Source: an optimization exercise on an open RTL-to-GDS flow (aim: small area and a short achievable clock period). Production flows keep margins and buffers that such runs may drop.
RTL that was checked went through simulation tests only; none was proved equivalent to the original.
Some runs may be left out. An edit can pass the tests and still lose a function that they never use.
No functional check of the RTL was part of run 8.
Power is estimated from default activity; no workload was simulated.

==> design.v <==
`timescale 1ns / 1ps
module adder32 #(parameter W = 32) (
    input  [W-1:0] a, b,
    input          ci,
    output [W-1:0] s,
    output         co
    );
    localparam L = (W > 32) ? 6 : (W > 16) ? 5 : (W > 8) ? 4 : (W > 4) ? 3 : (W > 2) ? 2 : 1;
    wire [W-1:0] p0 = a ^ b;
    wire [W-1:0] g0 = a & b;
    wire [W-1:0] g [0:L];
    wire [W-1:0] p [0:L];
    assign g[0] = {g0[W-1:1], g0[0] | (p0[0] & ci)};
    assign p[0] = p0;
    genvar k, i;
    generate
        for (k = 0; k < L; k = k + 1) begin : lvl
            for (i = 0; i < W; i = i + 1) begin : bitk
                if (i >= (1 << k)) begin : comb
                    assign g[k+1][i] = g[k][i] | (p[k][i] & g[k][i - (1 << k)]);
                    assign p[k+1][i] = p[k][i] & p[k][i - (1 << k)];
                end else begin : pass
                    assign g[k+1][i] = g[k][i];
                    assign p[k+1][i] = p[k][i];
                end
            end
        end
    endgenerate
    assign s  = p0 ^ {g[L][W-2:0], ci};
    assign co = g[L][W-1];
endmodule
`timescale 1ns / 1ps
module cpu5(
    input reset,
    input clk,
    input [31:0] ibus,
    input [31:0] databus_in,
    output [31:0] databus_out,
    output databus_oe,
    output [31:0] iaddrbus,
    output [31:0] daddrbus
    );
    reg  [31:2] pc;              
    reg  [31:1] id_sa, id_sb;    
    reg         id_hita, id_hitb;  
    reg  [31:2] id_pc4;          
    reg         id_br, id_bne;
    reg  [15:0] id_imm;
    reg  [4:0]  id_d;            
    reg         id_useimm, id_binv, id_cin;
    reg         id_arith, id_xor, id_and, id_or, id_set;
    reg         id_load, id_store;
    reg  [31:0] ex_a;            
    reg  [31:0] ex_op;           
    reg  [31:0] ex_sd;           
    reg         ex_cin;
    reg         ex_arith, ex_xor, ex_and, ex_or, ex_set;
    reg         ex_load, ex_store;
    reg  [4:0]  ex_d;
    reg  [31:0] mem_res, mem_sd;
    reg         mem_load, mem_store;
    reg  [4:0]  mem_d;
    reg  [31:0] wb_val;
    reg  [4:0]  wb_d;
    wire [31:2] pc4;
    wire        unused_c0;
    adder32 #(.W(30)) pcinc (.a(pc), .b(30'd0), .ci(1'b1), .s(pc4), .co(unused_c0));
    wire [5:0] op = ibus[31:26];
    wire [5:0] fn = ibus[5:0];
    wire [4:0] rs = ibus[25:21];
    wire [4:0] rt = ibus[20:16];
    wire [4:0] rd = ibus[15:11];
    wire is_br    = op[5];
    wire is_mem   = ~op[5] & op[4];
    wire is_load  = is_mem & ~op[0];
    wire is_store = is_mem & op[0];
    wire is_r     = ~op[3] & ~op[1] & ~op[0];
    wire [2:0] k   = is_r ? fn[2:0] : (op[4] ? 3'b011 : op[2:0]);
    wire       set = is_r & fn[5];
    wire       sub = ~set & (k == 3'b010);
    wire hita = (mem_d == rs) & (mem_d != 5'd0);
    wire hitb = (mem_d == rt) & (mem_d != 5'd0);
    always @(posedge clk) begin
        id_sa     <= hita ? 31'b0 : 32'b1 << rs >> 1;
        id_sb     <= hitb ? 31'b0 : 32'b1 << rt >> 1;
        id_hita   <= hita;
        id_hitb   <= hitb;
        id_pc4    <= pc4;
        id_br     <= is_br;
        id_bne    <= op[0];
        id_imm    <= ibus[15:0];
        id_d      <= (is_br | is_store) ? 5'd0 : (is_r ? rd : rt);
        id_useimm <= ~is_r;
        id_set    <= set;
        id_binv   <= set | sub;
        id_cin    <= sub | (set & ~fn[0]);
        id_arith  <= ~set & ~k[2] & k[1];
        id_xor    <= ~set & (k == 3'b001);
        id_and    <= ~set & (k == 3'b111);
        id_or     <= ~set & (k == 3'b100);
        id_load   <= is_load;
        id_store  <= is_store;
    end
    reg  [31:0] R [1:31];
    genvar i;
    generate
        for (i = 1; i < 32; i = i + 1) begin : regs
            wire we = (wb_d == i);
            always @(posedge clk) R[i] <= (R[i] & {32{~we}}) | (wb_val & {32{we}});
        end
    endgenerate
    reg  [31:0] ra, rb;
    integer j;
    always @(*) begin
        ra = {32{id_hita}} & wb_val;
        rb = {32{id_hitb}} & wb_val;
        for (j = 1; j < 32; j = j + 1) begin
            ra = ra | ({32{id_sa[j]}} & R[j]);
            rb = rb | ({32{id_sb[j]}} & R[j]);
        end
    end
    wire [31:0] va = ra;
    wire [31:0] vb = rb;
    wire [31:2] id_tgt;
    wire        unused_c1;
    adder32 #(.W(30)) tgtadd (.a(id_pc4), .b({{14{id_imm[15]}}, id_imm}), .ci(1'b0),
                              .s(id_tgt), .co(unused_c1));
    wire [31:2] pc_eq = (id_br & ~id_bne) ? id_tgt : pc4;
    wire [31:2] pc_ne = (id_br &  id_bne) ? id_tgt : pc4;
    wire        eq    = (va == vb);
    always @(posedge clk) begin
        if (reset)   pc <= 30'd0;
        else if (eq) pc <= pc_eq;
        else         pc <= pc_ne;
    end
    always @(posedge clk) begin
        ex_a      <= va;
        ex_op     <= (id_useimm ? {{16{id_imm[15]}}, id_imm} : vb) ^ {32{id_binv}};
        ex_sd     <= vb;
        ex_set    <= id_set;
        ex_cin    <= id_cin;
        ex_arith  <= id_arith;
        ex_xor    <= id_xor;
        ex_and    <= id_and;
        ex_or     <= id_or;
        ex_load   <= id_load;
        ex_store  <= id_store;
        ex_d      <= id_d;
    end
    wire [31:0] sum;
    wire        cout;
    adder32 #(.W(32)) alu_add (.a(ex_a), .b(ex_op), .ci(ex_cin), .s(sum), .co(cout));
    wire [31:0] res = ({32{ex_arith}} & sum)
                    | ({32{ex_xor}}   & (ex_a ^ ex_op))
                    | ({32{ex_and}}   & (ex_a & ex_op))
                    | ({32{ex_or}}    & (ex_a | ex_op))
                    | {31'b0, ex_set & ~cout};
    always @(posedge clk) begin
        mem_res   <= res;
        mem_sd    <= ex_sd;
        mem_load  <= ex_load;
        mem_store <= ex_store;
        mem_d     <= ex_d;
    end
    assign daddrbus    = mem_res;
    assign databus_out = mem_sd;
    assign databus_oe  = mem_store;
    always @(posedge clk) begin
        wb_val <= mem_load ? databus_in : mem_res;
        wb_d   <= mem_d;
    end
    assign iaddrbus = {pc, 2'b00};
endmodule
==> run.sh <==
#!/bin/bash
# synth_recipe.tcl (not shown) runs the flow's synth.tcl, then flattens the netlist and writes it again
# the make line also repeats each setting of config.mk as NAME=value (left out here)
make -C /OpenROAD-flow-scripts/flow DESIGN_CONFIG=/design/flow/config.mk WORK_HOME=/design/flow/orfs CLKGATE_MAP_FILE= SYNTH_SCRIPT=/design/flow/synth_recipe.tcl finish
==> config.mk <==
export PLATFORM = sky130hd
export DESIGN_NAME = cpu5
export DESIGN_NICKNAME = cpu5
export VERILOG_FILES = /design/flow/design.v
export SDC_FILE = /design/flow/constraint.sdc
export NUM_CORES = 4
export LEC_CHECK = 0
export CAP_MARGIN = 20
export CORE_MARGIN = 2
export CORE_UTILIZATION = 30
export SETUP_SLACK_MARGIN = 1.8
export SLEW_MARGIN = 20
==> constraint.sdc <==
create_clock -name core_clock -period 6.0 [get_ports {clk}]
set_input_delay 1.2000 -clock core_clock [delete_from_list [all_inputs] [get_ports {clk}]]
set_output_delay 1.2000 -clock core_clock [all_outputs]
set_load 0.01 [all_outputs]
**Run 1: the worst timing path**

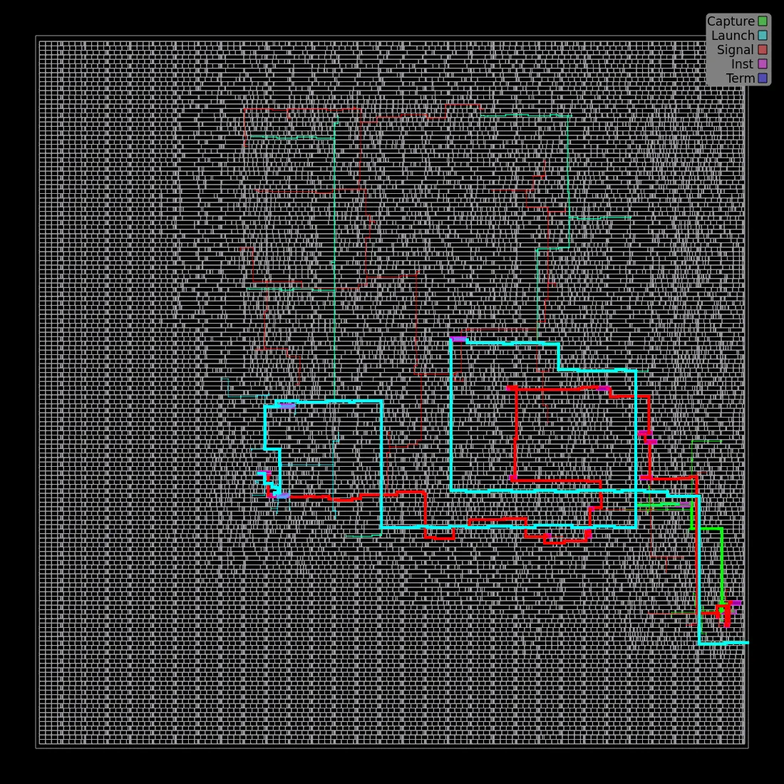
Final Critical Period: 4270 ps
final worst slack: 1730 ps

**Run 1: gate-type map**

Scale: 1.5 px per um.
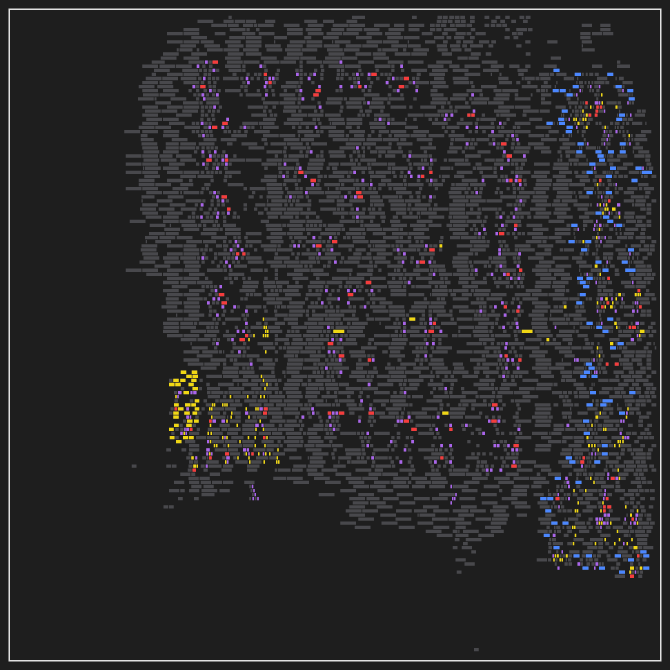
Red marks and/or cells, cells 102, most used or4_4. Blue marks fa/ha/maj cells, cells 97, most used ha_1, where a vertical strip on the right. Yellow marks nor cells, cells 211, most used nor2_1. Purple marks nand cells, cells 405, most used nand4_1.

==> impl_metrics.csv, run 1 <==
group,metric,value,unit
status,run_status,"timing/DRC/antenna clean",
min_path,holdCritPathClass,"flop to flop",
placement,port_buffers,160,
sta,max_freq,234,MHz
setup_path,r2r_slack,1730,ps
synthesis,synth_area_leaders,"edfxtp_1 (54%), a22oi_1 (14%), dfxtp_1 (14%), nand4_1 (3.1%), ha_1 (2.1%)",
finish,n_all_buffers,466,
synthesis,synth-xor-area-share,2.30,%
setup_path,critPathCapture,"pc[28]",
synthesis,synth_seq_cells,1366,
cts,postCtsSetupBuffers,6,
die,rows,157,
routing,ant_nets,0,
sta,rsz0062_at_grt,"true",
grt,grt_pass1_wl,356000,um
grt,grt.overflow.total,0,
cts,cts_hold_buf,0,
sta,worst_pin_slew,1150,ps
grt,grtUsageMet3,12.8,%
pwr,p_comb,3.39,mW
finish,multi_input_area,17200,um2
min_path,min_from,"id_or",
cts,cts.sinks,1366,
synthesis,synth_compound_area_share,17.0,%
sta,skew,41.9,ps
setup_path,start_kind,"flop",
cts,clk_pin_slew,60,ps
die,initial_core_util,30.2,%
setup_path,critPathArrivalTime,4950,ps
synthesis,ys_types,64,
placement,dp_hpwl,157000,um
finish,fillers,17300,
grt,track_usage,27.6,%
routing,wl,276000,um
grt,grt_pass1_vias,42100,
routing,wire_per_inst,39.3,um
synthesis,synthCells,4039,
sta,setup_violations,0,
synthesis,synth_mux_area_share,1.45,%
cts,ctsRootBufferMaster,"clkbuf_16",
synthesis,syn_area,55300,um2
flow_run,cap_violations,0,
pwr,p_comb_share,13.4,%
finish,drive_gt1_share,16.6,%
finish,diodes,14,
die,io_pins,163,
cts,cts_max_path_buffers,3,
finish,inverters,97,
setup_path,r2r-start,"id_sa[10]",
synthesis,synth_common_cells,"a22oi_1 (1027), edfxtp_1 (992), dfxtp_1 (374)",
finish,nets,4571,
min_path,holdPathStages,0,
finish,layout_common_cells,"a22oi_1 (1013), edfxtp_1 (992), dfxtp_1 (293), nand4_1 (272), buf_4 (200)",
routing,wl_met2,110000,um
finish,multi_input_area_share,25.2,%
finish,fin_area,68100,um2
synthesis,synth_top_family_by_area,"compound AO/OA/AOI/OAI gates",
finish,clkCellAreaFrac,7.37,%
sta,totalNegativeSetupSlack,0,ps
setup_path,worst-r2r-cell-count,13,
finish,nClkBuffers,199,
setup_path,worst_path_max_delay_cell,"or4_4",
pwr,power-top-group,"registers",
sta,period_share,71.1,%
cts,insertion_delay,820,ps
routing,via_per_inst,6.52,
**Run 1: wiring by layer**

Scale: 1 px per um.
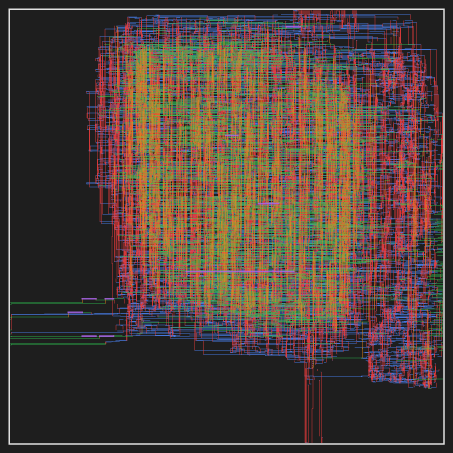
Orange marks metal 4, wire length 24.0 mm. Blue marks metal 1, wire length 93.9 mm. Green marks metal 3, wire length 48.1 mm. Purple marks metal 5, wire length 216 um. Red marks metal 2, wire length 110 mm.

**Run 1: routed metal per tile**

22 x 22 tiles, from dark blue (low) to red (high), scaled to the fullest tile. Values are wire area over tile area, all layers added.
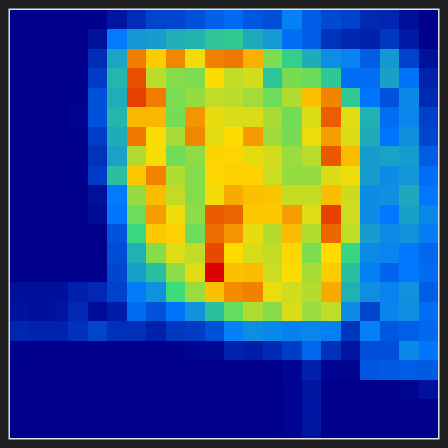

==> run 1 -> run 2 <==
==> flow/run.sh (new file) <==
#!/bin/bash
# Layout flow: the standard ORFS flow with two changes:
#  - clock tree synthesis runs without dummy loads (no extra load cells to
#    balance the clock buffers);
#  - the port buffers are sky130_fd_sc_hd__buf_2 cells.
# Each tool's output is kept in the ORFS logs under orfs/logs; make's own
# output goes to flow_make.log here.
set -euo pipefail
bash standard.sh \
  "CTS_ARGS=-sink_clustering_enable -repair_clock_nets -dont_use_dummy_load -sink_clustering_size 22 -sink_clustering_max_diameter 80" \
  "BUFFER_PORTS_ARGS=-inputs -outputs -buffer_cell sky130_fd_sc_hd__buf_2" \
  finish > flow_make.log 2>&1
==> standard.sh (new file) <==
#!/bin/bash
# synth_recipe.tcl (not shown) runs the flow's synth.tcl, then flattens the netlist and writes it again
# the make line also repeats each setting of config.mk as NAME=value (left out here)
make -C /OpenROAD-flow-scripts/flow DESIGN_CONFIG=/design/flow/config.mk WORK_HOME=/design/flow/orfs CLKGATE_MAP_FILE= SYNTH_SCRIPT=/design/flow/synth_recipe.tcl "${@:-finish}"
--- a/config.mk
+++ b/config.mk
@@ -9,4 +9,5 @@
 export CORE_MARGIN = 2
 export CORE_UTILIZATION = 30
-export SETUP_SLACK_MARGIN = 1.8
+export PLACE_DENSITY = 0.4
+export SETUP_SLACK_MARGIN = 2.2
 export SLEW_MARGIN = 20
removed: run.sh
**Run 2: routed metal per tile**

22 x 22 tiles, from dark blue (low) to red (high), scaled to the fullest tile. Values are wire area over tile area, all layers added.
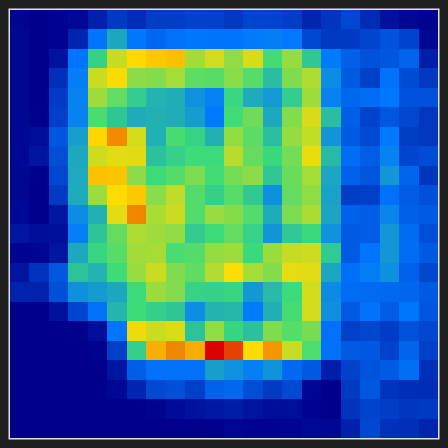
The densest ninth of the die: middle. The fullest tile reaches 0.98. 16% of the tiles are nearly empty. The emptiest ninth of the die: bottom left. The mean over all tiles is 0.29.

**Run 2: pin placement**

Scale: 1 px per um. Pins as bars across the die edge, other pins in grey.
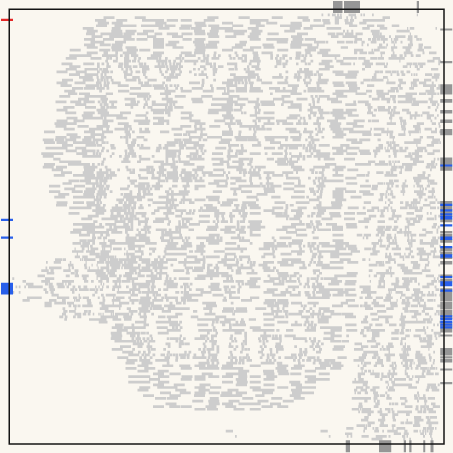
Red marks clk, pins 1, direction input, edge left. Blue marks ibus, pins 32, direction input, edge 22 right, 10 left.
All pins by edge: 108 right, 24 top, 20 bottom, 11 left.

==> run 2 against run 1 <==
Net effect: routed wire length rose by 11%; sequential share of layout area rose by 2.0 points; critical endpoint unchanged; setup slack got worse by 190 ps; clock-buffer cell count fell by 105.
==> impl_metrics.csv, run 2 <==
group,metric,value,unit
finish,nets,4598,
setup_path,start_kind,"flop",
setup_path,r2r-start,"id_sb[16]",
synthesis,synth_top_family_by_area,"compound AO/OA/AOI/OAI gates",
grt,track_usage,31.7,%
routing,wire_per_inst,44.5,um
grt,grt_max_degree,34,
cts,postCtsSetupBuffers,135,
sta,setup_violations,0,
die,tap_cells,2464,
die,io_pins,163,
sta,period_needed,4450,ps
cts,cts_hold_buf,0,
sta,max_freq,224,MHz
placement,post_dp_cell_area,60000,um2
min_path,min_from,"ex_sd[10]",
synthesis,synth_compound_area_share,17.0,%
finish,layout_common_cells,"edfxtp_1 (992), a22oi_1 (990), dfxtp_1 (293), nand4_1 (272), buf_4 (244)",
placement,dp_hpwl,184000,um
setup_path,worst_path_max_delay_cell,"or4_4",
finish,multi_input_area_share,26.6,%
pwr,p_comb,3.54,mW
setup_path,worst-r2r-cell-count,13,
cts,cts_max_path_buffers,3,
sta,worst_pin_slew,1240,ps
finish,clkCellAreaFrac,3.58,%
min_path,holdPathStages,0,
sta,skew,113,ps
finish,fin_area,65800,um2
placement,port_buffers,160,
sta,setup_slack,1550,ps
flow_run,cap_violations,0,
grt,grt_pass1_wl,398000,um
sta,totalNegativeSetupSlack,0,ps
finish,fillers,17600,
pwr,p_comb_share,16.1,%
synthesis,synthCells,4039,
synthesis,synth_common_cells,"a22oi_1 (1027), edfxtp_1 (992), dfxtp_1 (374)",
routing,wl,307000,um
setup_path,critPathCapture,"pc[28]",
die,initial_core_util,30.2,%
finish,fin_util,35.9,%
synthesis,synth_seq_cells,1366,
synthesis,ys_types,64,
synthesis,synth_mux_area_share,1.45,%
setup_path,worst-path-buf-inv,3,
setup_path,r2r_slack,1550,ps
cts,clk_pin_slew,90,ps
finish,diodes,10,
sta,period_share,74.2,%
die,rows,157,
grt,grtUsageMet3,12.5,%
finish,multi_input_area,17500,um2
finish,n_all_buffers,544,
pwr,power-top-group,"registers",
status,run_status,"timing/DRC/antenna clean",
synthesis,synth-xor-area-share,2.30,%
finish,drive_gt1_share,20.4,%
cts,cts.sinks,1366,
finish,inverters,97,
grt,grt_pass1_vias,42500,
routing,ant_nets,0,
cts,ctsRootBufferMaster,"clkbuf_16",
**Run 2: gate-type map**

Scale: 1.5 px per um.
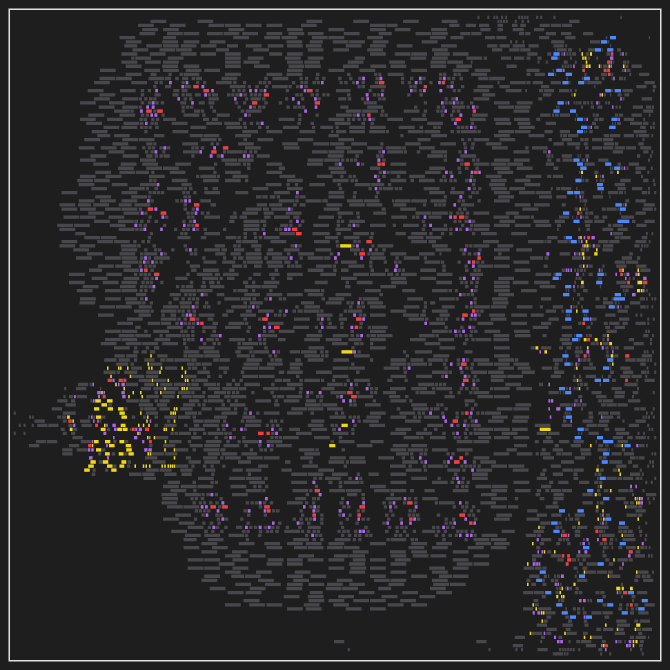
Red marks and/or cells, cells 102, most used or4_4, where spread over the die. Yellow marks nor cells, cells 211, most used nor2_1. Blue marks fa/ha/maj cells, cells 97, most used ha_1, where a vertical strip on the right. Purple marks nand cells, cells 405, most used nand4_1, where spread over the die.

**Run 2: the worst timing path**

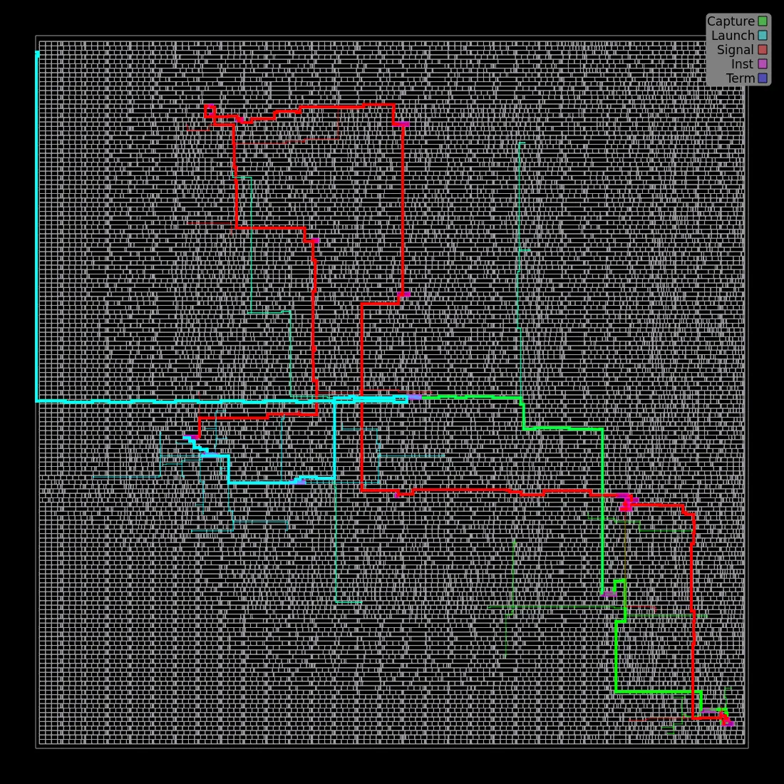

==> run 2 -> run 3 <==
--- a/flow/run.sh
+++ b/flow/run.sh
@@ -8,5 +8,5 @@
 set -euo pipefail
 bash standard.sh \
-  "CTS_ARGS=-sink_clustering_enable -repair_clock_nets -dont_use_dummy_load -sink_clustering_size 22 -sink_clustering_max_diameter 80" \
+  "CTS_ARGS=-sink_clustering_enable -repair_clock_nets -dont_use_dummy_load -sink_clustering_size 30 -sink_clustering_max_diameter 60" \
   "BUFFER_PORTS_ARGS=-inputs -outputs -buffer_cell sky130_fd_sc_hd__buf_2" \
   finish > flow_make.log 2>&1
--- a/config.mk
+++ b/config.mk
@@ -10,4 +10,4 @@
 export CORE_UTILIZATION = 30
 export PLACE_DENSITY = 0.4
-export SETUP_SLACK_MARGIN = 2.2
+export SETUP_SLACK_MARGIN = 1.9
 export SLEW_MARGIN = 20
**Run 3: the worst timing path**

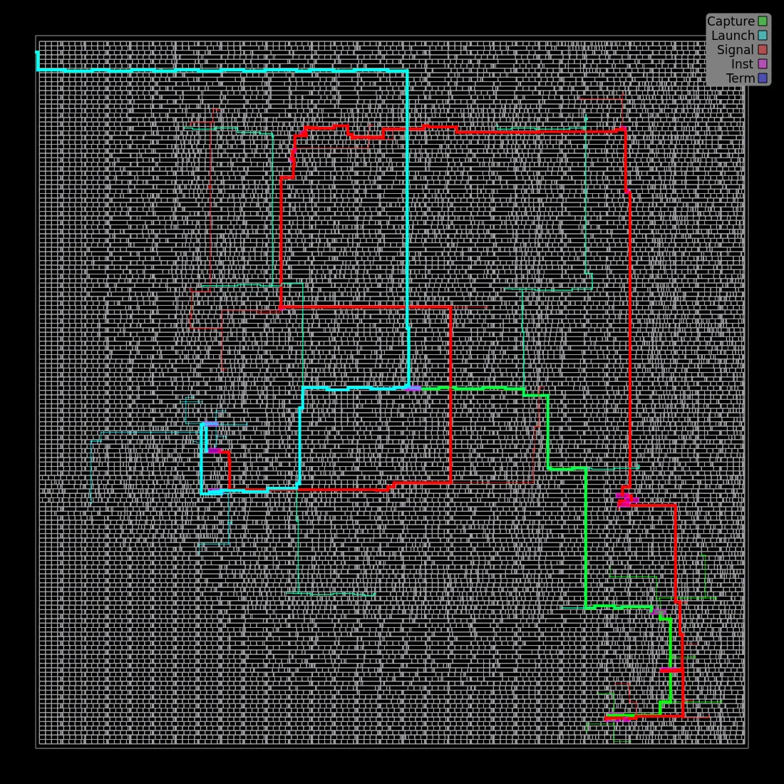
final core utilization: 36.0%
final worst slack: 1710 ps

**Run 3: routed metal per tile**

22 x 22 tiles, from dark blue (low) to red (high), scaled to the fullest tile. Values are wire area over tile area, all layers added.
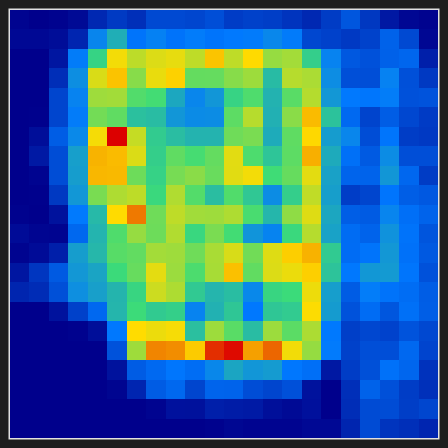
16% of the tiles are nearly empty. 27% of the tiles are over half the peak. The mean over all tiles is 0.29. The densest ninth of the die: middle.

**Run 3: wiring by layer**

Scale: 1 px per um.
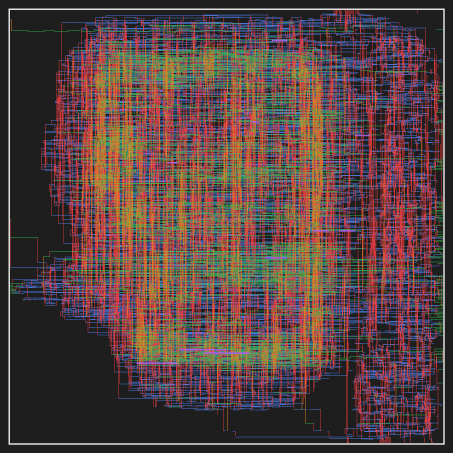
Green marks metal 3, wire length 42.8 mm. Purple marks metal 5, wire length 220 um. Red marks metal 2, wire length 125 mm. Blue marks metal 1, wire length 115 mm. Orange marks metal 4, wire length 19000 um.

==> run 3 against run 2 <==
Net effect: highest routed layer unchanged; cell area is 0.14% higher; register-to-register slack better by 160 ps; sequential power barely moved; global-route usage is 0.63 points lower; flip-flop and latch count did not move; still clean on timing, DRC and antenna; critical endpoint is now pc[22]; sequential share of layout area decreased by 0.086 points; utilization rose by 0.051 points; routed wire length is 1.7% lower.
==> impl_metrics.csv, run 3 <==
group,metric,value,unit
status,run_status,"timing/DRC/antenna clean",
finish,diodes,8,
grt,grt_pass1_vias,41900,
synthesis,ys_types,64,
cts,cts.sinks,1366,
grt,track_usage,31.1,%
sta,period_needed,4290,ps
setup_path,worst_path_max_delay_cell,"or4_1",
sta,worst_pin_slew,1230,ps
grt,grtUsageMet3,11.3,%
flow_run,cap_violations,0,
finish,inverters,97,
pwr,p_comb,3.39,mW
placement,post_dp_cell_area,60000,um2
synthesis,synth_mux_area_share,1.45,%
pwr,p_comb_share,14.6,%
cts,postCtsSetupBuffers,4,
routing,ant_nets,0,
routing,wire_per_inst,43.8,um
finish,clkCellAreaFrac,5.09,%
finish,multi_input_area,17200,um2
finish,multi_input_area_share,26.1,%
sta,period_share,71.5,%
placement,port_buffers,160,
die,tap_cells,2464,
synthesis,synth-xor-area-share,2.30,%
grt,grt_pass1_wl,391000,um
finish,nets,4592,
cts,cts_max_path_buffers,3,
pwr,power-top-group,"registers",
setup_path,r2r_slack,1710,ps
setup_path,r2r-start,"id_sb[11]",
synthesis,synthCells,4039,
synthesis,synth_common_cells,"a22oi_1 (1027), edfxtp_1 (992), dfxtp_1 (374)",
finish,layout_common_cells,"a22oi_1 (1004), edfxtp_1 (992), dfxtp_1 (294), nand4_1 (272), buf_4 (220)",
die,io_pins,163,
placement,dp_hpwl,184000,um
sta,totalNegativeSetupSlack,0,ps
setup_path,critPathCapture,"pc[22]",
cts,ctsRootBufferMaster,"clkbuf_16",
synthesis,synth_top_family_by_area,"compound AO/OA/AOI/OAI gates",
**Run 3: gate-type map**

Scale: 1.5 px per um.
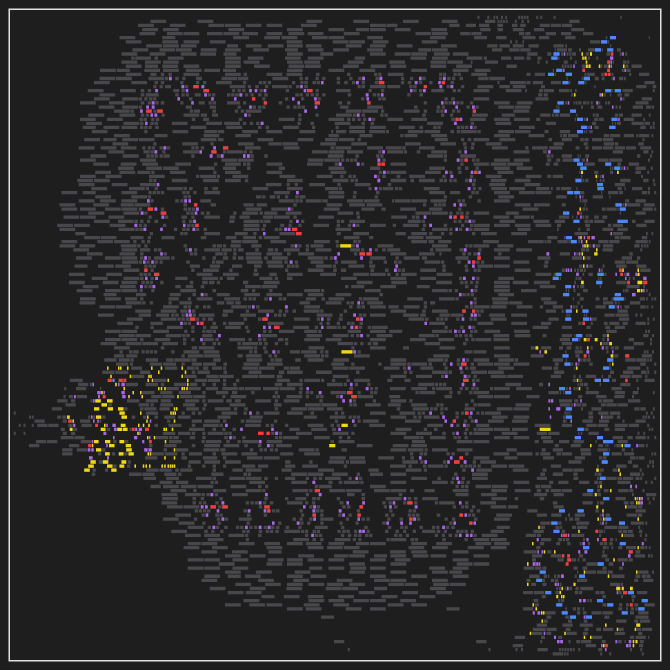

==> run 3 -> run 4 <==
--- a/flow/run.sh
+++ b/flow/run.sh
@@ -8,5 +8,5 @@
 set -euo pipefail
 bash standard.sh \
-  "CTS_ARGS=-sink_clustering_enable -repair_clock_nets -dont_use_dummy_load -sink_clustering_size 30 -sink_clustering_max_diameter 60" \
+  "CTS_ARGS=-sink_clustering_enable -repair_clock_nets -dont_use_dummy_load -sink_clustering_size 26 -sink_clustering_max_diameter 80" \
   "BUFFER_PORTS_ARGS=-inputs -outputs -buffer_cell sky130_fd_sc_hd__buf_2" \
   finish > flow_make.log 2>&1
**Run 4: gate-type map**

Scale: 1.5 px per um.
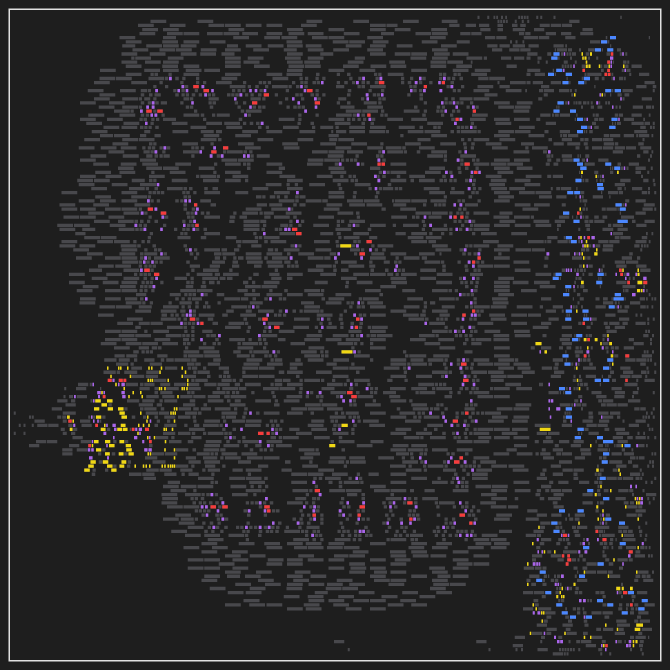
Red marks and/or cells, cells 102, most used or4_4, where spread over the die. Blue marks fa/ha/maj cells, cells 97, most used ha_1, where a vertical strip on the right. Yellow marks nor cells, cells 211, most used nor2_1. Purple marks nand cells, cells 405, most used nand4_1, where spread over the die.

**Run 4: routed metal per tile**

22 x 22 tiles, from dark blue (low) to red (high), scaled to the fullest tile. Values are wire area over tile area, all layers added.
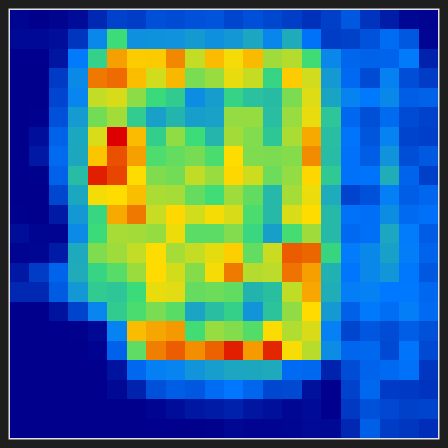
16% of the tiles are nearly empty. 31% of the tiles are over half the peak. The densest ninth of the die: middle.

**Run 4: the worst timing path**

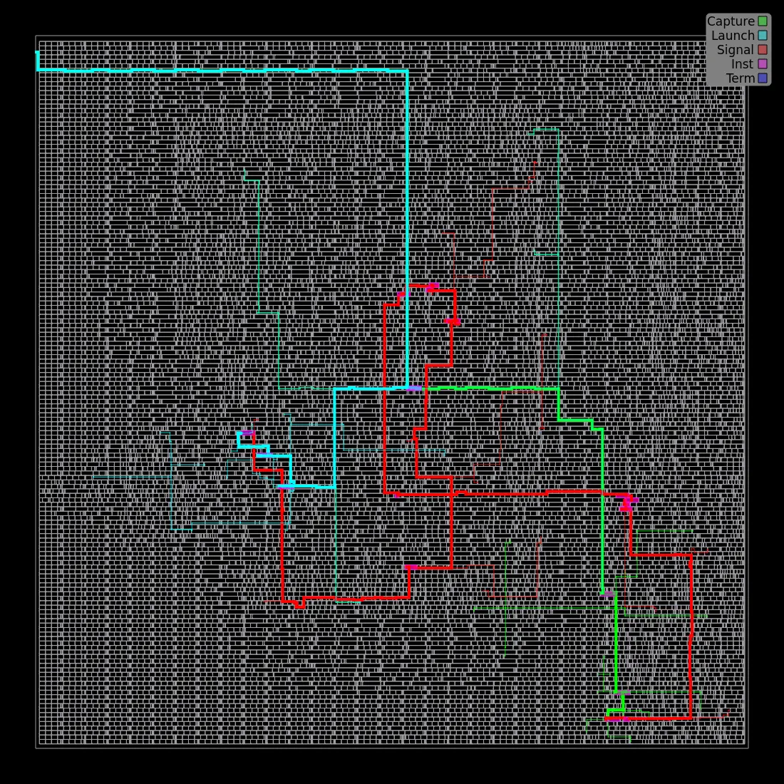
Final Critical Period: 4270 ps
final worst slack: 1730 ps

==> run 4 against run 3 <==
Net effect: register-to-register slack improved by 20 ps; non-clock buffer count increased by 18; still clean on timing, DRC and antenna; highest routed layer unchanged; critical path type unchanged; via count increased by 0.11%.
==> impl_metrics.csv, run 4 <==
group,metric,value,unit
status,run_status,"timing/DRC/antenna clean",
setup_path,critPathCapture,"pc[22]",
cts,cts_buffers,92,
pwr,sequentialPowerShare,56.7,%
setup_path,cp.required,6590,ps
cts,insertion_delay,790,ps
cts,ctsRootBufferMaster,"clkbuf_16",
finish,largestClassByArea,"sequential cells",
pwr,swShare,29.8,%
synthesis,synth_top_family_by_area,"compound AO/OA/AOI/OAI gates",
synthesis,syn_area,55300,um2
pwr,p_comb_share,16.0,%
cts,cts_max_path_buffers,3,
finish,layout_common_cells,"a22oi_1 (1000), edfxtp_1 (992), dfxtp_1 (294), nand4_1 (272), buf_4 (230)",
cts,postCtsSetupBuffers,136,
cts,h-tree-depth,3,
setup_path,worst-r2r-cell-count,13,
grt,grt_max_degree,34,
placement,dp.cells,6604,
finish,multi_input_cells,2332,
cts,cts_hold_buf,0,
die,io_pins,163,
die,tap_cells,2464,
grt,track_usage,31.7,%
finish,clkCellAreaFrac,3.53,%
routing,ant_nets,0,
placement,dp_hpwl,184000,um
synthesis,synthCells,4039,
setup_path,critPathCaptureType,"flop",
routing,num_vias,44900,
finish,diodes,9,
setup_path,start_kind,"flop",
finish,fin_util,35.6,%
pwr,switching_power,6.50,mW
grt,busiest_layer,"met2",
placement,place_congestion,0.956,
finish,multi_input_area,17400,um2
finish,fin_cells,6876,
synthesis,yosys.area_share.simple,7.13,%
grt,grt_pass1_wl,397000,um
min_path,min_from,"ex_sd[10]",
synthesis,synth_mux_area_share,1.45,%
sta,max_freq,234,MHz
setup_path,r2r-start,"id_sb[10]",
pwr,power,21.8,mW
placement,post_dp_cell_area,60000,um2
flow_run,cap_violations,0,
placement,port_buffers,160,
setup_path,worst_path_max_delay_cell,"or4_4",
cts,cts_tree,"done",
die,core,183000,um2
finish,inverters,97,
sta,holdWs,303,ps
routing,drc,0,
sta,totalNegativeSetupSlack,0,ps
sta,hold_viol,0,
die,die_h,433,um
pwr,p_comb,3.50,mW
sta,worst_pin_slew,1250,ps
routing,wire_per_inst,44.5,um
synthesis,synthAdderAreaFrac,2.24,%
setup_path,worst-path-buf-inv,3,
routing,via_per_inst,6.53,
cts,clk_pin_slew,90,ps
pwr,leakage,21.9,nW
setup_path,crit_start,"id_sb[10]",
finish,nets,4568,
pwr,power-top-group,"registers",
grt,grtUsageMet3,11.9,%
synthesis,synth_edf_count,992,
setup_path,cp.depth,13,
finish,seq_cells,1366,
sta,period_share,71.2,%
grt,grt_pass1_vias,42300,
cts,cts-resized-gates,239,
sta,relSlewSlack,16.5,%
synthesis,synth.most_common_cell,"a22oi_1",
cts,cts.sinks,1366,
synthesis,ys_types,64,
finish,multi_input_area_share,26.6,%
setup_path,path_cells,"buf_12, a22oi_1, nand4_1, or4_4, xor2_2, nor4_4, nand4_1, nor4_4, mux2i_4, buf_6, buf_12, mux2i_1, nor2_1",
synthesis,synth-xor-area-share,2.30,%
finish,n_all_buffers,516,
min_path,holdCritPathClass,"flop to flop",
synthesis,synth_common_cells,"a22oi_1 (1027), edfxtp_1 (992), dfxtp_1 (374)",
setup_path,r2r_slack,1730,ps
**Run 4: pin placement**

Scale: 1 px per um. Pins as bars across the die edge, other pins in grey.
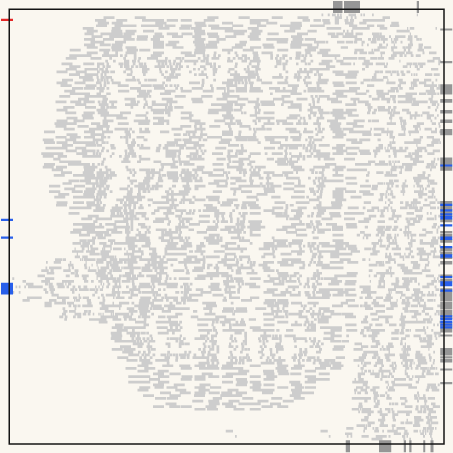

==> run 4 -> run 5 <==
--- a/flow/run.sh
+++ b/flow/run.sh
@@ -8,5 +8,5 @@
 set -euo pipefail
 bash standard.sh \
-  "CTS_ARGS=-sink_clustering_enable -repair_clock_nets -dont_use_dummy_load -sink_clustering_size 26 -sink_clustering_max_diameter 80" \
+  "CTS_ARGS=-sink_clustering_enable -repair_clock_nets -dont_use_dummy_load -sink_clustering_size 30 -sink_clustering_max_diameter 90" \
   "BUFFER_PORTS_ARGS=-inputs -outputs -buffer_cell sky130_fd_sc_hd__buf_2" \
   finish > flow_make.log 2>&1
**Run 5: pin placement**

Scale: 1 px per um. Pins as bars across the die edge, other pins in grey.
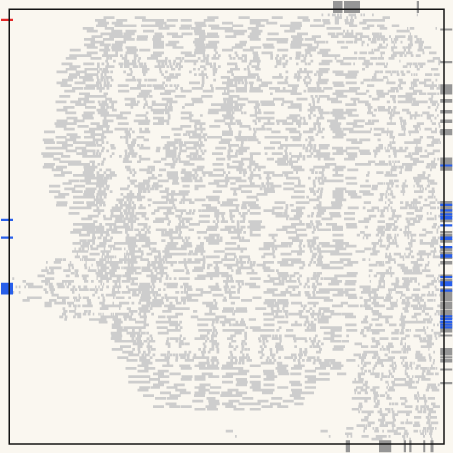
Red marks clk, pins 1, direction input, edge left. Blue marks ibus, pins 32, direction input, edge 22 right, 10 left.

**Run 5: wiring by layer**

Scale: 1 px per um.
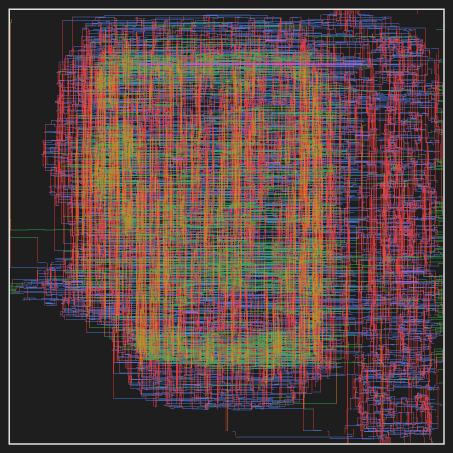
Purple marks metal 5, wire length 328 um. Blue marks metal 1, wire length 118 mm. Orange marks metal 4, wire length 20.9 mm. Red marks metal 2, wire length 125 mm. Green marks metal 3, wire length 42.9 mm.

**Run 5: gate-type map**

Scale: 1.5 px per um.
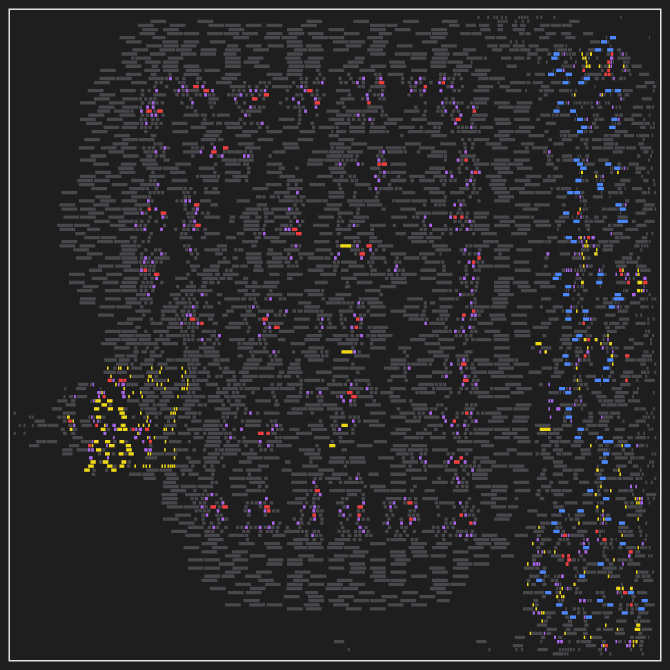
Red marks and/or cells, cells 102, most used or4_4, where spread over the die. Purple marks nand cells, cells 405, most used nand4_1, where spread over the die. Blue marks fa/ha/maj cells, cells 97, most used ha_1, where a vertical strip on the right. Yellow marks nor cells, cells 211, most used nor2_1.

==> run 5 against run 4 <==
Net effect: still clean on timing, DRC and antenna; flip-flop and latch count unchanged; register-to-register slack worse by 20 ps; combinational power about the same; area after synthesis unchanged; synthesized cell count unchanged; clock skew down 40 ps; die area unchanged; hold slack better by 14 ps; highest routed layer unchanged.
==> impl_metrics.csv, run 5 <==
group,metric,value,unit
grt,grt_pass1_vias,42700,
placement,dp_hpwl,184000,um
synthesis,synth_mux_area_share,1.45,%
setup_path,cp.depth,14,
setup_path,path_cells,"buf_6, a22oi_1, nand4_1, or4_4, xor2_4, nor4_4, nand4_1, nor4_4, mux2i_4, buf_12, buf_4, buf_12, mux2i_1, nor2_1",
cts,cts_tree,"done",
routing,via_per_inst,6.57,
sta,max_freq,233,MHz
placement,port_buffers,160,
setup_path,critPathCapture,"pc[22]",
status,run_status,"timing/DRC/antenna clean",
finish,fin_util,35.5,%
grt,busiest_layer,"met2",
pwr,power,21.3,mW
sta,setup_slack,1710,ps
min_path,holdCritPathClass,"flop to flop",
setup_path,start_kind,"flop",
grt,grtUsageMet3,12.5,%
placement,post_dp_cell_area,60000,um2
cts,postCtsSetupBuffers,174,
pwr,p_comb_share,16.6,%
finish,multi_input_area_share,26.8,%
finish,multi_input_area,17400,um2
synthesis,ys_types,64,
cts,cts_max_path_buffers,3,
sta,period_share,71.5,%
finish,diodes,11,
sta,holdWs,316,ps
finish,multi_input_cells,2332,
die,core,183000,um2
setup_path,worst_path_max_delay_cell,"or4_4",
setup_path,critPathCaptureType,"flop",
cts,cts-resized-gates,308,
grt,grt_pass1_wl,399000,um
synthesis,synth_top_family_by_area,"compound AO/OA/AOI/OAI gates",
pwr,p_comb,3.53,mW
synthesis,syn_area,55300,um2
flow_run,cap_violations,0,
grt,grt_max_degree,34,
cts,ctsRootBufferMaster,"clkbuf_16",
finish,inverters,97,
pwr,swShare,30.0,%
finish,layout_common_cells,"a22oi_1 (998), edfxtp_1 (992), dfxtp_1 (294), nand4_1 (272), buf_4 (234)",
finish,nets,4565,
setup_path,worst-path-buf-inv,4,
sta,relSlewSlack,21.1,%
pwr,switching_power,6.41,mW
routing,drc,0,
placement,place_congestion,0.956,
sta,worst_pin_slew,1180,ps
synthesis,yosys.area_share.simple,7.13,%
synthesis,synth_edf_count,992,
min_path,min_from,"ex_sd[10]",
pwr,leakage,21.8,nW
setup_path,worst-r2r-cell-count,14,
synthesis,synth.most_common_cell,"a22oi_1",
**Run 5: routed metal per tile**

22 x 22 tiles, from dark blue (low) to red (high), scaled to the fullest tile. Values are wire area over tile area, all layers added.
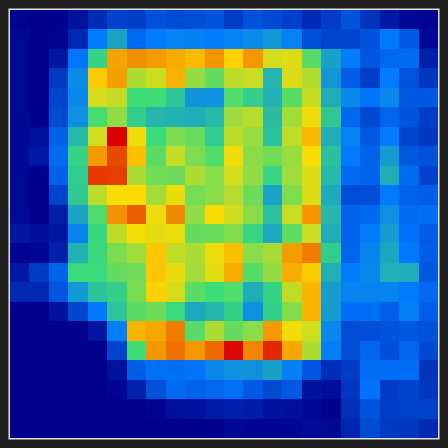

==> run 5 -> run 6 <==
--- a/config.mk
+++ b/config.mk
@@ -10,4 +10,4 @@
 export CORE_UTILIZATION = 30
 export PLACE_DENSITY = 0.4
-export SETUP_SLACK_MARGIN = 1.9
+export SETUP_SLACK_MARGIN = 1.5
 export SLEW_MARGIN = 20
**Run 6: routed metal per tile**

22 x 22 tiles, from dark blue (low) to red (high), scaled to the fullest tile. Values are wire area over tile area, all layers added.
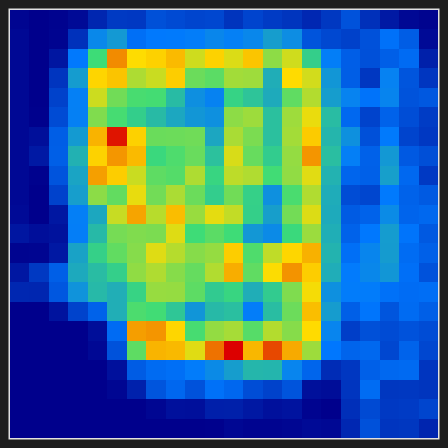
The emptiest ninth of the die: bottom left. 29% of the tiles are over half the peak. The mean over all tiles is 0.28. The densest ninth of the die: middle.

**Run 6: wiring by layer**

Scale: 1 px per um.
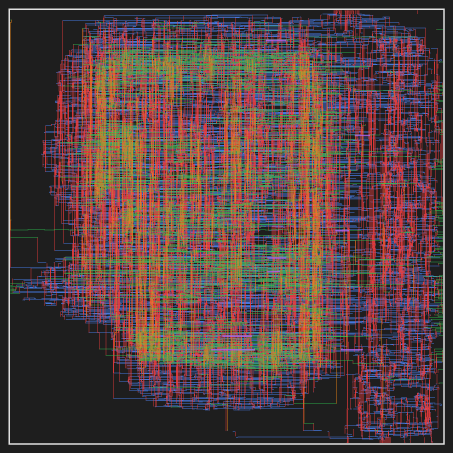
Orange marks metal 4, wire length 18300 um. Purple marks metal 5, wire length 165 um. Red marks metal 2, wire length 124 mm. Blue marks metal 1, wire length 117 mm. Green marks metal 3, wire length 40.2 mm.

==> run 6 against run 5 <==
Net effect: routed wire length decreased by 2.2%; setup slack worse by 260 ps; final cell count shrank 1.9%; via count shrank 1.7%; global-route usage down 0.77 points; sequential share of layout area up 1.9 points; area after synthesis is the same; critical path type unchanged.
==> impl_metrics.csv, run 6 <==
group,metric,value,unit
sta,hold_viol,0,
setup_path,critPathCapture,"pc[6]",
synthesis,synth_mux_area_share,1.45,%
finish,inverters,97,
pwr,swShare,30.0,%
synthesis,syn_area,55300,um2
finish,multi_input_cells,2332,
pwr,power,21.1,mW
cts,cts_tree,"done",
grt,busiest_layer,"met2",
finish,layout_common_cells,"a22oi_1 (1025), edfxtp_1 (992), dfxtp_1 (298), nand4_1 (272), buf_4 (177)",
cts,cts-resized-gates,113,
status,run_status,"timing/DRC/antenna clean",
finish,fin_util,34.3,%
sta,holdWs,312,ps
finish,multi_input_area,17000,um2
setup_path,critPathCaptureType,"flop",
setup_path,worst-r2r-cell-count,13,
setup_path,start_kind,"flop",
pwr,leakage,20.9,nW
placement,port_buffers,160,
setup_path,cp.depth,13,
setup_path,worst-path-buf-inv,3,
cts,cts_max_path_buffers,3,
sta,period_share,75.9,%
die,dieArea,188000,um2
min_path,holdCritPathClass,"flop to flop",
setup_path,path_cells,"buf_4, a22oi_1, nand4_1, or4_4, xor2_1, nor4_4, nand4_1, nor4_4, mux2i_4, buf_12, buf_16, mux2i_1, nor2_1",
finish,multi_input_area_share,27.1,%
routing,via_per_inst,6.59,
placement,dp_hpwl,184000,um
synthesis,avgSynthCellArea,13.7,um2
pwr,switching_power,6.33,mW
pwr,p_comb_share,15.6,%
cts,insertion_delay,760,ps
synthesis,synth-xor-area-share,2.30,%
die,core,183000,um2
setup_path,worst_path_max_delay_cell,"or4_4",
grt,grt_pass1_wl,391000,um
sta,setup_slack,1450,ps
synthesis,synth.most_common_cell,"a22oi_1",
synthesis,yosys.area_share.simple,7.13,%
placement,post_dp_cell_area,60000,um2
grt,grt_max_degree,34,
synthesis,synth_top_family_by_area,"compound AO/OA/AOI/OAI gates",
grt,grt_pass1_vias,41600,
routing,highest_layer,"met5",
pwr,p_comb,3.30,mW
sta,max_freq,220,MHz
routing,drc,0,
sta,worst_pin_slew,1220,ps
flow_run,cap_violations,0,
finish,nets,4431,
finish,diodes,12,
synthesis,ys_types,64,
**Run 6: pin placement**

Scale: 1 px per um. Pins as bars across the die edge, other pins in grey.
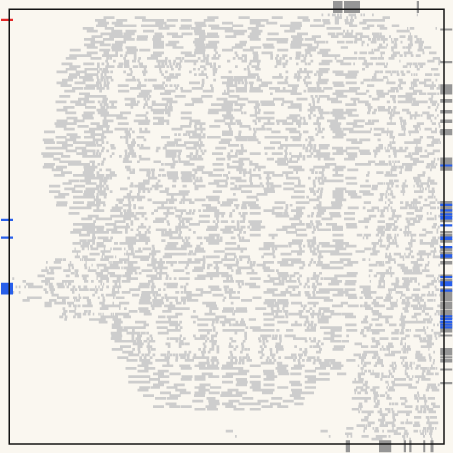
Red marks clk, pins 1, direction input, edge left. Blue marks ibus, pins 32, direction input, edge 22 right, 10 left.
All pins by edge: 108 right, 24 top, 20 bottom, 11 left.

**Run 6: gate-type map**

Scale: 1.5 px per um.
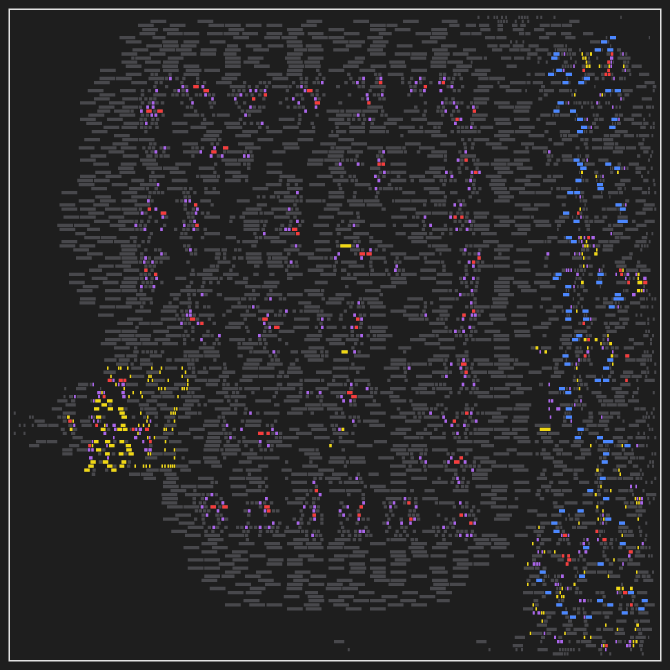

==> run 6 -> run 7 <==
--- a/config.mk
+++ b/config.mk
@@ -10,4 +10,4 @@
 export CORE_UTILIZATION = 30
 export PLACE_DENSITY = 0.4
-export SETUP_SLACK_MARGIN = 1.5
+export SETUP_SLACK_MARGIN = 2.4
 export SLEW_MARGIN = 20
**Run 7: gate-type map**

Scale: 1.5 px per um.
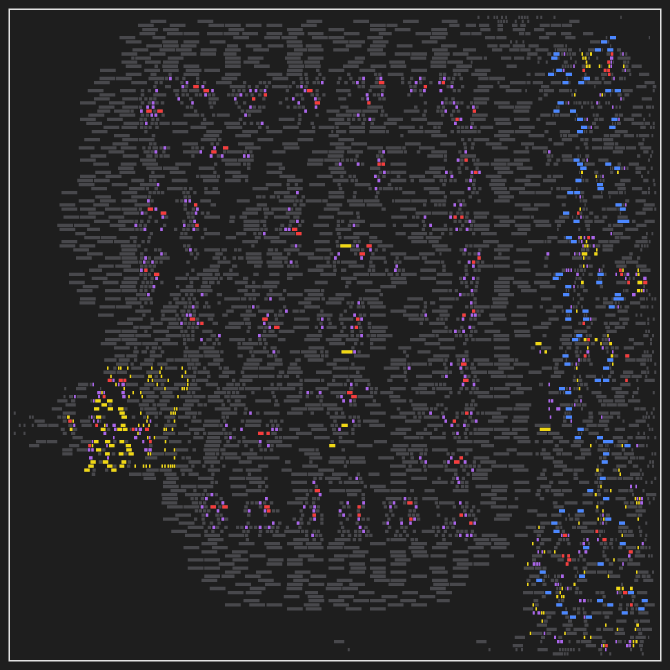
Yellow marks nor cells, cells 211, most used nor2_1. Red marks and/or cells, cells 102, most used or4_1, where spread over the die. Purple marks nand cells, cells 405, most used nand4_1, where spread over the die. Blue marks fa/ha/maj cells, cells 97, most used ha_1, where a vertical strip on the right.

**Run 7: wiring by layer**

Scale: 1 px per um.
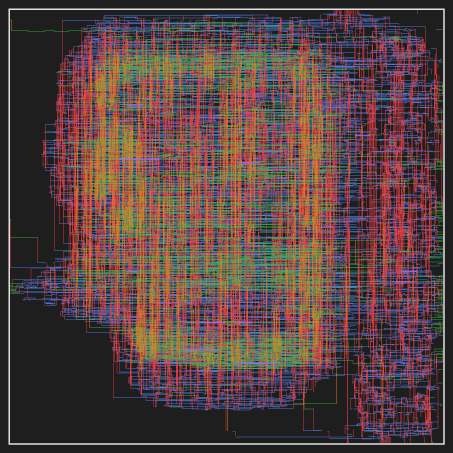
Red marks metal 2, wire length 126 mm. Purple marks metal 5, wire length 236 um. Blue marks metal 1, wire length 117 mm. Green marks metal 3, wire length 43.0 mm. Orange marks metal 4, wire length 19300 um.

==> run 7 against run 6 <==
Net effect: total power increased by 0.73%; hold slack improved by 3.3 ps; sequential share of layout area fell by 1.6 points; clock skew fell by 1.2 ps; register-to-register slack better by 230 ps; via count rose by 1.1%; routed wire length up 1.7%; critical endpoint is now pc[28]; cell area up 2.8%; setup slack better by 230 ps; final cell count up 1.6%; still clean on timing, DRC and antenna.
==> impl_metrics.csv, run 7 <==
group,metric,value,unit
setup_path,start_kind,"flop",
cts,insertion_delay,770,ps
pwr,pg_clk,5.43,mW
min_path,holdCritPathClass,"flop to flop",
cts,cts_tree,"done",
synthesis,synth_top_family_by_area,"compound AO/OA/AOI/OAI gates",
cts,clk_pin_slew,110,ps
finish,multi_input_cells,2332,
sta,holdWs,315,ps
synthesis,synth_area_leaders,"edfxtp_1 (54%), a22oi_1 (14%), dfxtp_1 (14%), nand4_1 (3.1%), ha_1 (2.1%)",
setup_path,r2r-start,"id_sa[26]",
routing,ant_nets,0,
pwr,internal_power,14.9,mW
finish,multi_input_area_share,26.9,%
pwr,leakage,21.6,nW
sta,period_share,72.1,%
routing,via_per_inst,6.56,
placement,place_congestion,0.956,
synthesis,synth.top_cell.area_share,53.9,%
setup_path,cp.depth,12,
pwr,powerSeq,12.4,mW
placement,dp.cells,6604,
setup_path,path_cells,"buf_12, a22oi_2, nand4_1, or4_4, xor2_4, nor4_4, nand4_1, nor4_4, mux2i_4, buf_12, nor2_1, a22o_1",
setup_path,worst-path-buf-inv,2,
pwr,p_comb_share,16.4,%
routing,drc,0,
synthesis,ys_types,64,
finish,nets,4541,
status,run_status,"timing/DRC/antenna clean",
pwr,switching_power,6.39,mW
cts,cts-resized-gates,226,
grt,grt_max_degree,34,
routing,num_vias,44900,
synthesis,synth_mux_area_share,1.45,%
die,dieArea,188000,um2
cts,cts_max_path_buffers,3,
sta,hold_viol,0,
min_path,holdPathEnd,"mem_sd[10]",
synthesis,synthCells,4039,
die,core,183000,um2
synthesis,avgSynthCellArea,13.7,um2
setup_path,critPathCaptureType,"flop",
synthesis,synth.most_common_cell,"a22oi_1",
synthesis,synth_compound_area_share,17.0,%
finish,multi_input_area,17400,um2
grt,grt_pass1_vias,42300,
synthesis,syn_area,55300,um2
pwr,vdd_ir_drop_max,0.229,mV
sta,max_freq,231,MHz
placement,dp_hpwl,184000,um
setup_path,worst_path_max_delay_cell,"or4_4",
grt,grt_pass1_wl,397000,um
grt,grt.overflow.total,0,
synthesis,synth-xor-area-share,2.30,%
synthesis,synth_flop_cell,"edfxtp_1",
cts,postCtsSetupBuffers,133,
sta,worst_pin_slew,1230,ps
routing,wl,305000,um
pwr,power,21.3,mW
pwr,power_density,329,nW/um2
synthesis,synthAdderAreaFrac,2.24,%
setup_path,critPathArrivalTime,4940,ps
setup_path,rr_endpoint,"pc[28]",
cts,cts_hold_buf,0,
flow_run,cap_violations,0,
die,die_h,433,um
grt,busiest_layer,"met2",
finish,clkCellAreaFrac,2.98,%
finish,seq_cells,1366,
setup_path,crit_start,"id_sa[26]",
cts,h-tree-depth,3,
synthesis,yosys.area_share.simple,7.13,%
finish,final_common_cell,"a22oi_1",
setup_path,critPathCapture,"pc[28]",
pwr,swShare,30.0,%
sta,skew,74.6,ps
synthesis,synth_async_sr_flop_share,0,%
placement,port_buffers,160,
finish,diodes,11,
cts,ctsRootBufferMaster,"clkbuf_16",
grt,grtUsageMet3,12.0,%
setup_path,r2r_slack,1680,ps
setup_path,worst-r2r-cell-count,12,
sta,slew_violations,0,
finish,inverters,97,
placement,post_dp_cell_area,60000,um2
routing,highest_layer,"met5",
finish,layout_common_cells,"a22oi_1 (996), edfxtp_1 (992), dfxtp_1 (291), nand4_1 (272), buf_4 (224)",
finish,sh_seq_area,58.1,%
pwr,p_comb,3.49,mW
**Run 7: the worst timing path**

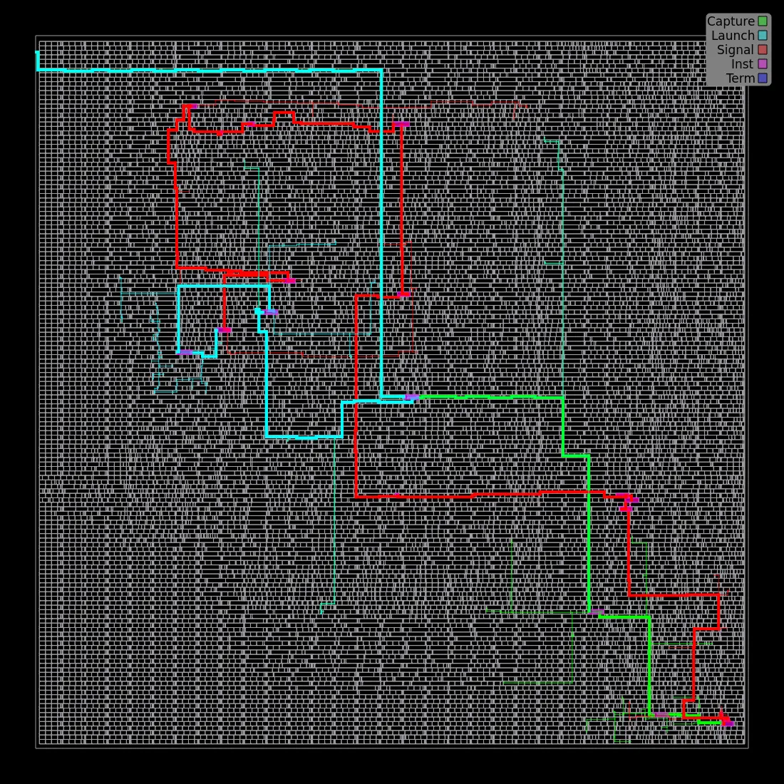
final core utilization: 35.3%
Setup TNS: 0 ps
final worst slack: 1680 ps
Non-Filler Instances: 6851
Final Critical Period: 4320 ps

**Run 7: routed metal per tile**

22 x 22 tiles, from dark blue (low) to red (high), scaled to the fullest tile. Values are wire area over tile area, all layers added.
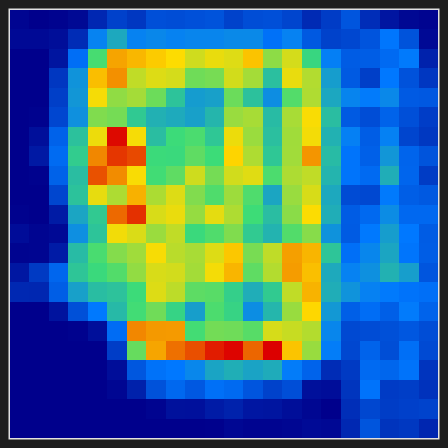

==> run 8: a larger rewrite; changed files in full <==
removed: flow/run.sh
removed: standard.sh
==> design.v <==
`timescale 1ns / 1ps
module DFF1(DFFIN1, DFFOUT1, clk);
    input DFFIN1, clk;
    output reg DFFOUT1;
    always @(posedge clk) begin
        DFFOUT1 <= DFFIN1;
    end
endmodule
`timescale 1ns / 1ps
module DFF2(
    input [1:0] DFFIN2,
    input clk,
    output reg [1:0] DFFOUT2
    );
    always @(posedge clk) begin
        DFFOUT2 <= DFFIN2;
    end
endmodule
`timescale 1ns / 1ps
module DFF3(DFFIN3, DFFOUT3, clk);
    input [2:0] DFFIN3; 
    input clk;
    output reg [2:0] DFFOUT3;
    always @(posedge clk) begin
        DFFOUT3 <= DFFIN3;
    end
endmodule
`timescale 1ns / 1ps
module DFF32(DFFIN32, DFFOUT32, clk);
    input [31:0] DFFIN32;
    input clk;
    output reg [31:0] DFFOUT32;
    always @(posedge clk) begin
        DFFOUT32 <= DFFIN32;
    end
endmodule
`timescale 1ns / 1ps
module PC_pipe(
    input [31:0] branchIn,
    output reg [31:0] val,
    input clk, rst
    );
    always@(posedge clk) begin
        if(rst)
            val <= 32'b0;
        else
            val <= branchIn;
    end
endmodule
`timescale 1ns / 1ps
module IF_ID(
    input [31:0] ibus, pcPlus4ValIn,
    input clk,
    output [31:0] instruction, pcPlus4ValOut
    );
    DFF32 instrBusVal(
        .DFFIN32(ibus),
        .DFFOUT32(instruction),
        .clk(clk)
    );
    DFF32 pcPlus4Val(
        .DFFIN32(pcPlus4ValIn),
        .DFFOUT32(pcPlus4ValOut),
        .clk(clk)
    );
endmodule
`timescale 1ns / 1ps
module ID_EX(
    input [31:0] dselIn, signExt_in, abus_in, bbus_in,
    input imm_in, clk, Cin_in, storeValIn, loadValIn, setValIn,
    input [1:0] setValTypeIn,
    input [2:0] S_in,
    output [31:0] dSelOut, signExt_out, abus_out, bbus_out,
    output imm_out, Cin_out, storeValOut, loadValOut, setValOut,
    output [1:0] setValTypeOut,
    output [2:0] S_out
    );
    DFF32 muxVal(
        .DFFIN32(dselIn),
        .DFFOUT32(dSelOut),
        .clk(clk)
    );
    DFF32 signExtVal(
        .DFFIN32(signExt_in),
        .DFFOUT32(signExt_out),
        .clk(clk)
    );
    DFF32 Abus_val(
        .DFFIN32(abus_in),
        .DFFOUT32(abus_out),
        .clk(clk)
    );
    DFF32 Bbus_val(
        .DFFIN32(bbus_in),
        .DFFOUT32(bbus_out),
        .clk(clk)
    );
    DFF3 Sval(
        .DFFIN3(S_in),
        .DFFOUT3(S_out),
        .clk(clk)
    );
    DFF1 CinVal(
        .DFFIN1(Cin_in),
        .DFFOUT1(Cin_out),
        .clk(clk)
    );
    DFF1 immVal(
        .DFFIN1(imm_in),
        .DFFOUT1(imm_out),
        .clk(clk)
    );
    DFF1 storeVal(
        .DFFIN1(storeValIn),
        .DFFOUT1(storeValOut),
        .clk(clk)
    );
    DFF1 loadVal(
        .DFFIN1(loadValIn),
        .DFFOUT1(loadValOut),
        .clk(clk)
    );
    DFF2 setTypeVal(
        .DFFIN2(setValTypeIn),
        .DFFOUT2(setValTypeOut),
        .clk(clk)
    );
    DFF1 setVal(
        .DFFIN1(setValIn),
        .DFFOUT1(setValOut),
        .clk(clk)
    );
endmodule
`timescale 1ns / 1ps
module EX_MEM(
    input [31:0] bOperandIn, dbusIn, dSelIn,
    input clk, storeValIn, loadValIn,
    output [31:0] bOperandOut, dbusOut, dSelOut,
    output storeValOut, loadValOut
    );
    DFF32 dselectVal(
        .DFFIN32(dSelIn),
        .DFFOUT32(dSelOut),
        .clk(clk)
    );
    DFF32 dbusVal(
        .DFFIN32(dbusIn),
        .DFFOUT32(dbusOut),
        .clk(clk)
    );
    DFF32 bOperandVal(
        .DFFIN32(bOperandIn),
        .DFFOUT32(bOperandOut),
        .clk(clk)
    );
    DFF1 storeVal(
        .DFFIN1(storeValIn),
        .DFFOUT1(storeValOut),
        .clk(clk)
    );
    DFF1 loadVal(
        .DFFIN1(loadValIn),
        .DFFOUT1(loadValOut),
        .clk(clk)
    );
endmodule
`timescale 1ns / 1ps
module MEM_WB(
    input [31:0] dbusIn, databusIn, DselIn,
    output [31:0] dbusOut, databusOut, 
    output reg [31:0] DselOut,
    input clk, loadIn, storeIn, 
    output loadOut, storeOut
    );
    always@(posedge clk) begin
        DselOut <= storeIn ? 32'h00000001 : DselIn;
    end
    DFF32 daddrbusVal(
        .DFFIN32(dbusIn),
        .DFFOUT32(dbusOut),
        .clk(clk)
    );
    DFF32 databusVal(
        .DFFIN32(databusIn),
        .DFFOUT32(databusOut),
        .clk(clk)
    );
    DFF1 storeVal(
        .DFFIN1(storeIn),
        .DFFOUT1(storeOut),
        .clk(clk)
    );
    DFF1 loadVal(
        .DFFIN1(loadIn),
        .DFFOUT1(loadOut),
        .clk(clk)
    );
endmodule
`timescale 1ns / 1ps
module adder32(
    input [31:0] a, b,
    output reg [31:0] out
    );
    always@(a, b) begin
        out = a + b;
    end
endmodule
`timescale 1ns / 1ps
module alu32(                
   output[31:0] d,           
   output Cout, V,           
   input [31:0] a, b,        
   input Cin,                
   input [2:0] S,             
   output reg Z
   );
   wire [31:0] c, g, p;     
   wire gout, pout;     
   always@(d) begin          
        if(d == 0)
            Z = 1;
        else
            Z = 0; 
   end     
   alu_cell alucell[31:0] (  
      .d(d),
      .g(g),
      .p(p),
      .a(a),
      .b(b),
      .c(c),
      .S(S)
   );
   lac5 laclevel5(
      .c(c),
      .gout(gout),
      .pout(pout),
      .Cin(Cin),
      .g(g),
      .p(p)
   );
   overflow over(        
    .Cout(Cout),
    .V(V),
    .c31(c[31]),
    .gout(gout),
    .pout(pout),
    .Cin(Cin)
   );   
endmodule
module alu_cell (d, g, p, a, b, c, S);   
   output d, g, p;
   input a, b, c;
   input [2:0] S;      
   reg g,p,d,cint,bint;
   always @(a,b,c,S,p,g) begin 
     bint = S[0] ^ b;
     g = a & bint;
     p = a ^ bint;
     cint = S[1] & c;
     if(S[2] == 1)
         case(S[1:0])
            2'b00: d = a|b;
            2'b01: d = ~(a|b);
            2'b10: d = a&b;
            2'b11: d = 0;
         endcase
      else
            d = p ^ cint;
end
endmodule
module overflow (Cin, c31, Cout, V, gout, pout);     
    output Cout;
    output V;
    input Cin;
    input c31;
    input gout;
    input pout;
    assign Cout = gout | (pout & Cin);   
    assign V = c31 ^ Cout;               
endmodule
module lac(c, gout, pout, Cin, g, p);    
   output [1:0] c;
   output gout;
   output pout;
   input Cin;
   input [1:0] g;
   input [1:0] p;
   assign c[0] = Cin;
   assign c[1] = g[0] | ( p[0] & Cin );
   assign gout = g[1] | ( p[1] & g[0] );
   assign pout = p[1] & p[0];
endmodule
module lac2 (c, gout, pout, Cin, g, p);  
   output [3:0] c;
   output gout, pout;
   input Cin;
   input [3:0] g, p;
   wire [1:0] cint, gint, pint;
   lac leaf0(
      .c(c[1:0]),
      .gout(gint[0]),
      .pout(pint[0]),
      .Cin(cint[0]),
      .g(g[1:0]),
      .p(p[1:0])
   );
   lac leaf1(        
      .c(c[3:2]),
      .gout(gint[1]),
      .pout(pint[1]),
      .Cin(cint[1]),
      .g(g[3:2]),
      .p(p[3:2])
   );
   lac root(         
      .c(cint),
      .gout(gout),
      .pout(pout),
      .Cin(Cin),
      .g(gint),
      .p(pint)
   );
endmodule   
module lac3 (c, gout, pout, Cin, g, p);      
   output [7:0] c;
   output gout, pout;
   input Cin;
   input [7:0] g, p;
   wire [1:0] cint, gint, pint;
   lac2 leaf0(      
      .c(c[3:0]),
      .gout(gint[0]),
      .pout(pint[0]),
      .Cin(cint[0]),
      .g(g[3:0]),
      .p(p[3:0])
   );
   lac2 leaf1(
      .c(c[7:4]),
      .gout(gint[1]),
      .pout(pint[1]),
      .Cin(cint[1]),
      .g(g[7:4]),
      .p(p[7:4])
   );
   lac root(
      .c(cint),
      .gout(gout),
      .pout(pout),
      .Cin(Cin),
      .g(gint),
      .p(pint)
   );
endmodule
module lac4 (c, gout, pout, Cin, g, p);      
   output [15:0] c;
   output gout, pout;
   input Cin;
   input [15:0] g, p;
   wire [1:0] cint, gint, pint;
   lac3 leaf0(
      .c(c[7:0]),
      .gout(gint[0]),
      .pout(pint[0]),
      .Cin(cint[0]),
      .g(g[7:0]),
      .p(p[7:0])      
   );
   lac3 leaf1(
      .c(c[15:8]),
      .gout(gint[1]),
      .pout(pint[1]),
      .Cin(cint[1]),
      .g(g[15:8]),
      .p(p[15:8])
   );
   lac root(
      .c(cint),
      .gout(gout),
      .pout(pout),
      .Cin(Cin),
      .g(gint),
      .p(pint)
   );
endmodule
module lac5 (c, gout, pout, Cin, g, p);  
   output [31:0] c;
   output gout, pout;
   input Cin;
   input [31:0] g, p;
   wire [1:0] cint, gint, pint;
   lac4 leaf0(
      .c(c[15:0]),
      .gout(gint[0]),
      .pout(pint[0]),
      .Cin(cint[0]),
      .g(g[15:0]),
      .p(p[15:0])      
   );
    lac4 leaf1(
      .c(c[31:16]),
      .gout(gint[1]),
      .pout(pint[1]),
      .Cin(cint[1]),
      .g(g[31:16]),
      .p(p[31:16])
   );
   lac root(
      .c(cint),
      .gout(gout),
      .pout(pout),
      .Cin(Cin),
      .g(gint),
      .p(pint)
   );
endmodule
`timescale 1ns / 1ps
module comparisonModule(
    input [31:0] compInput,
    output reg [31:0] compOut,
    input C, Z,
    input [1:0] setType
    );
    always@(*) begin
        case(setType)
            2'b00: begin         
                if(!C && !Z)
                    compOut = 32'b1;
                else
                    compOut = 32'b0;
            end         
            2'b10: begin         
                if(!C || Z)
                    compOut = 32'b1;
                else
                    compOut = 32'b0;
            end
            default: compOut = compInput;
        endcase
    end
endmodule
`timescale 1ns / 1ps
module decoder(
    input [4:0] r_in,
    output wire [31:0] r_out
    );
    assign r_out = 32'b1 << r_in;
endmodule
`timescale 1ns / 1ps
module equalityModule(
    input [31:0] AvalIn, BvalIn,
    output reg [31:0] AvalOut, BvalOut,
    input eq, eqType, clk,
    output reg eqResult
    );
    always@(*) begin
        AvalOut = AvalIn;            
        BvalOut = BvalIn;
        if(eq == 1'b1)
            case(eqType)
                1'b0: eqResult = (AvalIn == BvalIn);     
                1'b1: eqResult = (AvalIn != BvalIn);     
            endcase
        else
            eqResult = 1'b0;
    end
endmodule
`timescale 1ns / 1ps
module leftShift2Module(
    input [31:0] in,
    output reg [31:0] out
    );
    always@(in) begin
        out = in << 2;
    end
endmodule
`timescale 1ns / 1ps
module mux(
    input [31:0] a, b,
    input sel,
    output [31:0] out
    );
    assign out = sel ? a : b;
endmodule
`timescale 1ns / 1ps
module opcode_decoder(
    input [5:0] ibus_opcode, funct,
    output reg imm, Cin, store, load, set, eq, eqType,
    output reg [2:0] S,
    output reg [1:0] setType
    );
    always@(*) begin
        store = 1'b0;
        load  = 1'b0;
        set   = 1'b0;
        eq    = 1'b0;
        setType = 2'b11;
        eqType = 1'b0;
        imm   = 1'b0;
        Cin   = 1'b0;
        S     = 3'b000;
        case(ibus_opcode)
            6'b000000:       
            begin
                case(funct)
                6'b000011:       
                    begin
                    S = 3'b010; 
                    Cin = 0; 
                    imm = 1'b0;
                end
                6'b000010:       
                    begin
                        S = 3'b011;
                        Cin = 1;
                        imm = 1'b0;
                    end
                6'b000001:       
                    begin
                        S = 3'b000;
                        Cin = 0;
                        imm = 1'b0;
                    end
                6'b000111:       
                    begin
                        S = 3'b110;
                        Cin = 0;
                        imm = 1'b0;
                    end
                6'b000100:       
                    begin
                        S = 3'b100;
                        Cin = 0;
                        imm = 1'b0;
                    end
                6'b110110:       
                    begin
                        S = 3'b011;
                        Cin = 1;
                        imm = 1'b0;
                        set = 1'b1;
                        setType = 2'b00;
                    end
                6'b110111:       
                    begin
                        S = 3'b011;
                        Cin = 1;
                        imm = 1'b0;
                        set = 1'b1;
                        setType = 2'b10;
                    end
                endcase
            end
            6'b000011:       
                begin
                    S = 3'b010; 
                    Cin = 0; 
                    imm = 1'b1;
                end
            6'b000010:       
                begin
                    S = 3'b011;
                    Cin = 1;
                    imm = 1'b1;
                end
            6'b000001:       
                begin
                    S = 3'b000;
                    Cin = 0;
                    imm = 1'b1;
                end
            6'b001111:       
                begin
                    S = 3'b110;
                    Cin = 0;
                    imm = 1'b1;
                end
            6'b001100:       
                begin
                    S = 3'b100;
                    Cin = 0;
                    imm = 1'b1;
                end
            6'b011110:       
                begin
                    S = 3'b010;
                    Cin = 0;
                    imm = 1'b1;
                    load = 1'b1;
                end
            6'b011111:       
                begin
                    S = 3'b010;
                    Cin = 0;
                    imm = 1'b1;
                    store = 1'b1;
                end
            6'b110000:       
                begin
                    eq = 1'b1;
                    eqType = 1'b0;
                end
            6'b110001:       
                begin
                    eq = 1'b1;
                    eqType = 1'b1;
                end
        endcase
    end
endmodule
`timescale 1ns / 1ps
module regfile(Aselect, Dselect, dbus, clk, Bselect, abus, bbus);
    input [31:0] Aselect, Bselect, Dselect, dbus;
    input clk;
    output reg [31:0] abus, bbus;
    reg [31:0] R [1:31];
    genvar i;
    generate
        for (i = 1; i < 32; i = i + 1) begin : regs
            always @(posedge clk) begin
                if (Dselect[i] == 1'b1) R[i] <= dbus;
            end
        end
    endgenerate
    integer k;
    always @(*) begin
        abus = 32'b0;
        bbus = 32'b0;
        for (k = 1; k < 32; k = k + 1) begin
            if (Aselect[k]) abus = abus | (Dselect[k] ? dbus : R[k]);
            if (Bselect[k]) bbus = bbus | (Dselect[k] ? dbus : R[k]);
        end
    end
endmodule
`timescale 1ns / 1ps
module signExt(
    input [15:0] unex,
    output reg [31:0] ext
    );
    always @(unex) begin
        ext <= $signed(unex);
    end
endmodule
`timescale 1ns / 1ps
module cpu5(
    input reset,
    input clk,
    input [31:0] ibus,
    input [31:0] databus_in,
    output [31:0] databus_out,
    output databus_oe,
    output [31:0] iaddrbus,
    output [31:0] daddrbus
    );
    wire
    IDimm, IDcin, IDstore, IDload, eqOut,
    IDset, IDeq, IDeqType, EXset, ALUZ2comp,
    ALUCOUT2comp;
    wire [1:0]
    IDsetType, EXsetType;
    wire [2:0]
    ID_S, EX_S;
    wire[31:0] 
    IFpcplus4, branchMux2PC,
    instrBus2Decoders, Aselect, Bselect, destReg,
    IDextended, IDdselect, IDabus2eq, IDbbus2eq, 
    pcplus4plusbranch, IDeqabus2idex, IDeqbbus2idex,
    IDpcplus4, lshifttwo2adder, IDdselectMux, Abus2idex, Bbus2idex,
    EXabus, EXbbus, EXboperand, EXextended, EXimm, 
    EXcin, EXstore, EXload, EXdselect, EXdbus2comp,
    compDbus2exmem, compDbus2mux,
    MEMload, MEMstore, MEMdselect, MEMboperand,
    WBdselect, WBdbus, WBload, WBdatabus, regdbus;
    PC_pipe PC(
        .branchIn(branchMux2PC),
        .val(iaddrbus),
        .clk(clk),
        .rst(reset)
    );
    adder32 PCplus4Adder(
        .a(32'd4),
        .b(iaddrbus),
        .out(IFpcplus4)
    );
    IF_ID ifid_pipeline(
        .clk(clk),
        .ibus(ibus),
        .instruction(instrBus2Decoders),
        .pcPlus4ValIn(IFpcplus4),
        .pcPlus4ValOut(IDpcplus4)
    );
    mux branchMux(
        .a(pcplus4plusbranch),
        .b(IFpcplus4),
        .sel(eqOut),
        .out(branchMux2PC)
    );
    leftShift2Module left2(
        .in(IDextended),
        .out(lshifttwo2adder)
    );
    adder32 branchAddrAdder(
        .a(lshifttwo2adder),
        .b(IDpcplus4),
        .out(pcplus4plusbranch)
    );
    equalityModule eqMod(
        .AvalIn(IDabus2eq),
        .BvalIn(IDbbus2eq),
        .AvalOut(IDeqabus2idex),
        .BvalOut(IDeqbbus2idex),
        .eq(IDeq),
        .eqType(IDeqType),
        .eqResult(eqOut),
        .clk(clk)
    );
    decoder rsDecoder(
        .r_in(instrBus2Decoders[25:21]),
        .r_out(Aselect)
    );
    decoder rtDecoder(
        .r_in(instrBus2Decoders[20:16]),
        .r_out(Bselect)
    );
    decoder rdDecoder(
        .r_in(instrBus2Decoders[15:11]),
        .r_out(destReg)
    );
    opcode_decoder opDecoder(
        .ibus_opcode(instrBus2Decoders[31:26]),
        .funct(instrBus2Decoders[5:0]),
        .imm(IDimm),
        .Cin(IDcin),
        .store(IDstore),
        .load(IDload),
        .S(ID_S),
        .set(IDset),
        .eq(IDeq),
        .eqType(IDeqType),
        .setType(IDsetType)
    );
    signExt sign_extender(
        .unex(instrBus2Decoders[15:0]),
        .ext(IDextended)
    );
    mux ID_Mux(
        .a(Bselect),
        .b(destReg),
        .sel(IDimm),
        .out(IDdselectMux)
    );
    assign IDdselect = IDeq ? 32'h00000001 : IDdselectMux;
    regfile register_file(
        .Aselect(Aselect),
        .Bselect(Bselect),
        .Dselect(WBdselect),
        .abus(IDabus2eq),
        .bbus(IDbbus2eq),
        .dbus(regdbus),
        .clk(clk)
    );
    ID_EX idex_pipeline(
        .dselIn(IDdselect),
        .dSelOut(EXdselect),
        .abus_in(IDeqabus2idex),
        .abus_out(EXabus),
        .bbus_in(IDeqbbus2idex),
        .bbus_out(EXboperand),
        .signExt_in(IDextended),
        .signExt_out(EXextended),
        .imm_in(IDimm),
        .imm_out(EXimm),
        .Cin_in(IDcin),
        .Cin_out(EXcin),
        .S_in(ID_S),
        .S_out(EX_S),
        .storeValIn(IDstore),
        .storeValOut(EXstore),
        .loadValIn(IDload),
        .loadValOut(EXload),
        .setValIn(IDset),
        .setValOut(EXset),
        .setValTypeIn(IDsetType),
        .setValTypeOut(EXsetType),
        .clk(clk)
    );
    alu32 ALU(
        .a(EXabus),
        .b(EXbbus),
        .d(EXdbus2comp),
        .S(EX_S),
        .Cin(EXcin),
        .Z(ALUZ2comp),
        .Cout(ALUCOUT2comp)
    );
    mux EX_Mux(
        .a(EXextended),
        .b(EXboperand),
        .sel(EXimm),
        .out(EXbbus)
    );
    comparisonModule compMod(
        .compInput(EXdbus2comp),
        .compOut(compDbus2mux),
        .C(ALUCOUT2comp),
        .Z(ALUZ2comp),
        .setType(EXsetType)
    );
    mux compMux(
        .a(compDbus2mux),
        .b(EXdbus2comp),
        .sel(EXset),
        .out(compDbus2exmem)
    );
    EX_MEM exmem_pipeline(
        .bOperandIn(EXboperand),
        .bOperandOut(MEMboperand),
        .dbusIn(compDbus2exmem),
        .dbusOut(daddrbus),
        .dSelIn(EXdselect),
        .dSelOut(MEMdselect),
        .storeValIn(EXstore),
        .storeValOut(MEMstore),
        .loadValIn(EXload),
        .loadValOut(MEMload),
        .clk(clk)
    );
    assign databus_out = MEMboperand;
    assign databus_oe  = MEMstore;
    MEM_WB memwb_pipeline(
        .dbusIn(daddrbus),
        .dbusOut(WBdbus),
        .databusIn(databus_in),
        .databusOut(WBdatabus),
        .DselIn(MEMdselect),
        .DselOut(WBdselect),
        .loadIn(MEMload),
        .loadOut(WBload),
        .storeIn(MEMstore),
        .clk(clk)
    );
    mux WB_LoadMux(
        .a(WBdatabus),
        .b(WBdbus),
        .sel(WBload),
        .out(regdbus)
    );
endmodule
==> run.sh <==
#!/bin/bash
# synth_recipe.tcl (not shown) runs the flow's synth.tcl, then flattens the netlist and writes it again
# the make line also repeats each setting of config.mk as NAME=value (left out here)
make -C /OpenROAD-flow-scripts/flow DESIGN_CONFIG=/design/flow/config.mk WORK_HOME=/design/flow/orfs CLKGATE_MAP_FILE= SYNTH_SCRIPT=/design/flow/synth_recipe.tcl finish
==> config.mk <==
export PLATFORM = sky130hd
export DESIGN_NAME = cpu5
export DESIGN_NICKNAME = cpu5
export VERILOG_FILES = /design/flow/design.v
export SDC_FILE = /design/flow/constraint.sdc
export NUM_CORES = 4
export LEC_CHECK = 0
export CAP_MARGIN = 20
export CORE_MARGIN = 2
export CORE_UTILIZATION = 40
export SLEW_MARGIN = 20
**Run 8: routed metal per tile**

Scale: 1 px per um. 39 x 39 tiles, from dark blue (low) to red (high), scaled to the fullest tile. Values are wire area over tile area, all layers added.
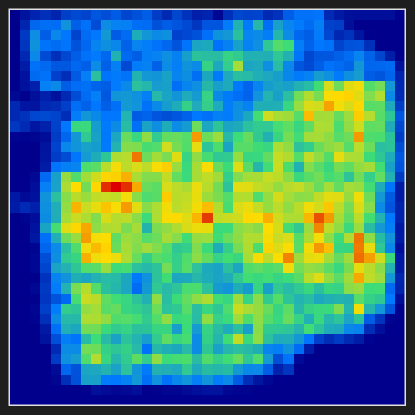
The mean over all tiles is 0.37. The densest ninth of the die: middle. 32% of the tiles are over half the peak. 14% of the tiles are nearly empty.

**Run 8: gate-type map**

Scale: 1.5 px per um.
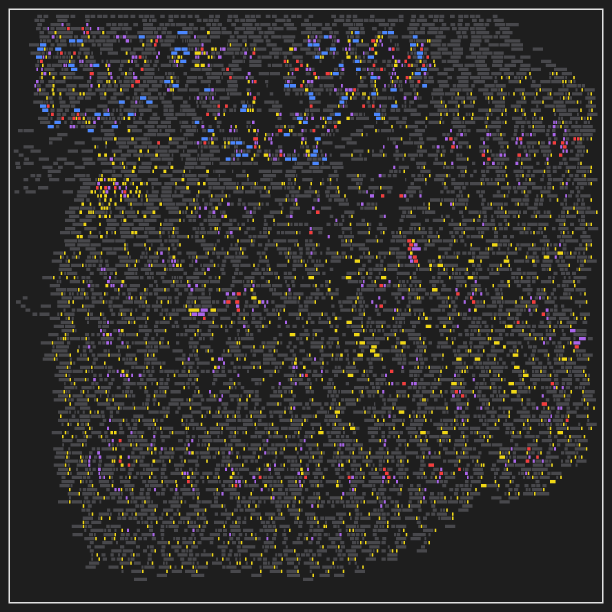
Red marks and/or cells, cells 124, most used or4_1, where spread over the die. Purple marks nand cells, cells 448, most used nand3_1, where spread over the die. Blue marks fa/ha/maj cells, cells 89, most used ha_1. Yellow marks nor cells, cells 1344, most used nor2_1, where spread over the die.

**Run 8: pin placement**

Scale: 1 px per um. Pins as bars across the die edge, other pins in grey.
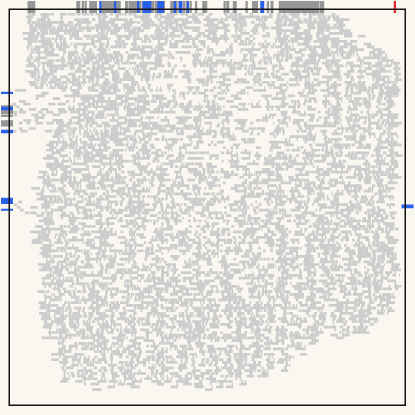
Red marks clk, pins 1, direction input, edge top. Blue marks ibus, pins 32, direction input, edge 20 top, 10 left, 2 right.
All pins by edge: 142 top, 19 left, 2 right.

==> run 8 against run 7 <==
Net effect: via count grew 41%; still clean on timing, DRC and antenna; utilization increased by 12 points; non-clock buffer count increased by 63; sequential power is 15% higher.
==> impl_metrics.csv, run 8 <==
group,metric,value,unit
setup_path,critPathArrivalTime,6570,ps
cts,cts_hold_buf,0,
placement,dp_hpwl,212000,um
grt,grt_pass1_wl,437000,um
cts,cts_tree,"done",
routing,wl,320000,um
sta,worst_pin_slew,1300,ps
sta,skew,28.4,ps
synthesis,synth_area_leaders,"dfxtp_1 (46%), a2111oi_0 (9.5%), a21oi_1 (9.0%), nor2_1 (7.2%), a22oi_1 (6.8%)",
placement,post_dp_cell_area,66300,um2
sta,max_freq,171,MHz
synthesis,synth_mux_area_share,1.06,%
sta,period_share,97.5,%
die,die_h,395,um
die,core,152000,um2
finish,diodes,21,
status,run_status,"timing/DRC/antenna clean",
cts,insertion_delay,820,ps
synthesis,synthAdderAreaFrac,1.73,%
pwr,switching_power,13.3,mW
pwr,p_comb_share,31.7,%
sta,hold_viol,0,
die,dieArea,156000,um2
synthesis,syn_area,61000,um2
setup_path,start_kind,"flop",
pwr,internal_power,22.0,mW
setup_path,worst_path_max_delay_cell,"a2111oi_1",
synthesis,avgSynthCellArea,8.66,um2
cts,cts-resized-gates,0,
finish,inverters,91,
setup_path,crit_start,"ifid_pipeline.instrBusVal.DFFOUT32[23]",
pwr,leakage,27.5,nW
sta,period_needed,5850,ps
finish,seq_cells,1402,
cts,postCtsSetupBuffers,0,
setup_path,r2r-start,"ifid_pipeline.instrBusVal.DFFOUT32[23]",
pwr,vdd_ir_drop_max,0.337,mV
flow_run,cap_violations,0,
finish,multi_input_area,30200,um2
setup_path,rr_endpoint,"PC.val[29]",
synthesis,synth_compound_area_share,29.6,%
routing,num_vias,63400,
routing,drc,0,
routing,via_per_inst,6.90,
grt,grtUsageMet3,11.8,%
sta,totalNegativeSetupSlack,0,ps
synthesis,synth_top_family_by_area,"compound AO/OA/AOI/OAI gates",
setup_path,worst-r2r-cell-count,13,
routing,highest_layer,"met5",
setup_path,path_cells,"or3b_2, buf_4, a2111oi_0, a2111oi_1, nand3_1, or4_1, xor2_1, nor4_1, and4_1, and4b_1, buf_12, nor3_1, a211oi_2",
synthesis,synthCells,7046,
finish,sh_seq_area,39.4,%
finish,final_common_cell,"dfxtp_1",
synthesis,ys_types,80,
synthesis,synth_async_sr_flop_share,0,%
finish,layout_common_cells,"dfxtp_1 (1367), nor2_1 (1111), a21oi_1 (1100), a2111oi_0 (663), a22oi_1 (554)",
routing,ant_nets,0,
min_path,holdCritPathClass,"flop to flop",
setup_path,critPathCaptureType,"flop",
sta,slew_violations,0,
pwr,p_comb,11.2,mW
setup_path,cp.depth,13,

## separate check: timing with driven ports
How much do the figures lean on ideal ports? The routed layouts below were timed once more, with nothing changed but the port constraints. Step 1, drivers: a clkbuf_16 drives clk and a buf_2 each remaining input, both assumed. Step 2 also shifts input and output timing later by t, the mid clock arrival at the registers, as if the neighbouring blocks saw the same clock. a / b / c = ideal / step 1 / step 2; a / b = the first two.
| run | shift t [ns] | setup WS [ns] | worst hold slack (ns) | worst setup path at the end | latest minus earliest clock arrival (ns) |
|---|---|---|---|---|---|
| run 1 | 0.887 | 1.732 / 1.732 / 1.732 | 0.324 / 0.324 / 0.324 | register to register | 0.043 / 0.042 |
| run 2 | 0.811 | 1.545 / 1.545 / 1.545 | 0.308 / 0.308 / 0.308 | register to register | 0.116 / 0.115 |
| run 3 | 0.889 | 1.709 / 1.709 / 1.643 | 0.301 / 0.301 / 0.301 | input to register | 0.093 / 0.093 |
| run 4 | 0.829 | 1.725 / 1.725 / 1.636 | 0.303 / 0.303 / 0.303 | input to register | 0.117 / 0.116 |
| run 5 | 0.815 | 1.707 / 1.707 / 1.707 | 0.316 / 0.316 / 0.316 | register to register | 0.075 / 0.076 |
| run 6 | 0.808 | 1.446 / 1.446 / 1.446 | 0.312 / 0.312 / 0.312 | register to register | 0.077 / 0.077 |
| run 7 | 0.828 | 1.675 / 1.675 / 1.675 | 0.315 / 0.315 / 0.315 | register to register | 0.075 / 0.075 |
| run 8 | 0.884 | 0.149 / 0.149 / 0.149 | 0.321 / 0.321 / 0.321 | register to register | 0.034 / 0.034 |
After both steps every run listed still meets setup and hold. The setup slack of run 4, which loses most, moves by 0.000 ns with the drivers and by -0.089 ns with both steps.
